What follows belongs to an exercise in optimizing a design on an open flow for small area; a production flow would make more cautious choices. At most, simulation tests tie the RTL to the original design; equivalence was not proved. The series may have gaps, and a smaller design here may also do less where the tests do not look. The RTL of run 2 was laid out without a check of its function. The clock cells of runs 5 to 9 come from the design's own scripts or RTL, not from TritonCTS. The flow treats the clock pin as an ideal source. Dropping or thinning the clock tree relies on that and would not hold on a real chip.

**Run 1: CTS result over the die**

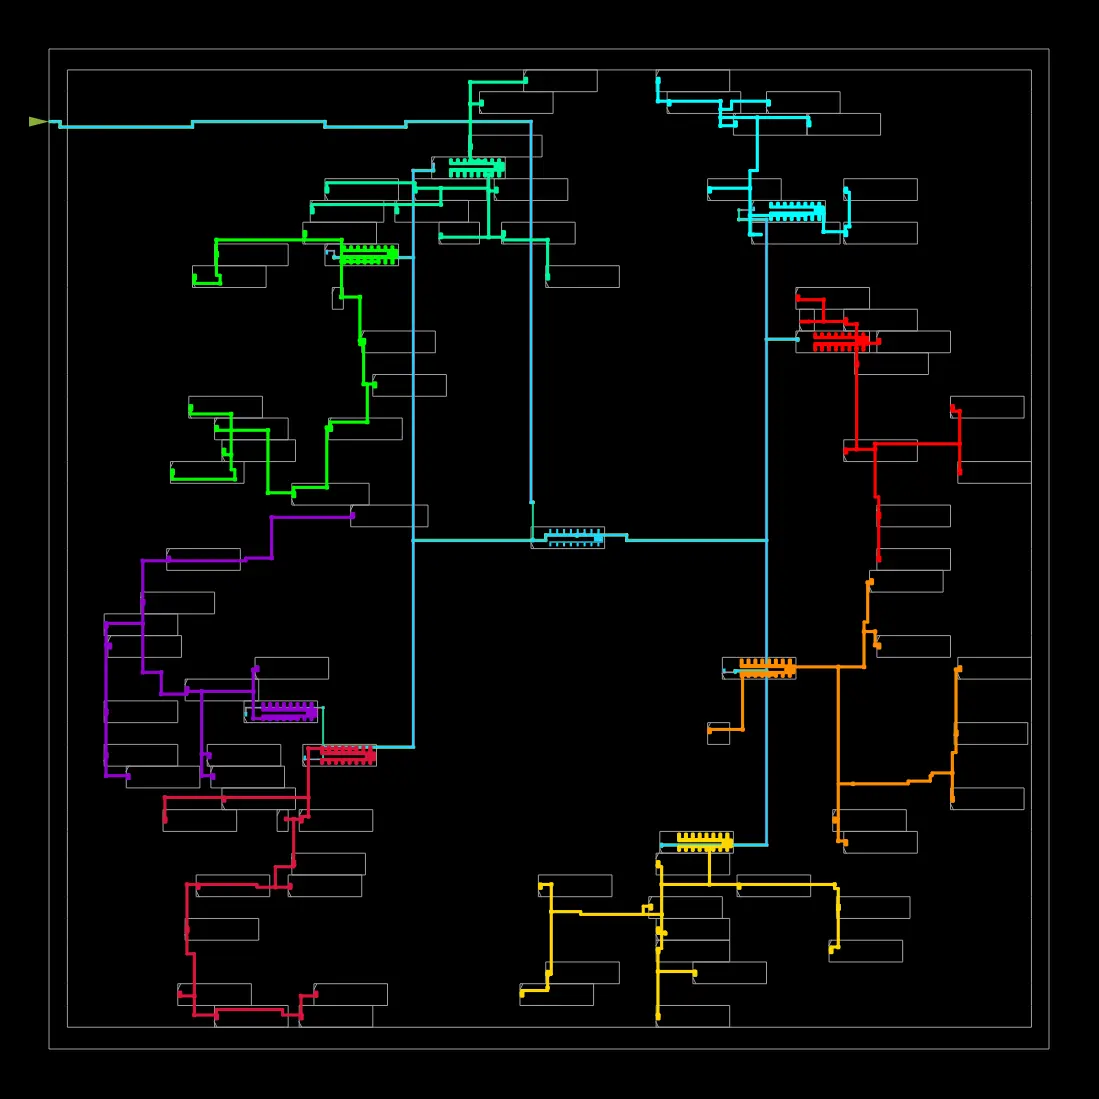
**Run 1: signal metal coverage by tile**

The die is cut into 25 by 25 equal tiles; black is low, pale yellow is high, scaled to the fullest tile. Values are wire area over tile area, all layers added.
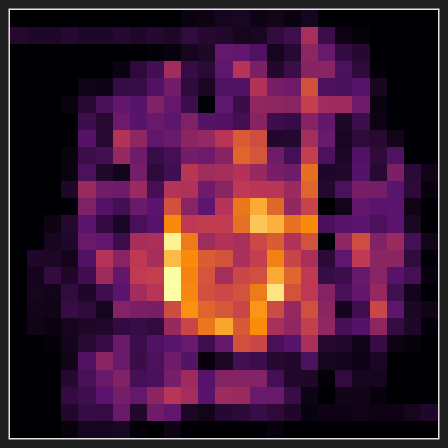
**Run 1: cells coloured by class**

The bar under the picture is 50 um long. Fill, decap, tap and diode cells in grey.
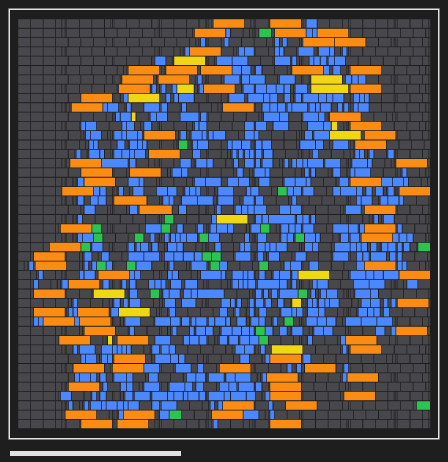
File: design/flow/config.mk
export PLATFORM = sky130hd
export DESIGN_NAME = LEDRGBCtrl
export DESIGN_NICKNAME = LEDRGBCtrl
export VERILOG_FILES = /design/flow/design.v
export SDC_FILE = /design/flow/constraint.sdc
export NUM_CORES = 4
export LEC_CHECK = 0
export CAP_MARGIN = 20
export CORE_MARGIN = 2
export CORE_UTILIZATION = 40
export PLACE_DENSITY = 0.6
export SLEW_MARGIN = 20
File: design/flow/constraint.sdc
create_clock -name core_clock -period 6.0 [get_ports {CLK}]
set_input_delay 1.2000 -clock core_clock [delete_from_list [all_inputs] [get_ports {CLK}]]
set_output_delay 1.2000 -clock core_clock [all_outputs]
set_load 0.01 [all_outputs]
File: design/flow/design.v
module PWM
#(
    parameter PWMWidth = 16
)
(
    input   wire                    CLK,
    input   wire                    nRST,
    output  wire                    OUT,
    input   wire    [PWMWidth-1:0]  PWMUpData,
    input   wire    [PWMWidth-1:0]  PWMConData
);
    reg     [PWMWidth-1:0]  PWMCount;
    always@( posedge CLK or negedge nRST ) begin
        if( !nRST )begin
            PWMCount    <=  0;
            end
        else if ( PWMCount >= PWMUpData )begin
            PWMCount    <=  0;
            end
        else begin
            PWMCount    <=  PWMCount + 1'b1;
            end
    end
    assign  OUT = ( PWMCount <= PWMConData ) ? 1'b0 : 1'b1;
endmodule
module LEDRGBCtrl
(
    input   wire    CLK,
    input   wire    nRST,
    output  wire    [2:0]    LEDs
);
    reg [31:0]  Count_LED;
    always@( posedge CLK or negedge nRST ) begin
        if ( !nRST ) begin
            Count_LED     <=  32'd0;
        end
        else if ( Count_LED >= 32'd768000 )begin
            Count_LED     <=  32'd0;
        end
        else begin
            Count_LED     <=  Count_LED + 1'b1;
        end
    end
    wire    [31:0]  PWM_RData;
    wire    [31:0]  PWM_GData;
    wire    [31:0]  PWM_BData;
    assign  PWM_RData[31:0]   = ( Count_LED <= 32'd256000 ) ? Count_LED[31:0] : 
                                (( Count_LED > 32'd256000)&&( Count_LED <= 32'd512000 )) ? ( 32'd512000 - Count_LED[31:0] ) : 32'b0;
    assign  PWM_GData[31:0]   = (( Count_LED >= 32'd256000 )&&( Count_LED <= 32'd512000 )) ? ( Count_LED[31:0] - 32'd256000 ) : 
                                ( Count_LED > 32'd512000 ) ? ( 32'd768000 - Count_LED[31:0] ) : 32'b0;
    assign  PWM_BData[31:0]   = ( Count_LED <= 32'd256000 ) ? ( 32'd256000 - Count_LED[31:0] ) : 
                                ( Count_LED > 32'd512000 ) ? ( Count_LED[31:0] - 32'd512000 ) : 32'b0;
    PWM
    #(
       .PWMWidth( 16 )
    )
    R_PWM
    (
        .CLK        (   CLK         ),
        .nRST       (   nRST        ),
        .OUT        (   LEDs[0]     ),
        .PWMUpData  (   16'd1000    ),
        .PWMConData (   PWM_RData[23:8]   )
    );
    PWM
    #(
       .PWMWidth( 16 )
    )
    G_PWM
    (
        .CLK        (   CLK         ),
        .nRST       (   nRST        ),
        .OUT        (   LEDs[1]     ),
        .PWMUpData  (   16'd1000    ),
        .PWMConData (   PWM_GData[23:8]   )
    );
    PWM
    #(
       .PWMWidth( 16 )
    )
    B_PWM
    (
        .CLK        (   CLK         ),
        .nRST       (   nRST        ),
        .OUT        (   LEDs[2]     ),
        .PWMUpData  (   16'd1000    ),
        .PWMConData (   PWM_BData[23:8]   )
    );
endmodule
File: design/flow/run.sh
#!/bin/bash
# synth_recipe.tcl (not shown) runs the flow's synth.tcl, then flattens the netlist and writes it again
# the make line also repeats each setting of config.mk as NAME=value (left out here)
make -C /OpenROAD-flow-scripts/flow DESIGN_CONFIG=/design/flow/config.mk WORK_HOME=/design/flow/orfs CLKGATE_MAP_FILE= SYNTH_SCRIPT=/design/flow/synth_recipe.tcl finish
==> flow_metrics.env, run 1 <==
export IMPL_outcome="timing/DRC/antenna clean"
export IMPL_timing_critical_path_slowest_stage_cell="dfrtp_2"
export IMPL_wire_per_inst_um=16.6
export IMPL_rsz0062_at_grt="false"
export IMPL_design_core_area_um2=14400
export IMPL_numCtsBuffers=9
export IMPL_multiInputGateArea_um2=3750
export IMPL_synth_top_cells_by_count="nor2_1, dfrtp_1, ha_1, nand2_1, o21ai_0"
export IMPL_antenna_diode_count=0
export IMPL_worstReg2RegStart="Count_LED[9]$_DFF_PN0_"
export IMPL_yosys_most_used_dff="dfrtp_1"
export IMPL_synth_ff_latch_count=80
export IMPL_path_depth_of_the_worst_reg2reg_path=6
export IMPL_synth_edff_count=0
export IMPL_most_common_library_cell_in_the_layout_ignoring_fill_and_taps="nor2_1"
export IMPL_timing_setup_tns_ns=0
export IMPL_period_share_pct=96.1
export IMPL_timing_hold_ws_ns=0.511
export IMPL_area_growth_pct=12.2
export IMPL_dp_worst_setup_slack_ns=0.475
export IMPL_gr_total_overflow=0
export IMPL_crit_path_end="LEDs[1]"
export IMPL_r2r_end="Count_LED[17]$_DFF_PN0_"
export IMPL_met3WireLength_um=795
export IMPL_clockBufferCount=12
export IMPL_path_delay_family="buffers and inverters"
export IMPL_route_detailed_drc=0
export IMPL_worstSetupEndpointType="output pin"
export IMPL_regToRegSetupSlack_ns=3.88
export IMPL_cts_tree="done"
export IMPL_globalRouteTotalUtil_pct=18.8
export IMPL_final_util_pct=45.6
export IMPL_cp_startpoint="Count_LED[12]$_DFF_PN0_"
export IMPL_hold_path_end="G_PWM.PWMCount[0]$_DFF_PN0_"
export IMPL_muxShareOfSynthArea_pct=0.363
export IMPL_final_layout_size_suffix_gt1_share_pct=7.81
export IMPL_ys_warn_count=2
export IMPL_dominant_cell_class="multi-input combinational cells"
export IMPL_slew_viol_final=0
export IMPL_synth_xor_area_share_pct=7.48
export IMPL_routed_top_layer="met4"
export IMPL_final_hold_viol_count=0
export IMPL_hold_path_startpoint="G_PWM.PWMCount[0]$_DFF_PN0_"
export IMPL_hold_buffers=0
export IMPL_grt_first_pass_wirelength_mm=23.7
export IMPL_synth_top_area_cell="dfrtp_1"
export IMPL_maxCapViolCount=0
export IMPL_combinational_family_with_the_most_area_after_synthesis="simple AND/OR/NAND/NOR gates"
export IMPL_seq_area_share_pct=30.5
export IMPL_route_met2_wl_mm=6.86
export IMPL_path_max_fanout=20
export IMPL_hold_path_cell_count=1
export IMPL_worst_slew_pin_transition_ns=0.847
export IMPL_post_dp_cell_area_um2=6200
export IMPL_clkSlewWorstSetupHoldPaths_ns=0.06
export IMPL_synth_adder_area_share_pct=14.1
export IMPL_max_slew_margin_rel_pct=43.2
export IMPL_post_route_worst_setup_slack_ns=0.234
export IMPL_synth_compound_area_share_pct=19.0
export IMPL_worst_ep_arrival_time_ns=4.57
export IMPL_dieWidth_um=125
export IMPL_required_ns=4.80
export IMPL_layout_common_cells="nor2_1, dfrtp_1, ha_1"
export IMPL_largest_reg_flops=32
export IMPL_global_route_usage_met2_pct=30.2
export IMPL_m1WireLength_mm=6.65
export IMPL_cts_max_level=3
export IMPL_grt_start_max_net_pins=81
export IMPL_grt_busiest_layer="met2"
export IMPL_yosys_cell_types_count=68
export IMPL_final_nets=768
export IMPL_critPathKind="flop to output pin"
export IMPL_yosysMostFrequentCell="nor2_1"
export IMPL_routed_via_density=5.63
export IMPL_total_of_cells_resized_after_clock_tree_synthesis=0
About 'CTS result over the die':
number of sequential cells in the layout: 80
cell at the root of the clock tree: clkbuf_16

About 'signal metal coverage by tile':
densest ninth of the die: centre
emptiest ninth of the die: upper left
tiles over half the peak: 12%
nearly empty tiles: 24%

About 'cells coloured by class':
[clock drivers and dummy loads] yellow | cells: 15 | share of their area: 4.6%
[all other logic] blue | cells: 583 | share of their area: 61%
[flip-flops] orange | cells: 80 | share of their area: 32%
[other buffers and delay cells] green | cells: 26 | share of their area: 3.3%

**Run 1: sequential cells coloured by netlist name**

The bar under the picture is 50 um long. Other sequential cells in the stronger grey, the rest of the logic in the fainter grey.
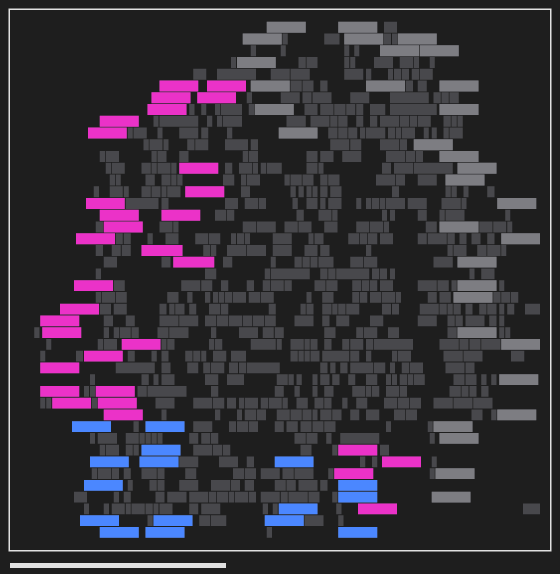

==> run 1 -> run 2 <==
==> design/flow/design.v (replaced) <==
module PWM
(
    input   wire    [1:0]   s,
    input   wire    [9:0]   T,
    input   wire    [9:0]   M,
    input   wire            y,
    output  reg     [2:0]   OUT
);
    wire [10:0] uc;
    wire [10:0] dc;
    assign uc[0] = ~y;
    assign dc[0] = 1'b1;
    genvar i;
    generate
        for (i = 0; i < 10; i = i + 1) begin : g_cmp
            assign uc[i+1] = (T[i] & ~M[i]) | (uc[i] & (T[i] | ~M[i]));
            assign dc[i+1] = (T[i] &  M[i]) | (dc[i] & (T[i] |  M[i]));
        end
    endgenerate
    wire        up   = uc[10];
    wire        dn   = dc[10];
    wire        zero = (|T[9:4]) | T[2];                     
    always @(*) begin
        case (s)
            2'b01:   OUT = {dn,   zero, up  };    
            2'b11:   OUT = {zero, up,   dn  };    
            2'b10:   OUT = {up,   dn,   zero};    
            default: OUT = {1'b0, zero, zero};    
        endcase
    end
endmodule
module LEDRGBCtrl
(
    input   wire    CLK,
    input   wire    nRST,
    output  wire    [2:0]    LEDs
);
    localparam [1:0] S3 = 2'b00, S0 = 2'b01, S1 = 2'b11, S2 = 2'b10;
    reg [1:0]   s;
    reg [9:0]   M;
    reg [7:0]   n;
    reg [9:0]   T;
    wire [8:0]  nc;
    wire [10:0] mc;
    wire [10:0] tc;
    assign nc[0] = 1'b1;
    assign mc[0] = nc[8];
    assign tc[0] = 1'b1;
    genvar i;
    generate
        for (i = 0; i < 8; i = i + 1) begin : g_n
            assign nc[i+1] = nc[i] & n[i];
        end
        for (i = 0; i < 10; i = i + 1) begin : g_mt
            assign mc[i+1] = mc[i] & M[i];
            assign tc[i+1] = tc[i] & T[i];
        end
    endgenerate
    wire        y     = nc[8];                               
    wire        m_end = y & (&M[9:4]) & M[1] & M[0];         
    wire        t_end = (&T[9:4]) & T[1] & T[0];             
    wire        is3   = (s == S3);
    always @(posedge CLK or negedge nRST) begin
        if (!nRST) begin
            s <= S3;
            T <= 10'd11;
        end else begin
            case (s)
                S3:      s <= S0;
                S0:      s <= m_end ? S1 : S0;
                S1:      s <= m_end ? S2 : S1;
                default: s <= m_end ? S3 : S2;
            endcase
            T <= t_end ? 10'd11 : (T ^ tc[9:0]);
        end
    end
    always @(posedge CLK) begin
        n <= is3 ? 8'd0 : (n ^ nc[7:0]);
        M <= (is3 | m_end) ? 10'd12 : (M ^ mc[9:0]);
    end
    PWM u_pwm
    (
        .s      (   s       ),
        .T      (   T       ),
        .M      (   M       ),
        .y      (   y       ),
        .OUT    (   LEDs    )
    );
endmodule
**Run 2: sequential cells coloured by netlist name**

The bar under the picture is 20 um long. Other sequential cells in the stronger grey, the rest of the logic in the fainter grey.
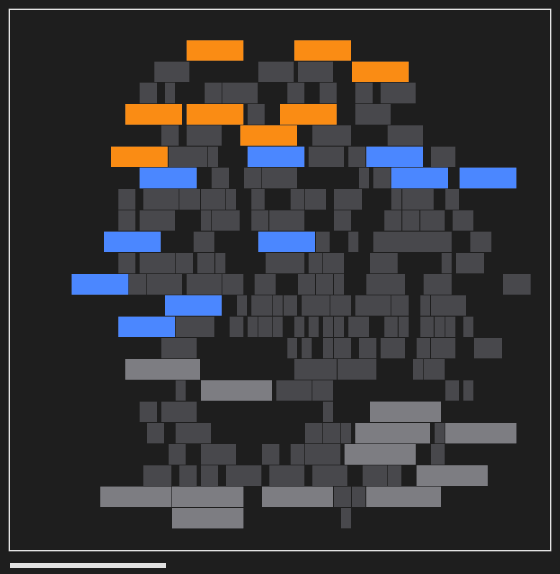
[M] blue | placed flops: 10
[n] orange | placed flops: 8

**Run 2: routed clock nets over the placement**

The bar under the picture is 20 um long.
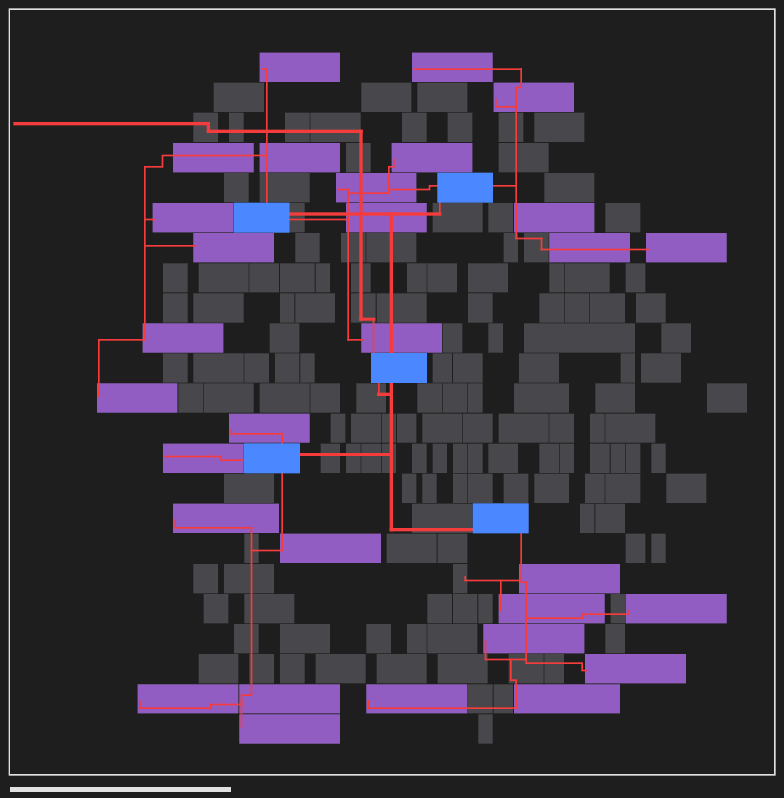
[clock wires] red | length: 401 um
[flip-flops] purple | count: 30
[cells driving clock nets] blue | count: 5
routed clock nets: 6

==> flow_metrics.env, run 2 <==
export IMPL_maxCapViolCount=0
export IMPL_worst_ep_arrival_time_ns=3.57
export IMPL_final_util_pct=46.3
export IMPL_period_minus_slack_ns=4.77
export IMPL_hold_buffers=0
export IMPL_seq_area_share_pct=35.6
export IMPL_timing_setup_tns_ns=0
export IMPL_clock_distribution_area_overhead_in_the_final_layout_pct=4.09
export IMPL_antenna_diode_count=0
export IMPL_global_route_usage_met2_pct=23.2
export IMPL_grt_busiest_layer="met2"
export IMPL_cp_start_kind="flop"
export IMPL_worst_path_largest_cell_delay_ns=0.57
export IMPL_gr_total_overflow=0
export IMPL_worstSetupEndpointType="output pin"
export IMPL_clk_insertion_delay_late_ns=0.27
export IMPL_synth_xor_area_share_pct=1.03
export IMPL_synth_compound_area_share_pct=14.6
export IMPL_m1WireLength_mm=1.52
export IMPL_number_of_fill_cells=393
export IMPL_clockBufferCount=7
export IMPL_hold_path_cell_count=1
export IMPL_path_depth_of_the_worst_reg2reg_path=18
export IMPL_ys_warn_count=2
export IMPL_slew_viol_final=0
export IMPL_synth_top_cells_by_count="ha_1, dfxtp_1, nor2_1, and2_1, dfrtp_1"
export IMPL_hold_path_end="n[0]$_SDFF_PP0_"
export IMPL_required_ns=4.80
export IMPL_number_of_global_route_vias_before_repair=1155
export IMPL_muxShareOfSynthArea_pct=0
export IMPL_seq_cell_count=30
export IMPL_clockRootBuffer="clkbuf_8"
export IMPL_yosysMostFrequentCell="ha_1"
export IMPL_synth_ff_latch_count=30
export IMPL_outcome="timing/DRC/antenna clean"
export IMPL_path_max_fanout=3
export IMPL_detailedPlacementHpwl_mm=2.46
export IMPL_rsz0062_at_grt="false"
export IMPL_layout_area_seq_um2=664
export IMPL_combinational_family_with_the_most_area_after_synthesis="simple AND/OR/NAND/NOR gates"
export IMPL_cp_startpoint="n[0]$_SDFF_PP0_"
export IMPL_critPathKind="flop to output pin"
export IMPL_final_layout_size_suffix_gt1_share_pct=11.8
export IMPL_route_detailed_drc=0
export IMPL_routed_via_density=5.35
export IMPL_synth_adder_area_share_pct=19.0
export IMPL_routed_top_layer="met4"
export IMPL_post_synth_inst_count=170
export IMPL_layout_common_cells="ha_1, dfxtp_1, nor2_1"
export IMPL_number_of_antenna_violations_at_the_first_check_in_global_routing=0
export IMPL_total_of_cells_resized_after_clock_tree_synthesis=0
export IMPL_async_reset_ff_share_pct=40.0
export IMPL_met3WireLength_um=114
export IMPL_grt_start_max_net_pins=13
export IMPL_dp_worst_setup_slack_ns=1.50
export IMPL_area_growth_pct=9.96
export IMPL_hold_path_startpoint="n[0]$_SDFF_PP0_"
export IMPL_dominant_cell_class="multi-input combinational cells"
export IMPL_final_nets=204
export IMPL_globalRouteTotalUtil_pct=14.5
export IMPL_wire_per_inst_um=13.9
export IMPL_r2r_end="M[9]$_SDFF_PP0_"
export IMPL_timing_hold_ws_ns=0.421
export IMPL_grt_first_pass_wirelength_mm=5.52
export IMPL_yosys_most_used_dff="dfxtp_1"
export IMPL_route_met2_wl_mm=1.49
export IMPL_path_delay_family="adder cells"
export IMPL_yosys_cell_types_count=46
export IMPL_avgSynthCellArea_um2=9.97
export IMPL_rows=23
export IMPL_worst_slew_pin_transition_ns=0.530
export IMPL_synth_top_area_cell="dfxtp_1"
export IMPL_period_share_pct=79.5
export IMPL_clkSlewWorstSetupHoldPaths_ns=0.06
export IMPL_cts_max_level=2
export IMPL_synth_edff_count=0
export IMPL_dieWidth_um=69.1
export IMPL_regToRegSetupSlack_ns=2.33
export IMPL_placed_cells_incl_taps=221
export IMPL_most_common_library_cell_in_the_layout_ignoring_fill_and_taps="ha_1"
export IMPL_max_slew_margin_rel_pct=64.6
export IMPL_post_dp_cell_area_um2=1790
export IMPL_cts_tree="done"
export IMPL_path_common_cell="ha_1"
export IMPL_cp_depth=13
export IMPL_worstReg2RegStart="n[0]$_SDFF_PP0_"
export IMPL_post_route_worst_setup_slack_ns=1.23
export IMPL_crit_path_end="LEDs[2]"
export IMPL_final_hold_viol_count=0
export IMPL_timing_critical_path_slowest_stage_cell="clkdlybuf4s50_1"
export IMPL_multiInputGateArea_um2=976
export IMPL_design_core_area_um2=4030
export IMPL_port_buffers=4
**Run 2: signal metal coverage by tile**

The die is cut into 14 by 14 equal tiles; black is low, pale yellow is high, scaled to the fullest tile. Values are wire area over tile area, all layers added.
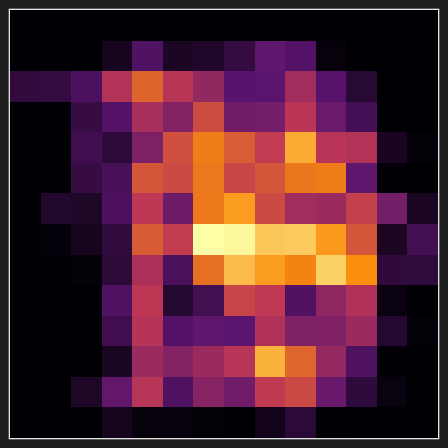
tiles over half the peak: 19%
mean over tiles: 0.10
emptiest ninth of the die: lower left
nearly empty tiles: 33%

**Run 2: CTS result over the die**

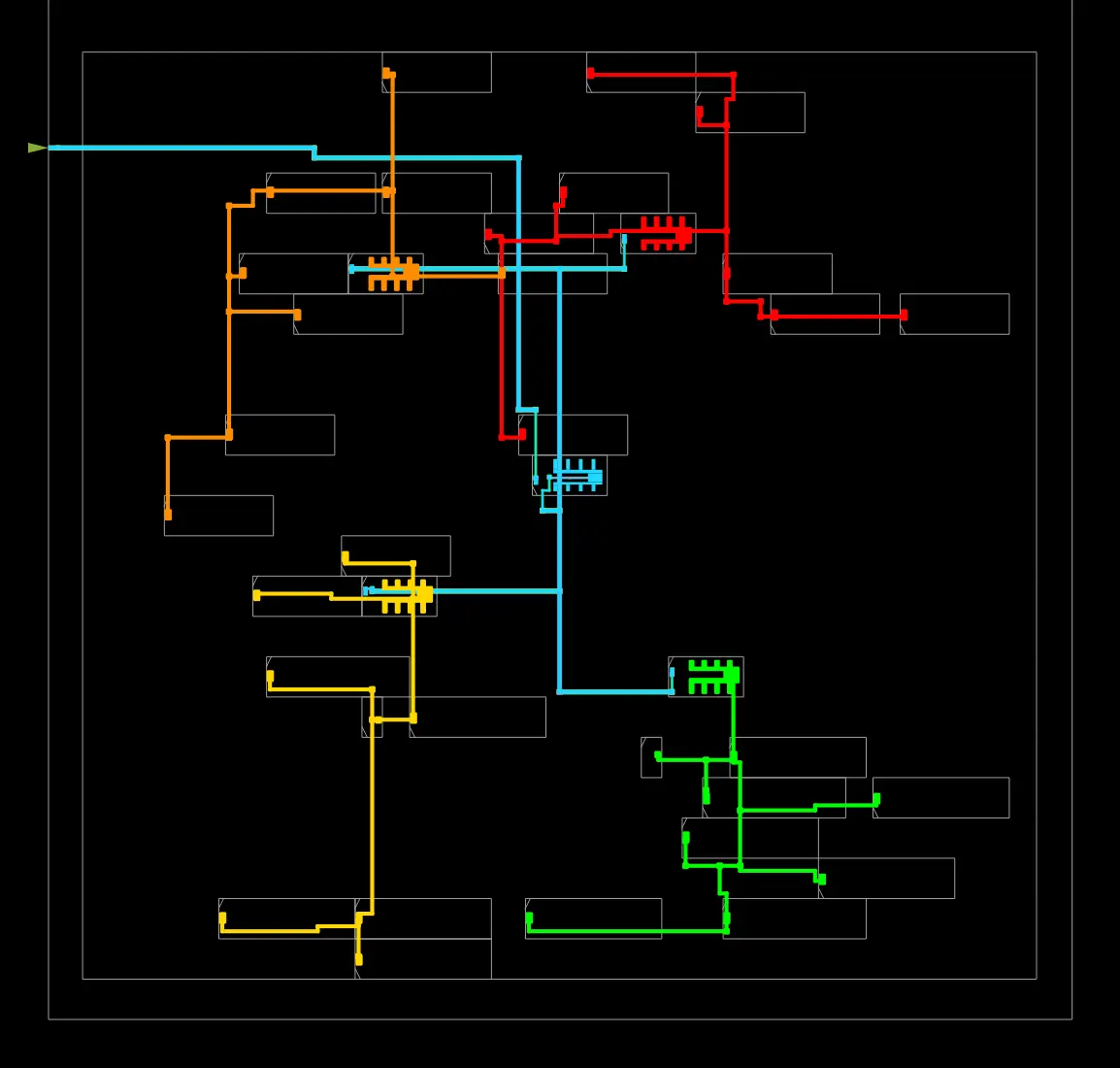
Num CTS Buffers: 5
number of clock sinks: 30

**Run 2: cells coloured by class**

The bar under the picture is 20 um long. Fill, decap, tap and diode cells in grey.
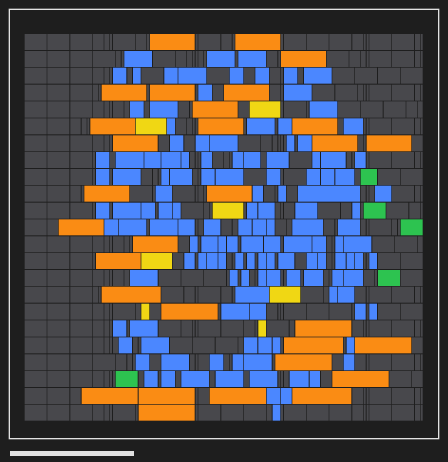

==> run 2 -> run 3 <==
--- a/design/flow/design.v
+++ b/design/flow/design.v
@@ -40,29 +40,27 @@
     reg [9:0]   M;
     reg [7:0]   n;
     reg [9:0]   T;
-    wire [8:0]  nc;
+    wire        is3   = (s == S3);
+    wire        nz    = ~|n[6:0];
+    wire        y     = n[7] & nz;                           
+    wire        n_fb  = (n[7] ^ n[5] ^ n[4] ^ n[3] ^ nz) & ~is3;
     wire [10:0] mc;
     wire [10:0] tc;
-    assign nc[0] = 1'b1;
-    assign mc[0] = nc[8];
+    assign mc[0] = y;
     assign tc[0] = 1'b1;
     genvar i;
     generate
-        for (i = 0; i < 8; i = i + 1) begin : g_n
-            assign nc[i+1] = nc[i] & n[i];
-        end
         for (i = 0; i < 10; i = i + 1) begin : g_mt
             assign mc[i+1] = mc[i] & M[i];
             assign tc[i+1] = tc[i] & T[i];
         end
     endgenerate
-    wire        y     = nc[8];                               
     wire        m_end = y & (&M[9:4]) & M[1] & M[0];         
     wire        t_end = (&T[9:4]) & T[1] & T[0];             
-    wire        is3   = (s == S3);
     always @(posedge CLK or negedge nRST) begin
         if (!nRST) begin
             s <= S3;
+            n <= 8'd0;
             T <= 10'd11;
         end else begin
             case (s)
@@ -71,11 +69,11 @@
                 S1:      s <= m_end ? S2 : S1;
                 default: s <= m_end ? S3 : S2;
             endcase
+            n <= {n[6:0], n_fb};
             T <= t_end ? 10'd11 : (T ^ tc[9:0]);
         end
     end
     always @(posedge CLK) begin
-        n <= is3 ? 8'd0 : (n ^ nc[7:0]);
         M <= (is3 | m_end) ? 10'd12 : (M ^ mc[9:0]);
     end
     PWM u_pwm
--- a/design/flow/config.mk
+++ b/design/flow/config.mk
@@ -8,5 +8,7 @@
 export CAP_MARGIN = 20
 export CORE_MARGIN = 2
 export CORE_UTILIZATION = 40
+export CTS_CLUSTER_DIAMETER = 500
+export CTS_CLUSTER_SIZE = 40
 export PLACE_DENSITY = 0.6
 export SLEW_MARGIN = 20
**Run 3: cells coloured by class**

The bar under the picture is 20 um long. Fill, decap, tap and diode cells in grey.
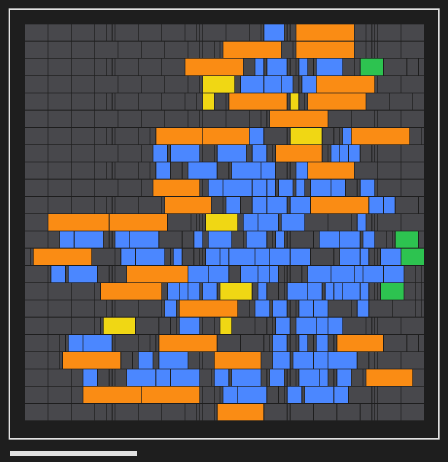
[other buffers and delay cells] green | cells: 4 | share of their area: 2.3%
[clock drivers and dummy loads] yellow | cells: 8 | share of their area: 4.8%
[flip-flops] orange | cells: 30 | share of their area: 41%
[all other logic] blue | cells: 125 | share of their area: 52%

**Run 3: signal metal coverage by tile**

The die is cut into 13 by 13 equal tiles; black is low, pale yellow is high, scaled to the fullest tile. Values are wire area over tile area, all layers added.
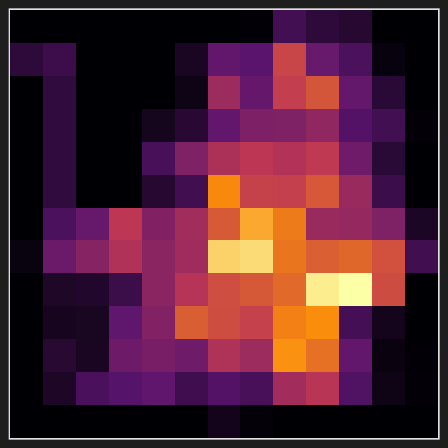
mean over tiles: 0.10
densest ninth of the die: centre
nearly empty tiles: 31%
fullest tile: 0.43

**Run 3: routed clock nets over the placement**

The bar under the picture is 20 um long.
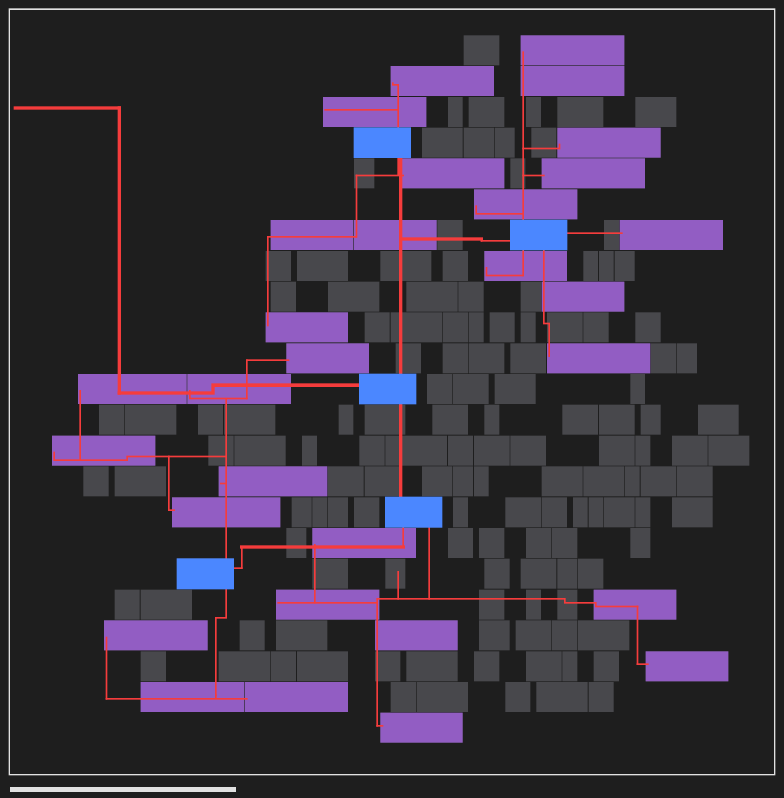
[clock wires] red | length: 376 um
[flip-flops] purple | count: 30
[cells driving clock nets] blue | count: 5
routed clock nets: 6

**Run 3: CTS result over the die**

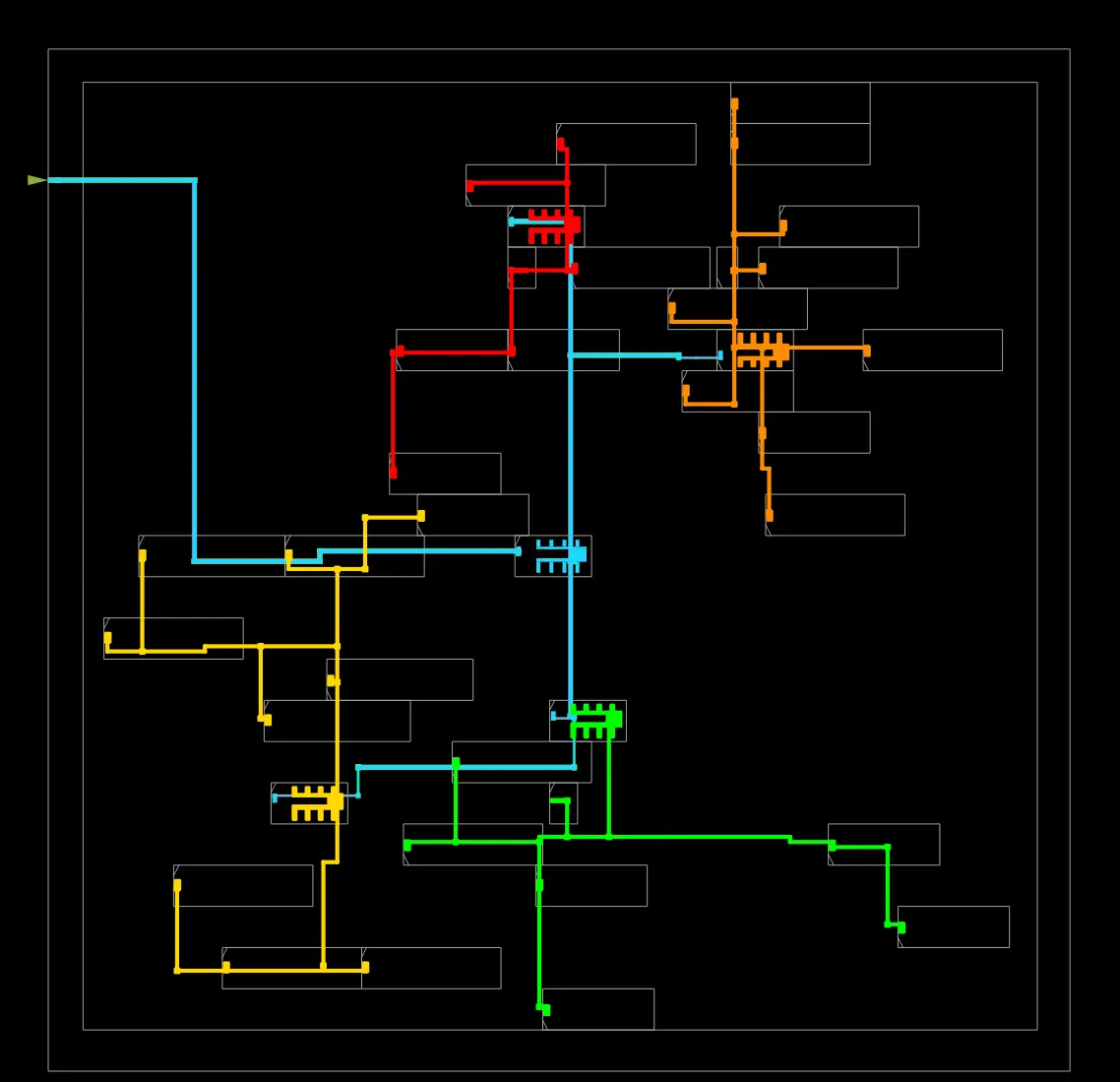
cell at the root of the clock tree: clkbuf_8
number of sequential cells in the layout: 30

==> flow_metrics.env, run 3 <==
export IMPL_ys_warn_count=2
export IMPL_design_core_area_um2=3940
export IMPL_clkSlewWorstSetupHoldPaths_ns=0.06
export IMPL_dieWidth_um=67.5
export IMPL_number_of_antenna_violations_at_the_first_check_in_global_routing=0
export IMPL_timing_fmax_ghz=0.262
export IMPL_fraction_of_the_mapped_netlist_area_in_simple_logic_gates_pct=22.6
export IMPL_path_depth_of_the_worst_reg2reg_path=13
export IMPL_clk_insertion_delay_late_ns=0.28
export IMPL_met3WireLength_um=77
export IMPL_cts_tree="done"
export IMPL_final_layout_size_suffix_gt1_share_pct=8.98
export IMPL_regToRegSetupSlack_ns=3.26
export IMPL_seq_area_share_pct=39.2
export IMPL_area_growth_pct=11.5
export IMPL_worst_ep_arrival_time_ns=2.62
export IMPL_combinational_family_with_the_most_area_after_synthesis="simple AND/OR/NAND/NOR gates"
export IMPL_global_route_usage_met1_pct=20.1
export IMPL_final_hold_viol_count=0
export IMPL_worst_path_largest_cell_delay_ns=0.57
export IMPL_route_detailed_drc=0
export IMPL_vias=1189
export IMPL_clock_sink_count=30
export IMPL_worst_slew_pin_transition_ns=0.906
export IMPL_post_dp_cell_area_um2=1710
export IMPL_yosys_most_used_dff="dfrtp_1"
export IMPL_start_util_pct=40.9
export IMPL_async_reset_ff_share_pct=66.7
export IMPL_grt_start_max_net_pins=21
export IMPL_stdcell_count=217
export IMPL_multiInputGateArea_um2=877
export IMPL_period_minus_slack_ns=3.82
export IMPL_cp_start_kind="flop"
export IMPL_tap_cells=50
export IMPL_cp_buffers_inverters=1
export IMPL_post_route_worst_setup_slack_ns=2.18
export IMPL_clockBufferCount=6
export IMPL_die_area_um2=4550
export IMPL_dp_worst_setup_slack_ns=2.49
export IMPL_max_slew_margin_rel_pct=39.4
export IMPL_cts_max_level=2
export IMPL_required_ns=4.80
export IMPL_synth_seq_area_share_pct=43.7
export IMPL_globalRouteTotalUtil_pct=16.0
export IMPL_timing_hold_ws_ns=0.375
export IMPL_ant_nets=0
export IMPL_layout_area_seq_um2=704
export IMPL_hold_path_end="n[7]$_DFF_PN0_"
export IMPL_numCtsBuffers=5
export IMPL_antenna_diode_count=0
export IMPL_setup_violations_final=0
export IMPL_gr_total_overflow=0
export IMPL_muxShareOfSynthArea_pct=0.699
export IMPL_rows=23
export IMPL_drt_first_pass_iters=4
export IMPL_wire_per_inst_um=14.1
export IMPL_min_delay_path_class="flop to flop"
export IMPL_cp_startpoint="T[8]$_DFF_PN0_"
export IMPL_worstPathCellList="nor2_2, or3_1, a2111oi_1, o41ai_1, nand3_1, clkdlybuf4s50_1"
export IMPL_port_buffers=4
export IMPL_first_iter_violations=77
export IMPL_clock_skew_final_ns=0.00894
export IMPL_placed_cells_incl_taps=209
export IMPL_worstReg2RegStart="n[5]$_DFF_PN0_"
export IMPL_outcome="timing/DRC/antenna clean"
export IMPL_place_gp_congestion=0.862
export IMPL_hold_path_cell_count=0
export IMPL_n_all_buffers=4
export IMPL_cp_depth=6
export IMPL_global_route_usage_met2_pct=25.0
export IMPL_cts_path_max_buffers=2
export IMPL_final_nets=185
export IMPL_synth_top_cells_by_count="dfrtp_1, ha_1, and2_1, nand2b_1"
export IMPL_routed_via_density=5.48
export IMPL_grt_busiest_layer="met2"
export IMPL_layout_common_cells="dfrtp_1, ha_1, and2_1"
export IMPL_synth_edff_count=0
export IMPL_final_util_pct=45.6
export IMPL_dominant_cell_class="multi-input combinational cells"
export IMPL_grt_first_pass_wirelength_mm=5.24
export IMPL_timing_setup_tns_ns=0
export IMPL_worstSetupEndpointType="output pin"
export IMPL_die_height_um=67.5
export IMPL_r2r_end="M[9]$_SDFF_PP0_"
export IMPL_gr_usage_met3_pct=4.50
export IMPL_synth_adder_area_share_pct=14.4
export IMPL_path_max_fanout=7
export IMPL_post_synth_inst_count=155
export IMPL_number_of_global_route_vias_before_repair=1173
export IMPL_maxCapViolCount=0
export IMPL_yosys_cell_types_count=41
export IMPL_synth_xor_area_share_pct=2.17
export IMPL_slew_viol_final=0
export IMPL_crit_path_end="LEDs[0]"
export IMPL_number_of_fill_cells=386
export IMPL_hold_buffers=0
export IMPL_period_share_pct=63.7
export IMPL_routed_top_layer="met4"
export IMPL_synthTopCellsByArea="dfrtp_1, ha_1, dfxtp_1"
export IMPL_layout_comb_gates_multi_input=117
export IMPL_final_cell_area_um2=1800
export IMPL_synth_top_area_cell="dfrtp_1"
export IMPL_m1WireLength_mm=1.48
export IMPL_synth_ff_latch_count=30
export IMPL_largest_registers="M x10, T x10, n x8"
export IMPL_critPathKind="flop to output pin"
export IMPL_detailedPlacementHpwl_mm=2.28
export IMPL_timing_critical_path_slowest_stage_cell="a2111oi_1"
export IMPL_synth_compound_area_share_pct=14.5
export IMPL_post_cts_setup_buffers=0
export IMPL_avgSynthCellArea_um2=10.4
export IMPL_rsz0062_at_grt="false"
export IMPL_pin_count=5
export IMPL_clock_distribution_area_overhead_in_the_final_layout_pct=4.60
export IMPL_hold_path_startpoint="n[6]$_DFF_PN0_"
export IMPL_total_of_cells_resized_after_clock_tree_synthesis=0
export IMPL_route_met2_wl_mm=1.44
export IMPL_path_delay_family="compound AO/OA/AOI/OAI gates"
**Run 3: sequential cells coloured by netlist name**

The bar under the picture is 20 um long. Other sequential cells in the stronger grey, the rest of the logic in the fainter grey.
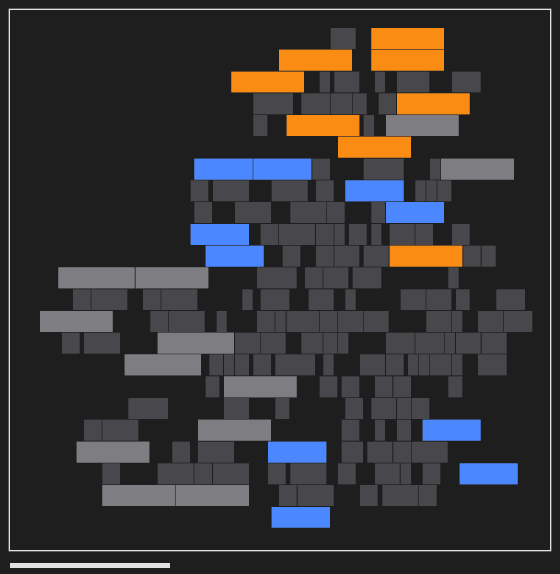

==> run 3 -> run 4 <==
--- a/design/flow/config.mk
+++ b/design/flow/config.mk
@@ -8,6 +8,7 @@
 export CAP_MARGIN = 20
 export CORE_MARGIN = 2
 export CORE_UTILIZATION = 40
+export CTS_BUF_LIST = sky130_fd_sc_hd__clkbuf_4
 export CTS_CLUSTER_DIAMETER = 500
 export CTS_CLUSTER_SIZE = 40
 export PLACE_DENSITY = 0.6
**Run 4: sequential cells coloured by netlist name**

The bar under the picture is 20 um long. Other sequential cells in the stronger grey, the rest of the logic in the fainter grey.
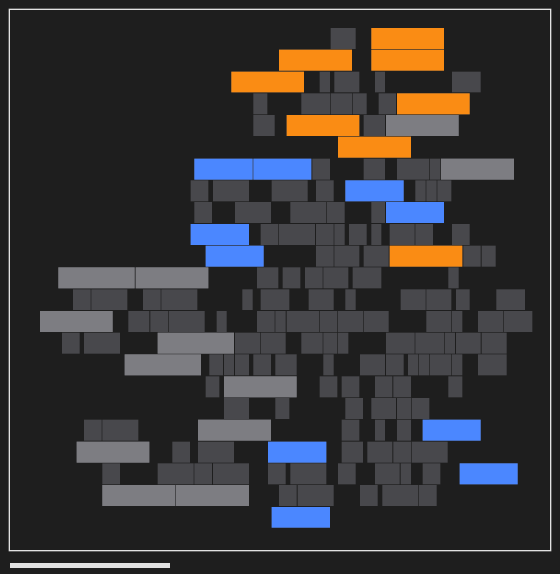
[n] orange | placed flops: 8
[M] blue | placed flops: 10
not coloured: 12

**Run 4: routed clock nets over the placement**

The bar under the picture is 20 um long.
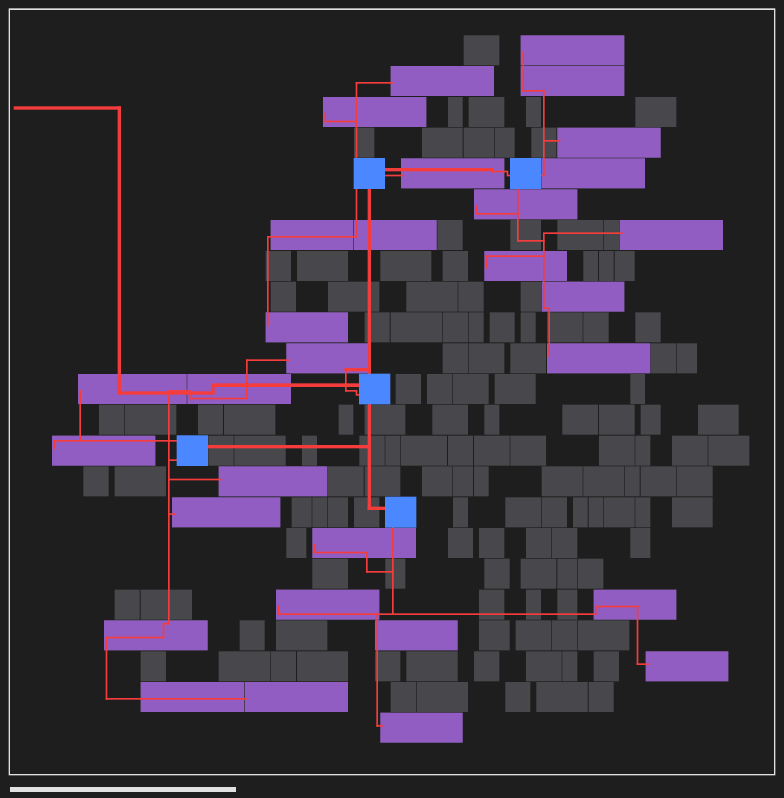
[clock wires] red | length: 370 um
[cells driving clock nets] blue | count: 5
[flip-flops] purple | count: 30
routed clock nets: 6

**Run 4: signal metal coverage by tile**

The die is cut into 13 by 13 equal tiles; black is low, pale yellow is high, scaled to the fullest tile. Values are wire area over tile area, all layers added.
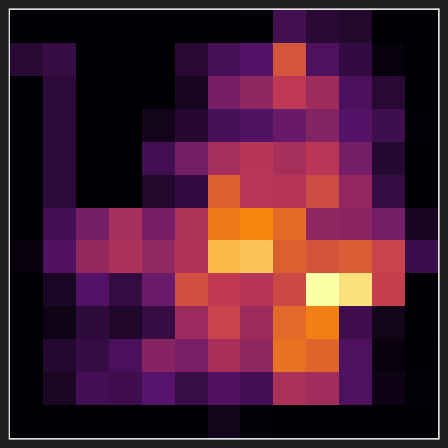
tiles over half the peak: 14%
mean over tiles: 0.10
densest ninth of the die: centre
emptiest ninth of the die: upper left
nearly empty tiles: 31%

**Run 4: cells coloured by class**

The bar under the picture is 20 um long. Fill, decap, tap and diode cells in grey.
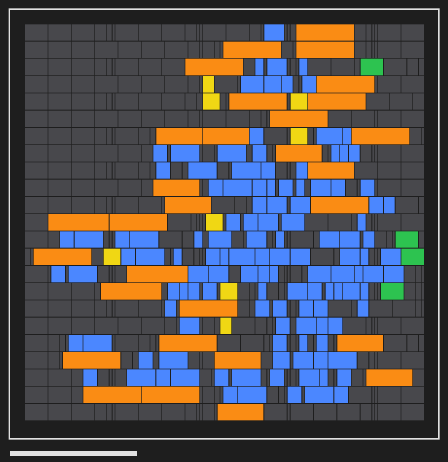
[other buffers and delay cells] green | cells: 4 | share of their area: 2.3%
[flip-flops] orange | cells: 30 | share of their area: 41%
[clock drivers and dummy loads] yellow | cells: 8 | share of their area: 3.2%
[all other logic] blue | cells: 125 | share of their area: 53%

==> flow_metrics.env, run 4 <==
export IMPL_outcome="timing/DRC/antenna clean"
export IMPL_clock_sink_count=30
export IMPL_timing_critical_path_slowest_stage_cell="a2111oi_1"
export IMPL_worstSetupEndpointType="output pin"
export IMPL_combinational_family_with_the_most_area_after_synthesis="simple AND/OR/NAND/NOR gates"
export IMPL_gr_usage_met3_pct=4.00
export IMPL_critPathKind="flop to output pin"
export IMPL_multiInputGateArea_um2=877
export IMPL_met3WireLength_um=85
export IMPL_layout_comb_gates_multi_input=117
export IMPL_hold_path_end="n[7]$_DFF_PN0_"
export IMPL_final_layout_size_suffix_gt1_share_pct=9.58
export IMPL_clock_distribution_area_overhead_in_the_final_layout_pct=3.11
export IMPL_cts_max_level=2
export IMPL_stdcell_count=217
export IMPL_hold_buffers=0
export IMPL_placed_cells_incl_taps=209
export IMPL_final_hold_viol_count=0
export IMPL_worst_slew_pin_transition_ns=0.898
export IMPL_clock_skew_final_ns=0.0148
export IMPL_n_all_buffers=4
export IMPL_m1WireLength_mm=1.53
export IMPL_route_detailed_drc=0
export IMPL_final_util_pct=44.9
export IMPL_global_route_usage_met2_pct=24.1
export IMPL_design_core_area_um2=3940
export IMPL_synth_ff_latch_count=30
export IMPL_clkSlewWorstSetupHoldPaths_ns=0.09
export IMPL_area_growth_pct=9.78
export IMPL_total_of_cells_resized_after_clock_tree_synthesis=0
export IMPL_antenna_diode_count=0
export IMPL_synth_xor_area_share_pct=2.17
export IMPL_avgSynthCellArea_um2=10.4
export IMPL_cp_depth=6
export IMPL_layout_area_seq_um2=704
export IMPL_die_area_um2=4550
export IMPL_grt_start_max_net_pins=21
export IMPL_min_delay_path_class="flop to flop"
export IMPL_post_dp_cell_area_um2=1710
export IMPL_vias=1180
export IMPL_timing_hold_ws_ns=0.381
export IMPL_period_minus_slack_ns=3.88
export IMPL_cp_startpoint="T[8]$_DFF_PN0_"
export IMPL_setup_violations_final=0
export IMPL_fraction_of_the_mapped_netlist_area_in_simple_logic_gates_pct=22.6
export IMPL_hold_path_startpoint="n[6]$_DFF_PN0_"
export IMPL_synth_top_area_cell="dfrtp_1"
export IMPL_hold_path_cell_count=0
export IMPL_post_synth_inst_count=155
export IMPL_r2r_end="M[9]$_SDFF_PP0_"
export IMPL_numCtsBuffers=5
export IMPL_synth_adder_area_share_pct=14.4
export IMPL_clockRootBuffer="clkbuf_4"
export IMPL_post_route_worst_setup_slack_ns=2.12
export IMPL_timing_setup_tns_ns=0
export IMPL_ys_warn_count=2
export IMPL_pin_count=5
export IMPL_seq_area_share_pct=39.8
export IMPL_async_reset_ff_share_pct=66.7
export IMPL_dieWidth_um=67.5
export IMPL_cts_tree="done"
export IMPL_grt_first_pass_wirelength_mm=5.10
export IMPL_period_share_pct=64.7
export IMPL_maxCapViolCount=0
export IMPL_number_of_global_route_vias_before_repair=1141
export IMPL_required_ns=4.80
export IMPL_grt_busiest_layer="met2"
export IMPL_port_buffers=4
export IMPL_final_nets=185
export IMPL_drt_first_pass_iters=4
export IMPL_synth_seq_area_share_pct=43.7
export IMPL_globalRouteTotalUtil_pct=15.4
export IMPL_first_iter_violations=82
export IMPL_die_height_um=67.5
export IMPL_largest_registers="M x10, T x10, n x8"
export IMPL_yosys_most_used_dff="dfrtp_1"
==> run 5: a larger rewrite; changed files in full <==
removed: design/flow/run.sh
==> design/flow/flow/run.sh <==
#!/bin/bash
# Own layout flow: the standard synthesis, then its combinational logic
# re-mapped for area with ABC (registers kept as they are: same instances,
# names and cells), then the standard ORFS layout with a small clock tree.
set -euo pipefail
W=$(pwd)
F=$W/flow
R=$W/orfs/results/$FLOW_PLATFORM/LEDRGBCtrl/base
PLAT=$FLOW_HOME/platforms/$FLOW_PLATFORM
LIB=$PLAT/lib/sky130_fd_sc_hd__tt_025C_1v80.lib

# 1. standard synthesis
bash standard.sh synth > log_synth_standard.log 2>&1
cp "$R/1_2_yosys.v" std_1_2_yosys.v

# 2. re-map the combinational logic, keep the smallest result
DU=$(sed -n '/DONT_USE_CELLS/,/^$/p' "$PLAT/config.mk" | grep -oE 'sky130_fd_sc_hd__[A-Za-z0-9_]+' | sed 's/^/-dont_use /' | tr '\n' ' ')
best=""
besta=""
i=0
while IFS= read -r scr; do
  [[ -z "$scr" ]] && continue
  i=$((i+1))
  echo "$scr" | tr ';' '\n' > resyn_$i.abc
  cat > resyn_$i.ys <<EOS
read_liberty -ignore_miss_func $LIB
blackbox sky130_fd_sc_hd__df*
read_verilog std_1_2_yosys.v
hierarchy -top $FLOW_TOP
flatten
opt_clean
abc -script resyn_$i.abc -liberty $LIB $DU
opt_clean -purge
hilomap -singleton -hicell sky130_fd_sc_hd__conb_1 HI -locell sky130_fd_sc_hd__conb_1 LO
insbuf -buf sky130_fd_sc_hd__buf_4 A X
splitnets
opt_clean -purge
rename -hide w:*.*
write_verilog -noattr -noexpr -nohex -nodec resyn_$i.v
design -reset
read_liberty -lib $LIB
read_verilog resyn_$i.v
hierarchy -check -top $FLOW_TOP
check -assert -mapped
stat -liberty $LIB
EOS
  if yosys -s resyn_$i.ys > log_resyn_$i.log 2>&1 < /dev/null; then
    a=$(grep "Chip area" log_resyn_$i.log | tail -1 | awk '{print $NF}')
    echo "script $i area $a: $scr"
    if [[ -z "$besta" ]] || awk -v a="$a" -v b="$besta" 'BEGIN{exit !(a<b)}'; then
      best=$i; besta=$a
    fi
  else
    echo "script $i failed: $scr"
  fi
done < "$F/abc_scripts.txt"
echo "best script $best area $besta"
cp resyn_$best.v "$R/1_2_yosys.v"
rm -f "$R/1_synth.odb" "$R/1_synth.sdc"
bash standard.sh synth > log_synth_odb.log 2>&1

# 3. placement (ports buffered with the smallest buffer)
PORTS="BUFFER_PORTS_ARGS=-buffer_cell sky130_fd_sc_hd__buf_1"
bash standard.sh "$PORTS" place > log_place.log 2>&1

# 4. clock: a few clock buffers fed by the clock port in place of the CTS
# step's tree; the smallest set whose clock-pin slew stays under the target
bestc=""
bestca=""
while read -r k cell area; do
  [[ -z "$k" ]] && continue
  d=$W/clock_${k}_$cell
  rm -rf "$d"; mkdir -p "$d"
  cp "$R/3_place.odb" "$R/3_place.sdc" "$d/"
  if RESULTS=$d CLOCK_BUF=sky130_fd_sc_hd__$cell CLOCK_GROUPS=$k CLOCK_PORT=CLK \
      openroad -no_init -exit "$F/clock_buffer.tcl" > "log_clock_${k}_$cell.log" 2>&1 < /dev/null; then
    slew=$(grep CLOCK_PIN_SLEW_PS "log_clock_${k}_$cell.log" | awk '{print $2}')
    tot=$(awk -v k="$k" -v a="$area" 'BEGIN{print k*a}')
    echo "clock $k x $cell: area $tot, slew $slew ps"
    if awk -v s="$slew" 'BEGIN{exit !(s<=100)}'; then
      if [[ -z "$bestca" ]] || awk -v a="$tot" -v b="$bestca" 'BEGIN{exit !(a<b)}'; then
        bestc=$d; bestca=$tot
      fi
    fi
  fi
done < "$F/clock_options.txt"
echo "clock choice $bestc"
cp "$bestc/4_1_cts.odb" "$bestc/4_cts.sdc" "$R/"

# 5. routing and the final layout
bash standard.sh "$PORTS" finish > log_layout.log 2>&1
==> design/flow/flow/abc_scripts.txt <==
strash;ifraig;dc2;dch -f;map -a;topo
strash;dc2;dc2;dch -f;map -a;topo
strash;ifraig;dc2;dch -f;amap;topo
strash;dch;map -a;topo
strash;&get -n;&deepsyn -T 10;&put;dch -f;map -a;topo
==> design/flow/flow/clock_buffer.tcl <==
# Clock distribution for a small design: the registers are split into
# CLOCK_GROUPS groups by position (k-means), and one clock buffer of type
# CLOCK_BUF, placed at the centre of its group, drives each group's clock pins.
# Reads 3_place.odb; writes 4_1_cts.odb and 4_cts.sdc (in place of the CTS
# step) into RESULTS, and prints the largest register clock-pin slew.
set plat $::env(FLOW_HOME)/platforms/$::env(FLOW_PLATFORM)
set R $::env(RESULTS)
set K $::env(CLOCK_GROUPS)
read_lef $plat/lef/sky130_fd_sc_hd.tlef
read_lef $plat/lef/sky130_fd_sc_hd_merged.lef
read_liberty $plat/lib/sky130_fd_sc_hd__tt_025C_1v80.lib
read_db $R/3_place.odb
read_sdc $R/3_place.sdc
source $plat/setRC.tcl

set db [ord::get_db]
set block [ord::get_db_block]
set master [$db findMaster $::env(CLOCK_BUF)]
set clknet [$block findNet $::env(CLOCK_PORT)]

# register clock pins and their positions
set pins {}
foreach it [$clknet getITerms] {
  set bb [[$it getInst] getBBox]
  lappend pins [list $it [expr {([$bb xMin] + [$bb xMax]) / 2.0}] [expr {([$bb yMin] + [$bb yMax]) / 2.0}]]
}
set n [llength $pins]
if {$K > $n} { set K $n }

# k-means, seeded with pins spread along x
set sorted [lsort -real -index 1 $pins]
set cx {}
set cy {}
for {set k 0} {$k < $K} {incr k} {
  set p [lindex $sorted [expr {int(($k + 0.5) * $n / $K)}]]
  lappend cx [lindex $p 1]
  lappend cy [lindex $p 2]
}
for {set iter 0} {$iter < 50} {incr iter} {
  set assign {}
  foreach p $pins {
    set best 0
    set bd 1e30
    for {set k 0} {$k < $K} {incr k} {
      set d [expr {abs([lindex $p 1] - [lindex $cx $k]) + abs([lindex $p 2] - [lindex $cy $k])}]
      if {$d < $bd} { set bd $d; set best $k }
    }
    lappend assign $best
  }
  set nx {}
  set ny {}
  for {set k 0} {$k < $K} {incr k} {
    set sx 0.0
    set sy 0.0
    set c 0
    foreach p $pins a $assign {
      if {$a == $k} { set sx [expr {$sx + [lindex $p 1]}]; set sy [expr {$sy + [lindex $p 2]}]; incr c }
    }
    if {$c > 0} {
      lappend nx [expr {$sx / $c}]
      lappend ny [expr {$sy / $c}]
    } else {
      lappend nx [lindex $cx $k]
      lappend ny [lindex $cy $k]
    }
  }
  set cx $nx
  set cy $ny
}

for {set k 0} {$k < $K} {incr k} {
  set leaf [odb::dbNet_create $block clknet_leaf_$k]
  $leaf setSigType CLOCK
  set buf [odb::dbInst_create $block $master clkbuf_leaf_$k]
  set c 0
  foreach p $pins a $assign {
    if {$a == $k} {
      set it [lindex $p 0]
      $it disconnect
      $it connect $leaf
      incr c
    }
  }
  [$buf findITerm A] connect $clknet
  [$buf findITerm X] connect $leaf
  $buf setLocation [expr {int([lindex $cx $k])}] [expr {int([lindex $cy $k])}]
  $buf setPlacementStatus PLACED
  puts "clock buffer $k drives $c pins"
}
detailed_placement
check_placement

set_propagated_clock [all_clocks]
estimate_parasitics -placement
set mx 0
foreach it [$clknet getITerms] {
  set inst [$it getInst]
  if {[string match clkbuf_leaf_* [$inst getName]]} {
    set out [[$inst findITerm X] getNet]
    foreach pin [get_pins -of_objects [get_nets [$out getName]]] {
      set s [expr {[get_property $pin slew_max] * 1000.0}]
      if {$s > $mx} { set mx $s }
    }
  }
}
puts "CLOCK_PIN_SLEW_PS $mx"
report_clock_skew
report_worst_slack -max
report_worst_slack -min
write_db $R/4_1_cts.odb
write_sdc $R/4_cts.sdc
==> design/flow/flow/clock_options.txt <==
1 clkbuf_16 25.024
2 clkbuf_8 13.7632
3 clkbuf_8 13.7632
4 clkbuf_4 7.5072
3 clkbuf_4 7.5072
2 clkbuf_16 25.024
==> design/flow/standard.sh <==
#!/bin/bash
# synth_recipe.tcl (not shown) runs the flow's synth.tcl, then flattens the netlist and writes it again
# the make line also repeats each setting of config.mk as NAME=value (left out here)
make -C /OpenROAD-flow-scripts/flow DESIGN_CONFIG=/design/flow/config.mk WORK_HOME=/design/flow/orfs CLKGATE_MAP_FILE= SYNTH_SCRIPT=/design/flow/synth_recipe.tcl "${@:-finish}"
==> design/flow/config.mk <==
export PLATFORM = sky130hd
export DESIGN_NAME = LEDRGBCtrl
export DESIGN_NICKNAME = LEDRGBCtrl
export VERILOG_FILES = /design/flow/design.v
export SDC_FILE = /design/flow/constraint.sdc
export NUM_CORES = 4
export LEC_CHECK = 0
export CAP_MARGIN = 20
export CORE_MARGIN = 2
export CORE_UTILIZATION = 40
export PLACE_DENSITY = 0.6
export SLEW_MARGIN = 20
**Run 5: signal metal coverage by tile**

The die is cut into 13 by 13 equal tiles; black is low, pale yellow is high, scaled to the fullest tile. Values are wire area over tile area, all layers added.
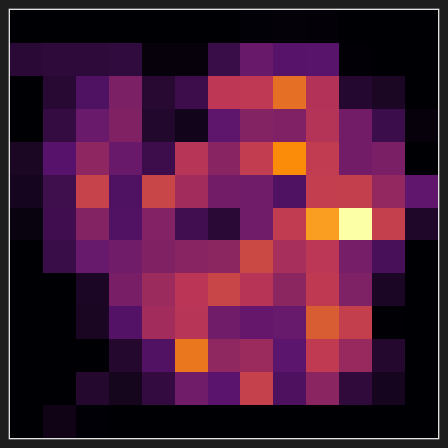
tiles over half the peak: 12%
nearly empty tiles: 30%
emptiest ninth of the die: lower left
mean over tiles: 0.11
fullest tile: 0.49

**Run 5: sequential cells coloured by netlist name**

The bar under the picture is 20 um long. Other sequential cells in the stronger grey, the rest of the logic in the fainter grey.
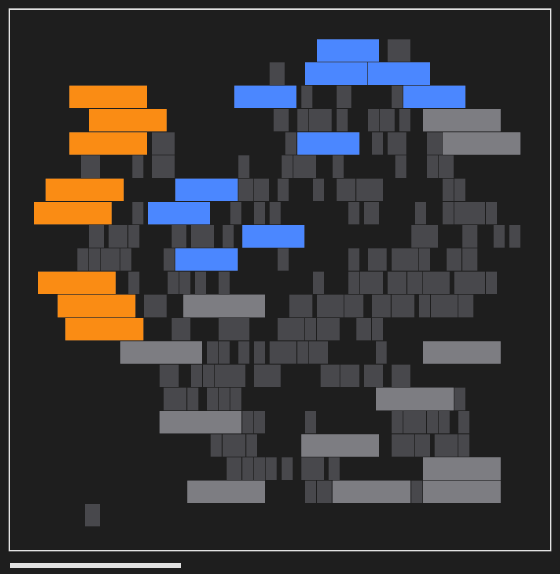
[M] blue | placed flops: 10 | where: top centre
[n] orange | placed flops: 8
not coloured: 12

**Run 5: routed clock nets over the placement**

The bar under the picture is 20 um long.
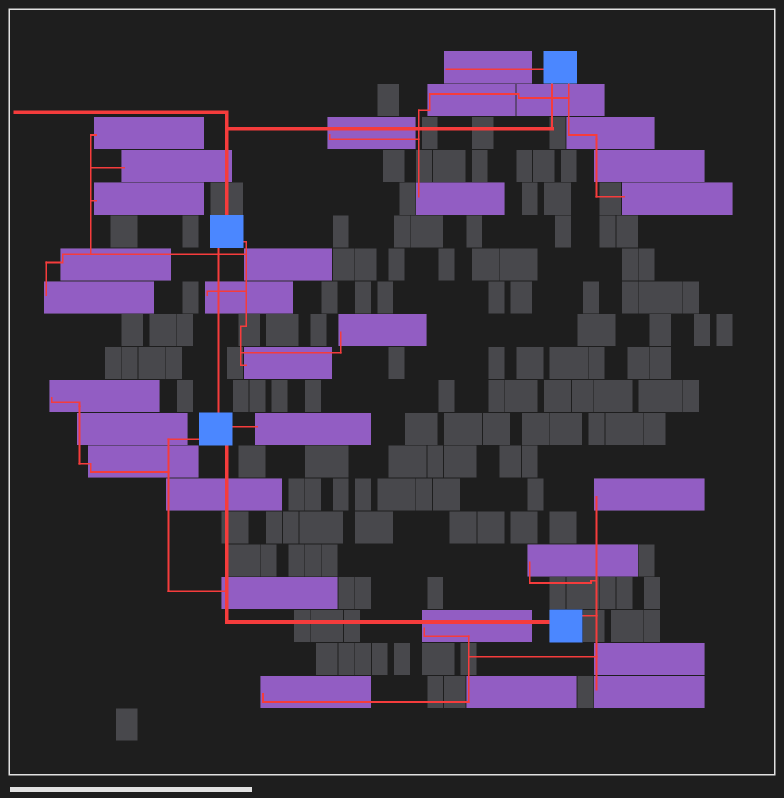
[clock wires] red | length: 336 um
[flip-flops] purple | count: 30
[cells driving clock nets] blue | count: 4
routed clock nets: 5

**Run 5: cells coloured by class**

The bar under the picture is 20 um long. Fill, decap, tap and diode cells in grey.
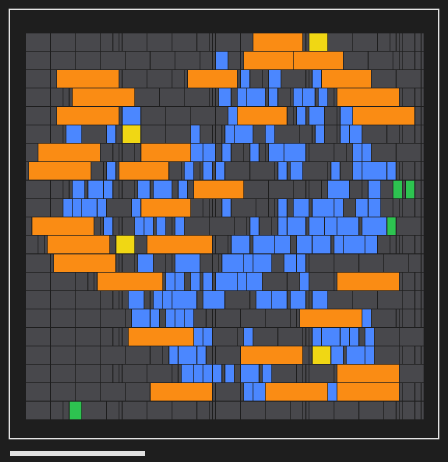
[other buffers and delay cells] green | cells: 4 | share of their area: 1.1%
[flip-flops] orange | cells: 30 | share of their area: 49%
[all other logic] blue | cells: 137 | share of their area: 48%
[cells driving clock nets] yellow | cells: 4 | share of their area: 2.1%

==> flow_metrics.env, run 5 <==
export IMPL_cp_buffers_inverters=2
export IMPL_met3WireLength_um=97
export IMPL_min_delay_path_class="flop to flop"
export IMPL_route_met2_wl_mm=1.38
export IMPL_rows=21
export IMPL_hold_path_startpoint="n[3]$_DFF_PN0_"
export IMPL_r2r_end="M[9]$_SDFF_PP0_"
export IMPL_wire_per_inst_um=12.5
export IMPL_drt_first_pass_iters=4
export IMPL_worst_slew_pin_transition_ns=0.548
export IMPL_final_layout_size_suffix_gt1_share_pct=4.57
export IMPL_worstReg2RegStart="n[0]$_DFF_PN0_"
export IMPL_avgSynthCellArea_um2=8.40
export IMPL_seq_cell_count=30
export IMPL_area_growth_pct=7.40
export IMPL_tap_cells=46
export IMPL_grt_busiest_layer="met2"
export IMPL_post_dp_cell_area_um2=1480
export IMPL_cp_depth=14
export IMPL_port_buffers=4
export IMPL_max_slew_margin_rel_pct=63.2
export IMPL_dominant_cell_class="flip-flops and latches"
export IMPL_route_detailed_drc=0
export IMPL_worst_ep_arrival_time_ns=2.72
export IMPL_crit_path_end="LEDs[0]"
export IMPL_seq_area_share_pct=46.8
export IMPL_setup_violations_final=0
export IMPL_clk_insertion_delay_late_ns=0.15
export IMPL_antenna_diode_count=0
export IMPL_outcome="timing/DRC/antenna clean"
export IMPL_cp_startpoint="n[0]$_DFF_PN0_"
export IMPL_final_hold_viol_count=0
export IMPL_grt_first_pass_wirelength_mm=4.93
export IMPL_detailedPlacementHpwl_mm=2.13
export IMPL_post_synth_inst_count=167
export IMPL_design_core_area_um2=3360
export IMPL_gr_usage_met3_pct=1.79
export IMPL_multiInputGateArea_um2=589
export IMPL_cp_start_kind="flop"
export IMPL_globalRouteTotalUtil_pct=14.5
export IMPL_gr_total_overflow=0
export IMPL_number_of_global_route_vias_before_repair=1165
export IMPL_timing_setup_tns_ns=0
export IMPL_dp_worst_setup_slack_ns=2.25
export IMPL_worstPathCellList="nor4_1, nand3_1, nor2_1, nand2_1, clkinv_1, o22ai_1, a222oi_1, a2111oi_0, a211oi_1, o21ai_0, a31oi_1, o32a_1, o21ai_0, buf_1"
export IMPL_most_common_library_cell_in_the_layout_ignoring_fill_and_taps="nor2_1"
export IMPL_rsz0062_at_grt="false"
export IMPL_timing_hold_ws_ns=0.387
export IMPL_final_cell_area_um2=1510
export IMPL_path_common_cell="o21ai_0"
export IMPL_critPathKind="flop to output pin"
export IMPL_timing_critical_path_slowest_stage_cell="dfrtp_1"
export IMPL_regToRegSetupSlack_ns=3.28
export IMPL_global_route_usage_met2_pct=26.5
export IMPL_stdcell_count=221
export IMPL_worst_path_largest_cell_delay_ns=0.39
export IMPL_period_minus_slack_ns=3.92
export IMPL_routed_via_density=5.52
export IMPL_first_iter_violations=49
export IMPL_slew_viol_final=0
export IMPL_die_height_um=63.2
export IMPL_worstSetupEndpointType="output pin"
export IMPL_timing_fmax_ghz=0.255
export IMPL_ant_nets=0
export IMPL_place_gp_congestion=0.836
export IMPL_clock_skew_final_ns=0.0202
export IMPL_final_util_pct=44.8
export IMPL_clkSlewWorstSetupHoldPaths_ns=0.09
export IMPL_path_depth_of_the_worst_reg2reg_path=12
export IMPL_hold_path_end="n[4]$_DFF_PN0_"
export IMPL_vias=1220
export IMPL_hold_path_cell_count=0
export IMPL_global_route_usage_met1_pct=18.4
export IMPL_placed_cells_incl_taps=217
export IMPL_path_max_fanout=3
export IMPL_routed_top_layer="met4"
export IMPL_final_nets=179
export IMPL_pin_count=5
export IMPL_number_of_antenna_violations_at_the_first_check_in_global_routing=0
export IMPL_number_of_fill_cells=364
==> run 5 -> run 6 <==
--- a/design/flow/design.v
+++ b/design/flow/design.v
@@ -44,17 +44,6 @@
     wire        nz    = ~|n[6:0];
     wire        y     = n[7] & nz;                           
     wire        n_fb  = (n[7] ^ n[5] ^ n[4] ^ n[3] ^ nz) & ~is3;
-    wire [10:0] mc;
-    wire [10:0] tc;
-    assign mc[0] = y;
-    assign tc[0] = 1'b1;
-    genvar i;
-    generate
-        for (i = 0; i < 10; i = i + 1) begin : g_mt
-            assign mc[i+1] = mc[i] & M[i];
-            assign tc[i+1] = tc[i] & T[i];
-        end
-    endgenerate
     wire        m_end = y & (&M[9:4]) & M[1] & M[0];         
     wire        t_end = (&T[9:4]) & T[1] & T[0];             
     always @(posedge CLK or negedge nRST) begin
@@ -70,11 +59,11 @@
                 default: s <= m_end ? S3 : S2;
             endcase
             n <= {n[6:0], n_fb};
-            T <= t_end ? 10'd11 : (T ^ tc[9:0]);
+            T <= t_end ? 10'd11 : T + 1'b1;
         end
     end
     always @(posedge CLK) begin
-        M <= (is3 | m_end) ? 10'd12 : (M ^ mc[9:0]);
+        M <= (is3 | m_end) ? 10'd12 : M + y;
     end
     PWM u_pwm
     (
==> design/flow/flow/abc_scripts.txt (replaced) <==
strash;ifraig;dc2;dch -f;map -a;topo
strash;dc2;dc2;dch -f;map -a;topo
strash;ifraig;dc2;dch -f;amap;topo
strash;ifraig;dc2;dch -f;amap -m;topo
strash;dch;map -a;topo
strash;&get -n;&deepsyn -T 10;&put;dch -f;map -a;topo
strash;&get -n;&deepsyn -T 30;&put;dch -f;amap -m;topo
strash;&get -n;&deepsyn -T 30 -S 7;&put;dch -f;amap -m;topo
**Run 6: signal metal coverage by tile**

The die is cut into 13 by 13 equal tiles; black is low, pale yellow is high, scaled to the fullest tile. Values are wire area over tile area, all layers added.
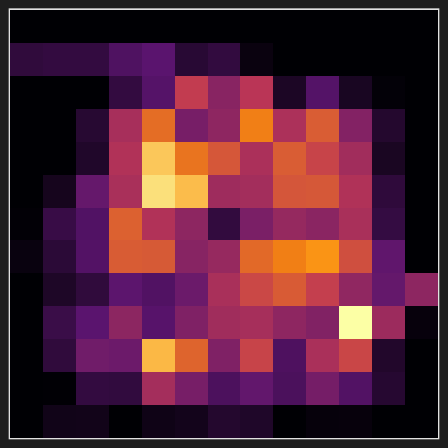
nearly empty tiles: 29%
densest ninth of the die: centre
fullest tile: 0.44
mean over tiles: 0.11
tiles over half the peak: 17%

**Run 6: sequential cells coloured by netlist name**

The bar under the picture is 20 um long. Other sequential cells in the stronger grey, the rest of the logic in the fainter grey.
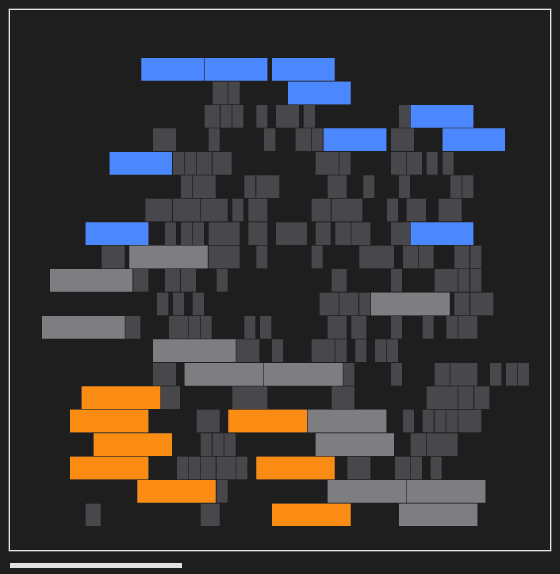
[M] blue | placed flops: 10
[n] orange | placed flops: 8
not coloured: 12

**Run 6: routed clock nets over the placement**

The bar under the picture is 20 um long.
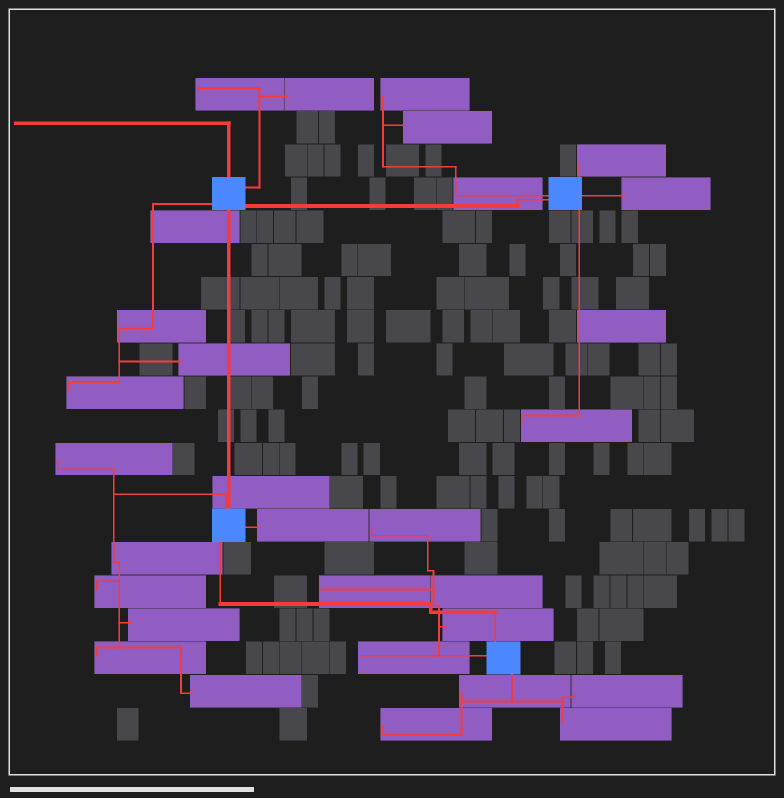
[cells driving clock nets] blue | count: 4
[clock wires] red | length: 332 um
[flip-flops] purple | count: 30
routed clock nets: 5
flops lie: all over the die

**Run 6: cells coloured by class**

The bar under the picture is 20 um long. Fill, decap, tap and diode cells in grey.
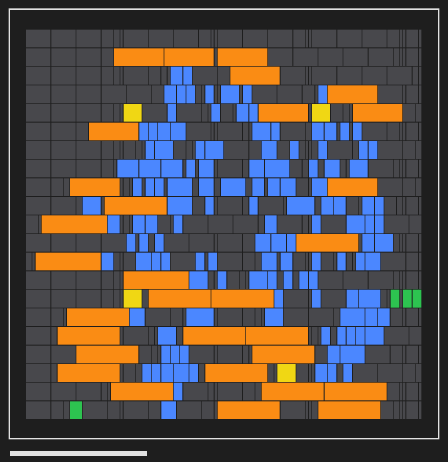
[flip-flops] orange | cells: 30 | share of their area: 50%
[all other logic] blue | cells: 128 | share of their area: 47%
[cells driving clock nets] yellow | cells: 4 | share of their area: 2.1%
[other buffers and delay cells] green | cells: 4 | share of their area: 1.1%

==> flow_metrics.env, run 6 <==
export IMPL_outcome="timing/DRC/antenna clean"
export IMPL_hold_path_cell_count=0
export IMPL_multiInputGateArea_um2=586
export IMPL_met3WireLength_um=112
export IMPL_gr_total_overflow=0
export IMPL_cp_depth=19
export IMPL_layout_comb_gates_multi_input=105
export IMPL_rows=21
export IMPL_slew_viol_final=0
export IMPL_timing_fmax_ghz=0.231
export IMPL_tap_cells=46
export IMPL_ys_warn_count=2
export IMPL_worstPathCellList="nor4_1, nand3_1, nor2_1, nor2_1, o221ai_1, a222oi_1, a211oi_1, a221o_1, o21ai_0, o21ai_0, o221a_1, a21oi_1, a21oi_1, o21bai_1, o21a_1, o21bai_1, o32a_1, o21ai_0, buf_1"
export IMPL_global_route_usage_met1_pct=18.7
export IMPL_global_route_usage_met2_pct=26.5
export IMPL_seq_area_share_pct=47.6
export IMPL_area_growth_pct=7.55
export IMPL_final_util_pct=44.7
export IMPL_r2r_end="M[9]$_SDFF_PP0_"
export IMPL_final_hold_viol_count=0
export IMPL_worst_path_largest_cell_delay_ns=0.39
export IMPL_setup_violations_final=0
export IMPL_avgSynthCellArea_um2=8.71
export IMPL_crit_path_end="LEDs[2]"
export IMPL_seq_cell_count=30
export IMPL_stdcell_count=212
export IMPL_placed_cells_incl_taps=208
export IMPL_path_depth_of_the_worst_reg2reg_path=14
export IMPL_path_delay_family="compound AO/OA/AOI/OAI gates"
export IMPL_port_buffers=4
export IMPL_design_core_area_um2=3310
export IMPL_gr_usage_met3_pct=1.62
export IMPL_first_iter_violations=41
export IMPL_max_slew_margin_rel_pct=67.8
export IMPL_required_ns=4.80
export IMPL_dieWidth_um=62.7
export IMPL_drt_first_pass_iters=6
export IMPL_start_util_pct=41.6
export IMPL_antenna_diode_count=0
export IMPL_clock_skew_final_ns=0.0164
export IMPL_layout_area_seq_um2=704
export IMPL_timing_critical_path_slowest_stage_cell="dfrtp_1"
export IMPL_grt_first_pass_wirelength_mm=4.77
export IMPL_critPathKind="flop to output pin"
export IMPL_dp_worst_setup_slack_ns=1.82
export IMPL_number_of_fill_cells=341
export IMPL_multi_input_gate_share_of_total_cell_area_pct=39.6
export IMPL_hold_path_end="n[4]$_DFF_PN0_"
export IMPL_largest_registers="M x10, T x10, n x8"
export IMPL_post_dp_cell_area_um2=1450
export IMPL_ant_nets=0
export IMPL_dominant_cell_class="flip-flops and latches"
export IMPL_grt_start_max_net_pins=21
export IMPL_route_detailed_drc=0
export IMPL_final_layout_size_suffix_gt1_share_pct=4.82
export IMPL_path_max_fanout=3
export IMPL_globalRouteTotalUtil_pct=14.4
export IMPL_detailedPlacementHpwl_mm=2.12
export IMPL_timing_hold_ws_ns=0.382
export IMPL_route_met2_wl_mm=1.30
export IMPL_most_common_library_cell_in_the_layout_ignoring_fill_and_taps="nor2_1"
export IMPL_inverters=23
export IMPL_pin_count=5
export IMPL_cp_buffers_inverters=1
export IMPL_hold_path_startpoint="n[3]$_DFF_PN0_"
export IMPL_place_gp_congestion=0.836
export IMPL_clk_insertion_delay_late_ns=0.15
export IMPL_clkSlewWorstSetupHoldPaths_ns=0.09
export IMPL_post_route_worst_setup_slack_ns=1.68
export IMPL_die_height_um=62.7
export IMPL_worstReg2RegStart="n[0]$_DFF_PN0_"
export IMPL_worst_ep_arrival_time_ns=3.12
export IMPL_final_cell_area_um2=1480
export IMPL_final_nets=170
export IMPL_period_share_pct=72.0
export IMPL_postRouteWirelength_mm=2.73
export IMPL_cp_start_kind="flop"
export IMPL_number_of_global_route_vias_before_repair=1105
export IMPL_wire_per_inst_um=12.9
export IMPL_vias=1167
export IMPL_maxCapViolCount=0
export IMPL_min_delay_path_class="flop to flop"
export IMPL_worstSetupEndpointType="output pin"
export IMPL_m1WireLength_mm=1.29
export IMPL_layout_common_cells="nor2_1, clkinv_1, dfrtp_1"
export IMPL_period_minus_slack_ns=4.32
export IMPL_path_common_cell="o21ai_0"
export IMPL_cp_startpoint="n[0]$_DFF_PN0_"
export IMPL_regToRegSetupSlack_ns=3.58
export IMPL_post_synth_inst_count=158
export IMPL_routed_via_density=5.50
export IMPL_die_area_um2=3930
export IMPL_routed_top_layer="met4"
export IMPL_grt_busiest_layer="met2"
export IMPL_timing_setup_tns_ns=0
export IMPL_syn_area_um2=1380
export IMPL_number_of_antenna_violations_at_the_first_check_in_global_routing=0
export IMPL_worst_slew_pin_transition_ns=0.478
export IMPL_rsz0062_at_grt="false"
==> run 6 -> run 7 <==
--- a/design/flow/design.v
+++ b/design/flow/design.v
@@ -25,7 +25,7 @@
             2'b01:   OUT = {dn,   zero, up  };    
             2'b11:   OUT = {zero, up,   dn  };    
             2'b10:   OUT = {up,   dn,   zero};    
-            default: OUT = {1'b0, zero, zero};    
+            default: OUT = 3'b000;                
         endcase
     end
 endmodule
@@ -35,35 +35,35 @@
     input   wire    nRST,
     output  wire    [2:0]    LEDs
 );
-    localparam [1:0] S3 = 2'b00, S0 = 2'b01, S1 = 2'b11, S2 = 2'b10;
+    localparam [1:0] R = 2'b00, S0 = 2'b01, S1 = 2'b11, S2 = 2'b10;
     reg [1:0]   s;
     reg [9:0]   M;
     reg [7:0]   n;
     reg [9:0]   T;
-    wire        is3   = (s == S3);
+    wire        isR   = (s == R);
     wire        nz    = ~|n[6:0];
-    wire        y     = n[7] & nz;                           
-    wire        n_fb  = (n[7] ^ n[5] ^ n[4] ^ n[3] ^ nz) & ~is3;
+    wire        y     = ~n[7] & nz;                          
     wire        m_end = y & (&M[9:4]) & M[1] & M[0];         
     wire        t_end = (&T[9:4]) & T[1] & T[0];             
+    wire        stall = (s == S2) & m_end;
+    wire        n_fb  = (n[7] ^ n[5] ^ n[4] ^ n[3] ^ nz) & ~stall;
     always @(posedge CLK or negedge nRST) begin
         if (!nRST) begin
-            s <= S3;
+            s <= R;
             n <= 8'd0;
-            T <= 10'd11;
         end else begin
             case (s)
-                S3:      s <= S0;
+                R:       s <= S0;
                 S0:      s <= m_end ? S1 : S0;
                 S1:      s <= m_end ? S2 : S1;
-                default: s <= m_end ? S3 : S2;
+                default: s <= m_end ? S0 : S2;
             endcase
             n <= {n[6:0], n_fb};
-            T <= t_end ? 10'd11 : T + 1'b1;
         end
     end
     always @(posedge CLK) begin
-        M <= (is3 | m_end) ? 10'd12 : M + y;
+        T <= isR ? 10'd12 : t_end ? 10'd11 : T + 1'b1;
+        M <= isR ? 10'd12 : m_end ? ((s == S2) ? 10'd11 : 10'd12) : M + y;
     end
     PWM u_pwm
     (
--- a/design/flow/flow/run.sh
+++ b/design/flow/flow/run.sh
@@ -77,7 +77,7 @@
     slew=$(grep CLOCK_PIN_SLEW_PS "log_clock_${k}_$cell.log" | awk '{print $2}')
     tot=$(awk -v k="$k" -v a="$area" 'BEGIN{print k*a}')
     echo "clock $k x $cell: area $tot, slew $slew ps"
-    if awk -v s="$slew" 'BEGIN{exit !(s<=100)}'; then
+    if awk -v s="$slew" 'BEGIN{exit !(s<=112)}'; then
       if [[ -z "$bestca" ]] || awk -v a="$tot" -v b="$bestca" 'BEGIN{exit !(a<b)}'; then
         bestc=$d; bestca=$tot
       fi
==> design/flow/flow/clock_options.txt (replaced) <==
2 clkbuf_4 7.5072
4 clkbuf_2 5.0048
3 clkbuf_4 7.5072
1 clkbuf_16 25.024
2 clkbuf_8 13.7632
4 clkbuf_4 7.5072
3 clkbuf_8 13.7632
--- a/design/flow/config.mk
+++ b/design/flow/config.mk
@@ -8,5 +8,5 @@
 export CAP_MARGIN = 20
 export CORE_MARGIN = 2
 export CORE_UTILIZATION = 40
-export PLACE_DENSITY = 0.6
+export PLACE_DENSITY = 0.9
 export SLEW_MARGIN = 20
**Run 7: routed clock nets over the placement**

The bar under the picture is 20 um long.
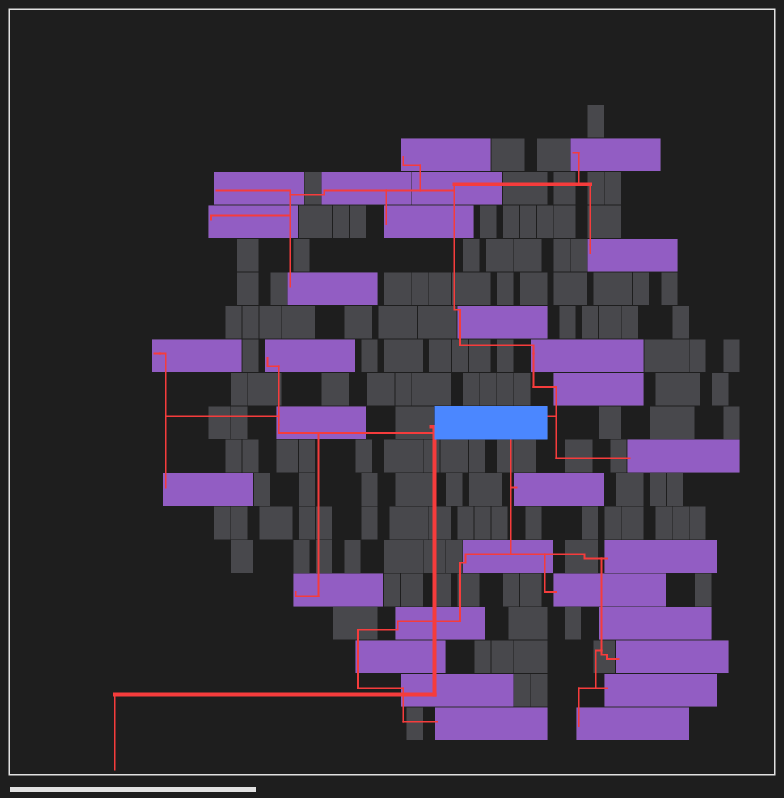
[flip-flops] purple | count: 30
[clock wires] red | length: 289 um
[cells driving clock nets] blue | count: 1
routed clock nets: 2

**Run 7: cells coloured by class**

The bar under the picture is 20 um long. Fill, decap, tap and diode cells in grey.
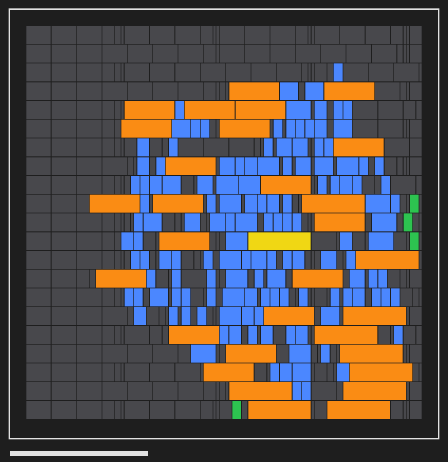
[flip-flops] orange | cells: 30 | share of their area: 47%
[cells driving clock nets] yellow | cells: 1 | share of their area: 1.8%
[all other logic] blue | cells: 137 | share of their area: 50%
[other buffers and delay cells] green | cells: 4 | share of their area: 1.1%

**Run 7: signal metal coverage by tile**

The die is cut into 12 by 12 equal tiles; black is low, pale yellow is high, scaled to the fullest tile. Values are wire area over tile area, all layers added.
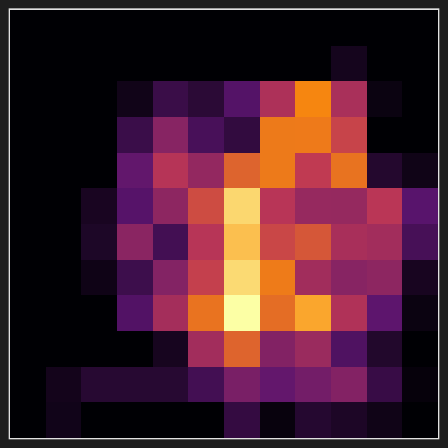
nearly empty tiles: 40%
tiles over half the peak: 15%
densest ninth of the die: centre
fullest tile: 0.53

**Run 7: sequential cells coloured by netlist name**

The bar under the picture is 20 um long. Other sequential cells in the stronger grey, the rest of the logic in the fainter grey.
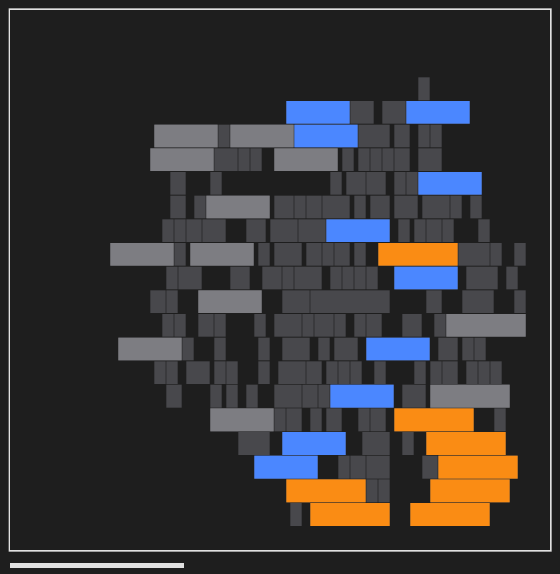
[n] orange | placed flops: 8 | where: lower right
[M] blue | placed flops: 10
not coloured: 12

==> flow_metrics.env, run 7 <==
export IMPL_met3WireLength_um=108
export IMPL_multi_input_gate_share_of_total_cell_area_pct=40.3
export IMPL_worstPathCellList="nor3_1, nor3b_1, o22a_1, nand2_1, nor2_1, nor2_1, o221ai_1, o221ai_1, o221ai_1, o221ai_1, o221ai_1, o221ai_1, o221ai_1, o211ai_1, o221ai_1, o21ai_0, a222oi_1, clkinv_1, buf_1"
export IMPL_global_route_usage_met1_pct=18.9
export IMPL_setup_violations_final=0
export IMPL_worstSetupEndpointType="output pin"
export IMPL_seq_area_share_pct=44.9
export IMPL_cp_buffers_inverters=2
export IMPL_worst_path_largest_cell_delay_ns=0.39
export IMPL_final_util_pct=44.1
export IMPL_antenna_diode_count=0
export IMPL_min_delay_path_class="flop to flop"
export IMPL_timing_hold_ws_ns=0.389
export IMPL_multiInputGateArea_um2=583
export IMPL_hold_path_end="n[1]$_DFF_PN0_"
export IMPL_post_route_worst_setup_slack_ns=1.68
export IMPL_route_met2_wl_mm=1.29
export IMPL_wire_per_inst_um=12.4
export IMPL_clock_skew_final_ns=0.00193
export IMPL_period_minus_slack_ns=4.32
export IMPL_outcome="timing/DRC/antenna clean"
export IMPL_largest_registers="M x10, T x10, n x8"
export IMPL_port_buffers=4
export IMPL_start_util_pct=41.1
export IMPL_design_core_area_um2=3280
export IMPL_maxCapViolCount=0
export IMPL_slew_viol_final=0
export IMPL_max_slew_margin_rel_pct=64.7
export IMPL_regToRegSetupSlack_ns=3.39
export IMPL_required_ns=4.80
export IMPL_rsz0062_at_grt="false"
export IMPL_r2r_end="M[2]$_SDFF_PP1_"
export IMPL_clkSlewWorstSetupHoldPaths_ns=0.11
export IMPL_dominant_cell_class="flip-flops and latches"
export IMPL_post_dp_cell_area_um2=1420
export IMPL_path_max_fanout=3
export IMPL_avgSynthCellArea_um2=8.08
export IMPL_timing_critical_path_slowest_stage_cell="dfrtp_1"
export IMPL_final_layout_size_suffix_gt1_share_pct=0.581
export IMPL_timing_setup_tns_ns=0
export IMPL_path_delay_family="compound AO/OA/AOI/OAI gates"
export IMPL_clk_insertion_delay_late_ns=0.17
export IMPL_path_depth_of_the_worst_reg2reg_path=12
export IMPL_inverters=31
export IMPL_dieWidth_um=62.1
export IMPL_globalRouteTotalUtil_pct=14.8
export IMPL_number_of_antenna_violations_at_the_first_check_in_global_routing=0
export IMPL_post_synth_inst_count=167
export IMPL_path_common_cell="o221ai_1"
export IMPL_routed_top_layer="met4"
export IMPL_postRouteWirelength_mm=2.70
export IMPL_tap_cells=46
export IMPL_die_height_um=62.1
export IMPL_routed_via_density=5.60
export IMPL_dp_worst_setup_slack_ns=1.88
export IMPL_gr_total_overflow=0
export IMPL_placed_cells_incl_taps=217
export IMPL_final_cell_area_um2=1450
export IMPL_ys_warn_count=2
export IMPL_worst_ep_arrival_time_ns=3.12
export IMPL_period_share_pct=71.9
export IMPL_worstReg2RegStart="n[0]$_DFF_PN0_"
export IMPL_grt_busiest_layer="met2"
export IMPL_rows=21
export IMPL_timing_fmax_ghz=0.232
export IMPL_die_area_um2=3860
export IMPL_first_iter_violations=98
export IMPL_final_nets=176
export IMPL_m1WireLength_mm=1.23
export IMPL_syn_area_um2=1350
export IMPL_hold_path_cell_count=0
export IMPL_crit_path_end="LEDs[1]"
export IMPL_critPathKind="flop to output pin"
export IMPL_area_growth_pct=7.23
export IMPL_worst_slew_pin_transition_ns=0.524
export IMPL_grt_start_max_net_pins=31
export IMPL_route_detailed_drc=0
export IMPL_grt_first_pass_wirelength_mm=4.46
export IMPL_stdcell_count=218
export IMPL_drt_first_pass_iters=4
export IMPL_gr_usage_met3_pct=0.828
export IMPL_cp_startpoint="n[0]$_DFF_PN0_"
export IMPL_final_hold_viol_count=0
export IMPL_global_route_usage_met2_pct=27.2
export IMPL_layout_comb_gates_multi_input=106
export IMPL_seq_cell_count=30
export IMPL_hold_path_startpoint="n[0]$_DFF_PN0_"
export IMPL_ant_nets=0
export IMPL_layout_common_cells="clkinv_1, nor2_1, dfxtp_1"
export IMPL_number_of_fill_cells=335
export IMPL_pin_count=5
export IMPL_layout_area_seq_um2=651
export IMPL_place_gp_congestion=0.854
export IMPL_detailedPlacementHpwl_mm=2.08
export IMPL_number_of_global_route_vias_before_repair=1070
export IMPL_vias=1221
export IMPL_cp_start_kind="flop"
==> run 7 -> run 8 <==
--- a/design/flow/flow/run.sh
+++ b/design/flow/flow/run.sh
@@ -77,7 +77,7 @@
     slew=$(grep CLOCK_PIN_SLEW_PS "log_clock_${k}_$cell.log" | awk '{print $2}')
     tot=$(awk -v k="$k" -v a="$area" 'BEGIN{print k*a}')
     echo "clock $k x $cell: area $tot, slew $slew ps"
-    if awk -v s="$slew" 'BEGIN{exit !(s<=112)}'; then
+    if awk -v s="$slew" 'BEGIN{exit !(s<=117)}'; then
       if [[ -z "$bestca" ]] || awk -v a="$tot" -v b="$bestca" 'BEGIN{exit !(a<b)}'; then
         bestc=$d; bestca=$tot
       fi
==> design/flow/flow/clock_options.txt (replaced) <==
1 buf_12 20.0192
3 buf_4 7.5072
2 buf_6 11.2608
1 clkbuf_16 25.024
2 clkbuf_8 13.7632
2 buf_8 15.0144
4 clkbuf_4 7.5072
**Run 8: sequential cells coloured by netlist name**

The bar under the picture is 20 um long. Other sequential cells in the stronger grey, the rest of the logic in the fainter grey.
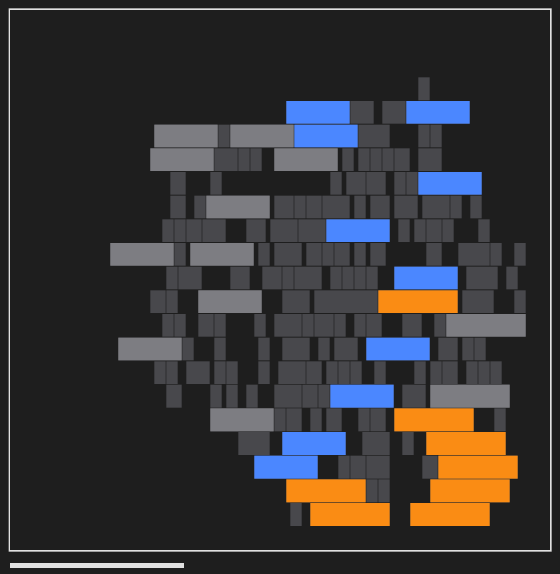
[n] orange | placed flops: 8 | where: lower right
[M] blue | placed flops: 10

**Run 8: cells coloured by class**

The bar under the picture is 20 um long. Fill, decap, tap and diode cells in grey.
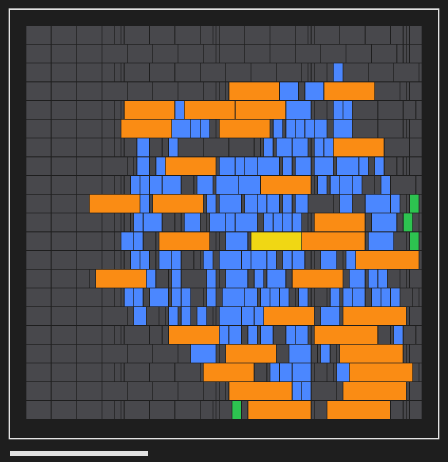
[all other logic] blue | cells: 137 | share of their area: 50%
[cells driving clock nets] yellow | cells: 1 | share of their area: 1.4%
[other buffers and delay cells] green | cells: 4 | share of their area: 1.1%
[flip-flops] orange | cells: 30 | share of their area: 47%

**Run 8: signal metal coverage by tile**

The die is cut into 12 by 12 equal tiles; black is low, pale yellow is high, scaled to the fullest tile. Values are wire area over tile area, all layers added.
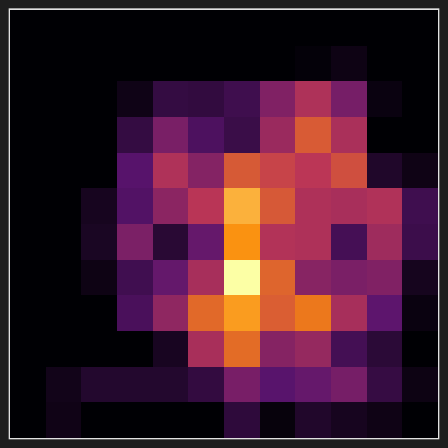
emptiest ninth of the die: upper left
nearly empty tiles: 39%
densest ninth of the die: centre
fullest tile: 0.59
tiles over half the peak: 9.7%

**Run 8: routed clock nets over the placement**

The bar under the picture is 20 um long.
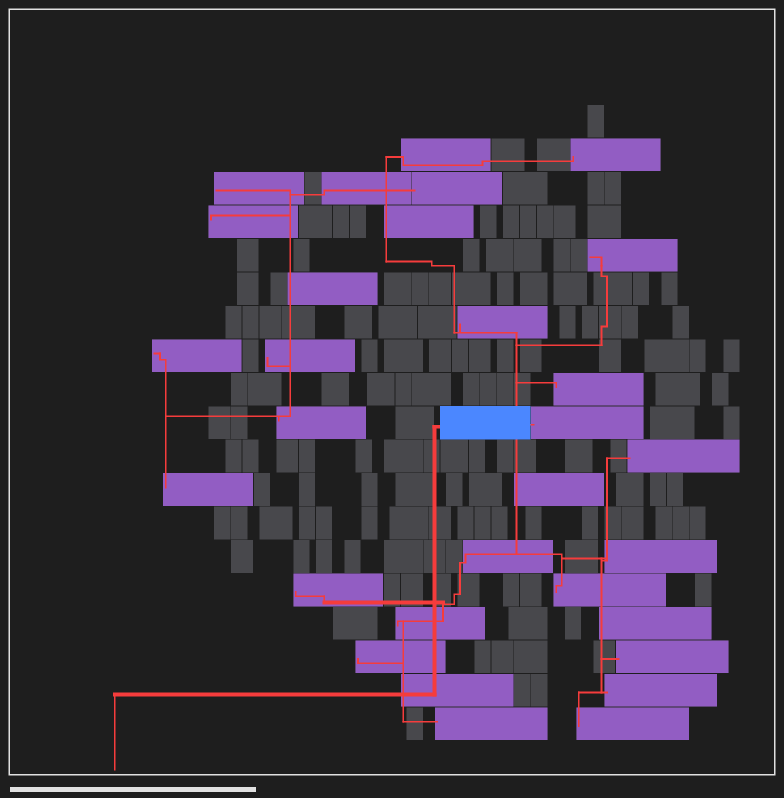
[flip-flops] purple | count: 30
[cells driving clock nets] blue | count: 1
[clock wires] red | length: 285 um
routed clock nets: 2

==> flow_metrics.env, run 8 <==
export IMPL_outcome="timing/DRC/antenna clean"
export IMPL_path_common_cell="o221ai_1"
export IMPL_post_route_worst_setup_slack_ns=1.70
export IMPL_timing_setup_tns_ns=0
export IMPL_seq_area_share_pct=45.1
export IMPL_antenna_diode_count=0
export IMPL_layout_comb_gates_multi_input=106
export IMPL_post_synth_inst_count=167
export IMPL_clkSlewWorstSetupHoldPaths_ns=0.11
export IMPL_worstPathCellList="nor3_1, nor3b_1, o22a_1, nand2_1, nor2_1, nor2_1, o221ai_1, o221ai_1, o221ai_1, o221ai_1, o221ai_1, o221ai_1, o221ai_1, o211ai_1, o221ai_1, o21ai_0, a222oi_1, clkinv_1, buf_1"
export IMPL_number_of_antenna_violations_at_the_first_check_in_global_routing=0
export IMPL_m1WireLength_mm=1.21
export IMPL_grt_first_pass_wirelength_mm=4.41
export IMPL_route_detailed_drc=0
export IMPL_largest_registers="M x10, T x10, n x8"
export IMPL_layout_area_seq_um2=651
export IMPL_period_minus_slack_ns=4.30
export IMPL_ys_warn_count=2
export IMPL_postRouteWirelength_mm=2.64
export IMPL_final_layout_size_suffix_gt1_share_pct=0.581
export IMPL_seq_cell_count=30
export IMPL_cp_startpoint="n[0]$_DFF_PN0_"
export IMPL_drt_first_pass_iters=4
export IMPL_rows=21
export IMPL_gr_usage_met3_pct=0.828
export IMPL_tap_cells=46
export IMPL_min_delay_path_class="flop to flop"
export IMPL_dieWidth_um=62.1
export IMPL_hold_path_end="n[1]$_DFF_PN0_"
export IMPL_routed_via_density=5.56
export IMPL_dominant_cell_class="flip-flops and latches"
export IMPL_die_area_um2=3860
export IMPL_hold_path_startpoint="n[0]$_DFF_PN0_"
export IMPL_place_gp_congestion=0.854
export IMPL_stdcell_count=218
export IMPL_r2r_end="M[2]$_SDFF_PP1_"
export IMPL_timing_critical_path_slowest_stage_cell="dfrtp_1"
export IMPL_inverters=31
export IMPL_detailedPlacementHpwl_mm=2.08
export IMPL_wire_per_inst_um=12.1
export IMPL_number_of_fill_cells=336
export IMPL_worst_ep_arrival_time_ns=3.10
export IMPL_post_dp_cell_area_um2=1420
export IMPL_vias=1213
export IMPL_final_cell_area_um2=1440
export IMPL_cp_depth=19
export IMPL_clock_skew_final_ns=0.00261
export IMPL_grt_busiest_layer="met2"
export IMPL_worstReg2RegStart="n[0]$_DFF_PN0_"
export IMPL_globalRouteTotalUtil_pct=14.6
export IMPL_critPathKind="flop to output pin"
export IMPL_layout_common_cells="clkinv_1, nor2_1, dfxtp_1"
export IMPL_port_buffers=4
export IMPL_regToRegSetupSlack_ns=3.38
export IMPL_setup_violations_final=0
export IMPL_gr_total_overflow=0
export IMPL_timing_hold_ws_ns=0.391
export IMPL_hold_path_cell_count=0
export IMPL_path_depth_of_the_worst_reg2reg_path=12
export IMPL_met3WireLength_um=118
export IMPL_final_hold_viol_count=0
export IMPL_final_util_pct=43.9
export IMPL_die_height_um=62.1
export IMPL_cp_buffers_inverters=2
export IMPL_global_route_usage_met1_pct=18.9
export IMPL_dp_worst_setup_slack_ns=1.88
export IMPL_multiInputGateArea_um2=583
export IMPL_route_met2_wl_mm=1.23
export IMPL_period_share_pct=71.7
export IMPL_worstSetupEndpointType="output pin"
export IMPL_rsz0062_at_grt="false"
export IMPL_clk_insertion_delay_late_ns=0.14
export IMPL_worst_path_largest_cell_delay_ns=0.39
export IMPL_number_of_global_route_vias_before_repair=1073
export IMPL_avgSynthCellArea_um2=8.08
export IMPL_maxCapViolCount=0
export IMPL_max_slew_margin_rel_pct=65.1
export IMPL_routed_top_layer="met4"
export IMPL_slew_viol_final=0
export IMPL_start_util_pct=41.1
export IMPL_placed_cells_incl_taps=217
export IMPL_path_delay_family="compound AO/OA/AOI/OAI gates"
export IMPL_required_ns=4.80
export IMPL_global_route_usage_met2_pct=26.3
export IMPL_cp_start_kind="flop"
export IMPL_path_max_fanout=3
export IMPL_design_core_area_um2=3280
export IMPL_worst_slew_pin_transition_ns=0.518
export IMPL_grt_start_max_net_pins=31
export IMPL_syn_area_um2=1350
export IMPL_crit_path_end="LEDs[1]"
export IMPL_first_iter_violations=94
export IMPL_final_nets=176
export IMPL_pin_count=5
export IMPL_area_growth_pct=6.86
export IMPL_multi_input_gate_share_of_total_cell_area_pct=40.4
export IMPL_timing_fmax_ghz=0.232
export IMPL_ant_nets=0
==> run 8 -> run 9 <==
--- a/design/flow/flow/run.sh
+++ b/design/flow/flow/run.sh
@@ -1,7 +1,10 @@
 #!/bin/bash
 # Own layout flow: the standard synthesis, then its combinational logic
 # re-mapped for area with ABC (registers kept as they are: same instances,
-# names and cells), then the standard ORFS layout with a small clock tree.
+# names and cells), then the standard ORFS layout, with the ports buffered by
+# the smallest buffer and the clock distributed by one level of clock buffers
+# (clock_buffer.tcl) in place of the CTS step. Each tool's output goes to a
+# log_*.log file in the folder the flow runs in.
 set -euo pipefail
 W=$(pwd)
 F=$W/flow
@@ -55,7 +58,11 @@
   fi
 done < "$F/abc_scripts.txt"
 echo "best script $best area $besta"
-cp resyn_$best.v "$R/1_2_yosys.v"
+if [[ -n "$best" ]]; then
+  cp resyn_$best.v "$R/1_2_yosys.v"
+else
+  cp std_1_2_yosys.v "$R/1_2_yosys.v"
+fi
 rm -f "$R/1_synth.odb" "$R/1_synth.sdc"
 bash standard.sh synth > log_synth_odb.log 2>&1
 
@@ -84,6 +91,17 @@
     fi
   fi
 done < "$F/clock_options.txt"
+if [[ -z "$bestc" ]]; then
+  # none under the target: the option with the smallest slew
+  bests=""
+  for lg in log_clock_*.log; do
+    sl=$(grep CLOCK_PIN_SLEW_PS "$lg" | awk '{print $2}')
+    [[ -z "$sl" ]] && continue
+    if [[ -z "$bests" ]] || awk -v a="$sl" -v b="$bests" 'BEGIN{exit !(a<b)}'; then
+      bests=$sl; bestc=$W/$(basename "$lg" .log | sed 's/^log_//')
+    fi
+  done
+fi
 echo "clock choice $bestc"
 cp "$bestc/4_1_cts.odb" "$bestc/4_cts.sdc" "$R/"
 
--- a/design/flow/flow/abc_scripts.txt
+++ b/design/flow/flow/abc_scripts.txt
@@ -6,3 +6,5 @@
 strash;&get -n;&deepsyn -T 10;&put;dch -f;map -a;topo
 strash;&get -n;&deepsyn -T 30;&put;dch -f;amap -m;topo
 strash;&get -n;&deepsyn -T 30 -S 7;&put;dch -f;amap -m;topo
+strash;&get -n;&deepsyn -T 30;&put;&get -n;&if -K 4 -a;&mfs;&st;&put;dch -f;amap -m;topo
+strash;&get -n;&deepsyn -T 30;&put;dch -f;&get -n;&nf -a -R 1000;&put;topo
**Run 9: signal metal coverage by tile**

The die is cut into 12 by 12 equal tiles; black is low, pale yellow is high, scaled to the fullest tile. Values are wire area over tile area, all layers added.
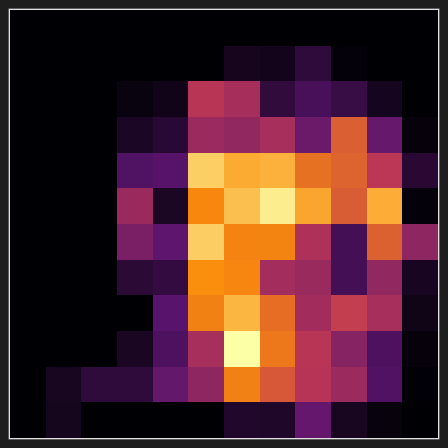
emptiest ninth of the die: upper left
fullest tile: 0.44
densest ninth of the die: centre
mean over tiles: 0.10
tiles over half the peak: 18%
nearly empty tiles: 41%

**Run 9: cells coloured by class**

The bar under the picture is 20 um long. Fill, decap, tap and diode cells in grey.
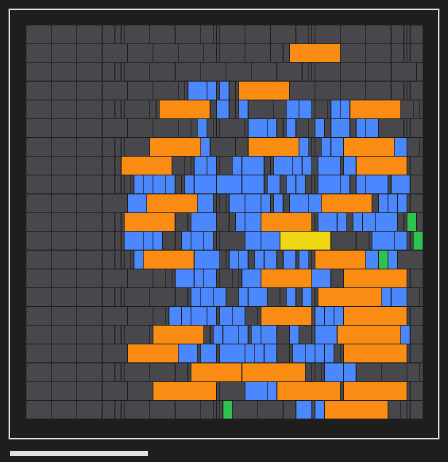
[all other logic] blue | cells: 133 | share of their area: 50%
[other buffers and delay cells] green | cells: 4 | share of their area: 1.1%
[flip-flops] orange | cells: 30 | share of their area: 47%
[cells driving clock nets] yellow | cells: 1 | share of their area: 1.5%

**Run 9: routed clock nets over the placement**

The bar under the picture is 20 um long.
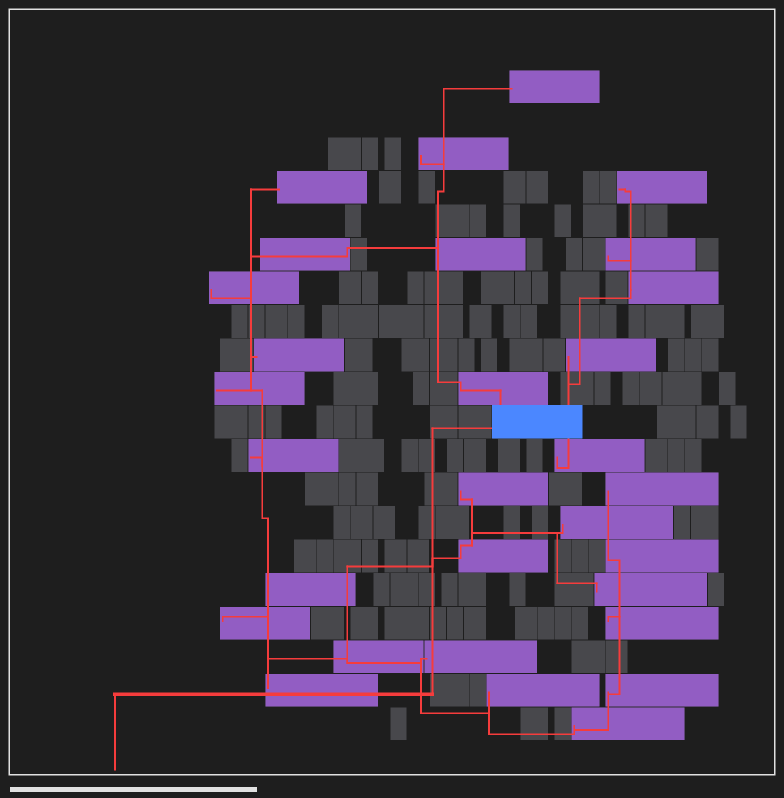
[flip-flops] purple | count: 30
[cells driving clock nets] blue | count: 1
[clock wires] red | length: 311 um
routed clock nets: 2

**Run 9: sequential cells coloured by netlist name**

The bar under the picture is 20 um long. Other sequential cells in the stronger grey, the rest of the logic in the fainter grey.
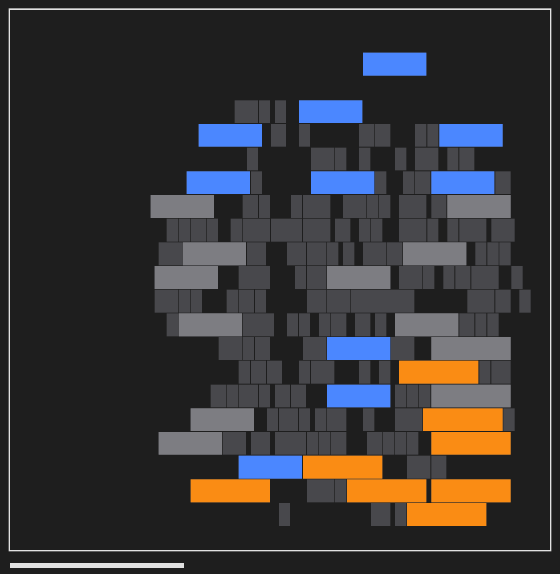
[M] blue | placed flops: 10
[n] orange | placed flops: 8 | where: lower right
not coloured: 12

==> flow_metrics.env, run 9 <==
export IMPL_design_core_area_um2=3280
export IMPL_worst_slew_pin_transition_ns=0.872
export IMPL_ys_warn_count=2
export IMPL_worstPathCellList="nor3_1, nor3b_1, o22ai_1, nor3_1, a222oi_1, a21oi_1, o21ai_0, a222oi_1, a221o_1, o221ai_1, o211ai_1, o221ai_1, o21ai_0, o21ai_0, nand2_1, o22a_1, o21ai_0, buf_1"
export IMPL_post_route_worst_setup_slack_ns=1.67
export IMPL_slew_viol_final=0
export IMPL_maxCapViolCount=0
export IMPL_number_of_fill_cells=312
export IMPL_place_gp_congestion=0.931
export IMPL_path_max_fanout=3
export IMPL_seq_area_share_pct=45.3
export IMPL_timing_setup_tns_ns=0
export IMPL_m1WireLength_mm=1.28
export IMPL_dp_worst_setup_slack_ns=1.92
export IMPL_route_met2_wl_mm=1.20
export IMPL_post_dp_cell_area_um2=1420
export IMPL_ant_nets=0
export IMPL_first_iter_violations=82
export IMPL_clock_skew_final_ns=0.00961
export IMPL_rows=21
export IMPL_crit_path_end="LEDs[1]"
export IMPL_cp_depth=18
export IMPL_worstSetupEndpointType="output pin"
export IMPL_inverters=23
export IMPL_gr_usage_met3_pct=1.24
export IMPL_most_common_library_cell_in_the_layout_ignoring_fill_and_taps="nor2_1"
export IMPL_clkSlewWorstSetupHoldPaths_ns=0.12
export IMPL_critPathKind="flop to output pin"
export IMPL_placed_cells_incl_taps=213
export IMPL_vias=1154
export IMPL_largest_registers="M x10, T x10, n x8"
export IMPL_hold_path_startpoint="n[5]$_DFF_PN0_"
export IMPL_pin_count=5
export IMPL_hold_path_end="n[6]$_DFF_PN0_"
export IMPL_path_delay_family="compound AO/OA/AOI/OAI gates"
export IMPL_number_of_global_route_vias_before_repair=1022
export IMPL_global_route_usage_met2_pct=24.7
export IMPL_grt_busiest_layer="met2"
export IMPL_final_layout_size_suffix_gt1_share_pct=0.595
export IMPL_dominant_cell_class="flip-flops and latches"
export IMPL_min_delay_path_class="flop to flop"
export IMPL_stdcell_count=214
export IMPL_global_route_usage_met1_pct=19.9
export IMPL_path_common_cell="o21ai_0"
export IMPL_timing_fmax_ghz=0.231
export IMPL_routed_top_layer="met4"
export IMPL_post_synth_inst_count=163
export IMPL_routed_via_density=5.39
export IMPL_clk_insertion_delay_late_ns=0.15
export IMPL_number_of_antenna_violations_at_the_first_check_in_global_routing=0
export IMPL_layout_area_seq_um2=651
export IMPL_globalRouteTotalUtil_pct=14.3
export IMPL_final_hold_viol_count=0
export IMPL_worst_path_largest_cell_delay_ns=0.40
export IMPL_timing_hold_ws_ns=0.395
export IMPL_drt_first_pass_iters=5
export IMPL_port_buffers=4
export IMPL_layout_comb_gates_multi_input=110
export IMPL_cp_start_kind="flop"
export IMPL_die_height_um=62.0
export IMPL_wire_per_inst_um=12.0
export IMPL_cp_buffers_inverters=1
export IMPL_rsz0062_at_grt="false"
export IMPL_detailedPlacementHpwl_mm=1.97
export IMPL_seq_cell_count=30
export IMPL_final_util_pct=43.8
export IMPL_multi_input_gate_share_of_total_cell_area_pct=42.3
export IMPL_timing_critical_path_slowest_stage_cell="dfrtp_1"
export IMPL_hold_path_cell_count=0
export IMPL_final_nets=172
export IMPL_avgSynthCellArea_um2=8.25
export IMPL_syn_area_um2=1350
export IMPL_multiInputGateArea_um2=608
export IMPL_met3WireLength_um=82
export IMPL_path_depth_of_the_worst_reg2reg_path=16
export IMPL_final_cell_area_um2=1440
export IMPL_antenna_diode_count=0
export IMPL_gr_total_overflow=0
export IMPL_route_detailed_drc=0
export IMPL_layout_common_cells="nor2_1, clkinv_1, dfxtp_1"
export IMPL_required_ns=4.80
export IMPL_tap_cells=46
export IMPL_outcome="timing/DRC/antenna clean"
export IMPL_setup_violations_final=0
export IMPL_postRouteWirelength_mm=2.57
export IMPL_start_util_pct=41.0
export IMPL_dieWidth_um=62.0
export IMPL_r2r_end="M[9]$_SDFF_PP0_"
export IMPL_die_area_um2=3840
export IMPL_max_slew_margin_rel_pct=41.3
export IMPL_worstReg2RegStart="n[0]$_DFF_PN0_"
export IMPL_grt_start_max_net_pins=31
export IMPL_area_growth_pct=6.88
export IMPL_period_share_pct=72.2
export IMPL_cp_startpoint="n[0]$_DFF_PN0_"
export IMPL_period_minus_slack_ns=4.33
export IMPL_regToRegSetupSlack_ns=3.08
export IMPL_grt_first_pass_wirelength_mm=4.40
export IMPL_worst_ep_arrival_time_ns=3.13

==> what the ideal ports hide <==
The flow's constraints put no driver on any port. The routed layouts listed below were extracted and timed again, unchanged, in two steps. Step 1, drivers: a clkbuf_16 drives CLK and a buf_2 each remaining input, both assumed. Step 2 adds t to the input delays and takes it off the output delays; t is the mean of the earliest and latest rising clock arrival at the registers after step 1. Input paths then give back, and output paths get back, about the clock's delay inside the block. Slacks: ideal / step 1 / step 2; pairs: ideal / step 1.
| run | shift t [ns] | slack for setup (ns) | hold WS [ns] | worst setup path after step 2 | cell pins on the clock port's net |
|---|---|---|---|---|---|
| run 1 | 0.387 | 0.234 / 0.194 / 0.581 | 0.511 / 0.511 / 0.511 | register to output | 1 |
| run 2 | 0.298 | 1.229 / 1.203 / 1.502 | 0.421 / 0.421 / 0.421 | register to output | 1 |
| run 3 | 0.296 | 2.179 / 2.154 / 2.451 | 0.375 / 0.375 / 0.375 | register to output | 1 |
| run 4 | 0.339 | 2.118 / 2.096 / 2.434 | 0.381 / 0.381 / 0.381 | register to output | 1 |
| run 5 | 0.185 | 2.084 / 2.040 / 2.226 | 0.387 / 0.387 / 0.387 | register to output | 4 |
| run 6 | 0.187 | 1.677 / 1.634 / 1.821 | 0.382 / 0.382 / 0.382 | register to output | 4 |
| run 7 | 0.196 | 1.683 / 1.653 / 1.849 | 0.389 / 0.389 / 0.389 | register to output | 1 |
| run 8 | 0.172 | 1.697 / 1.665 / 1.837 | 0.391 / 0.391 / 0.391 | register to output | 1 |
| run 9 | 0.177 | 1.667 / 1.634 / 1.811 | 0.395 / 0.395 / 0.395 | register to output | 1 |
After both steps setup and hold are still met in every run listed.
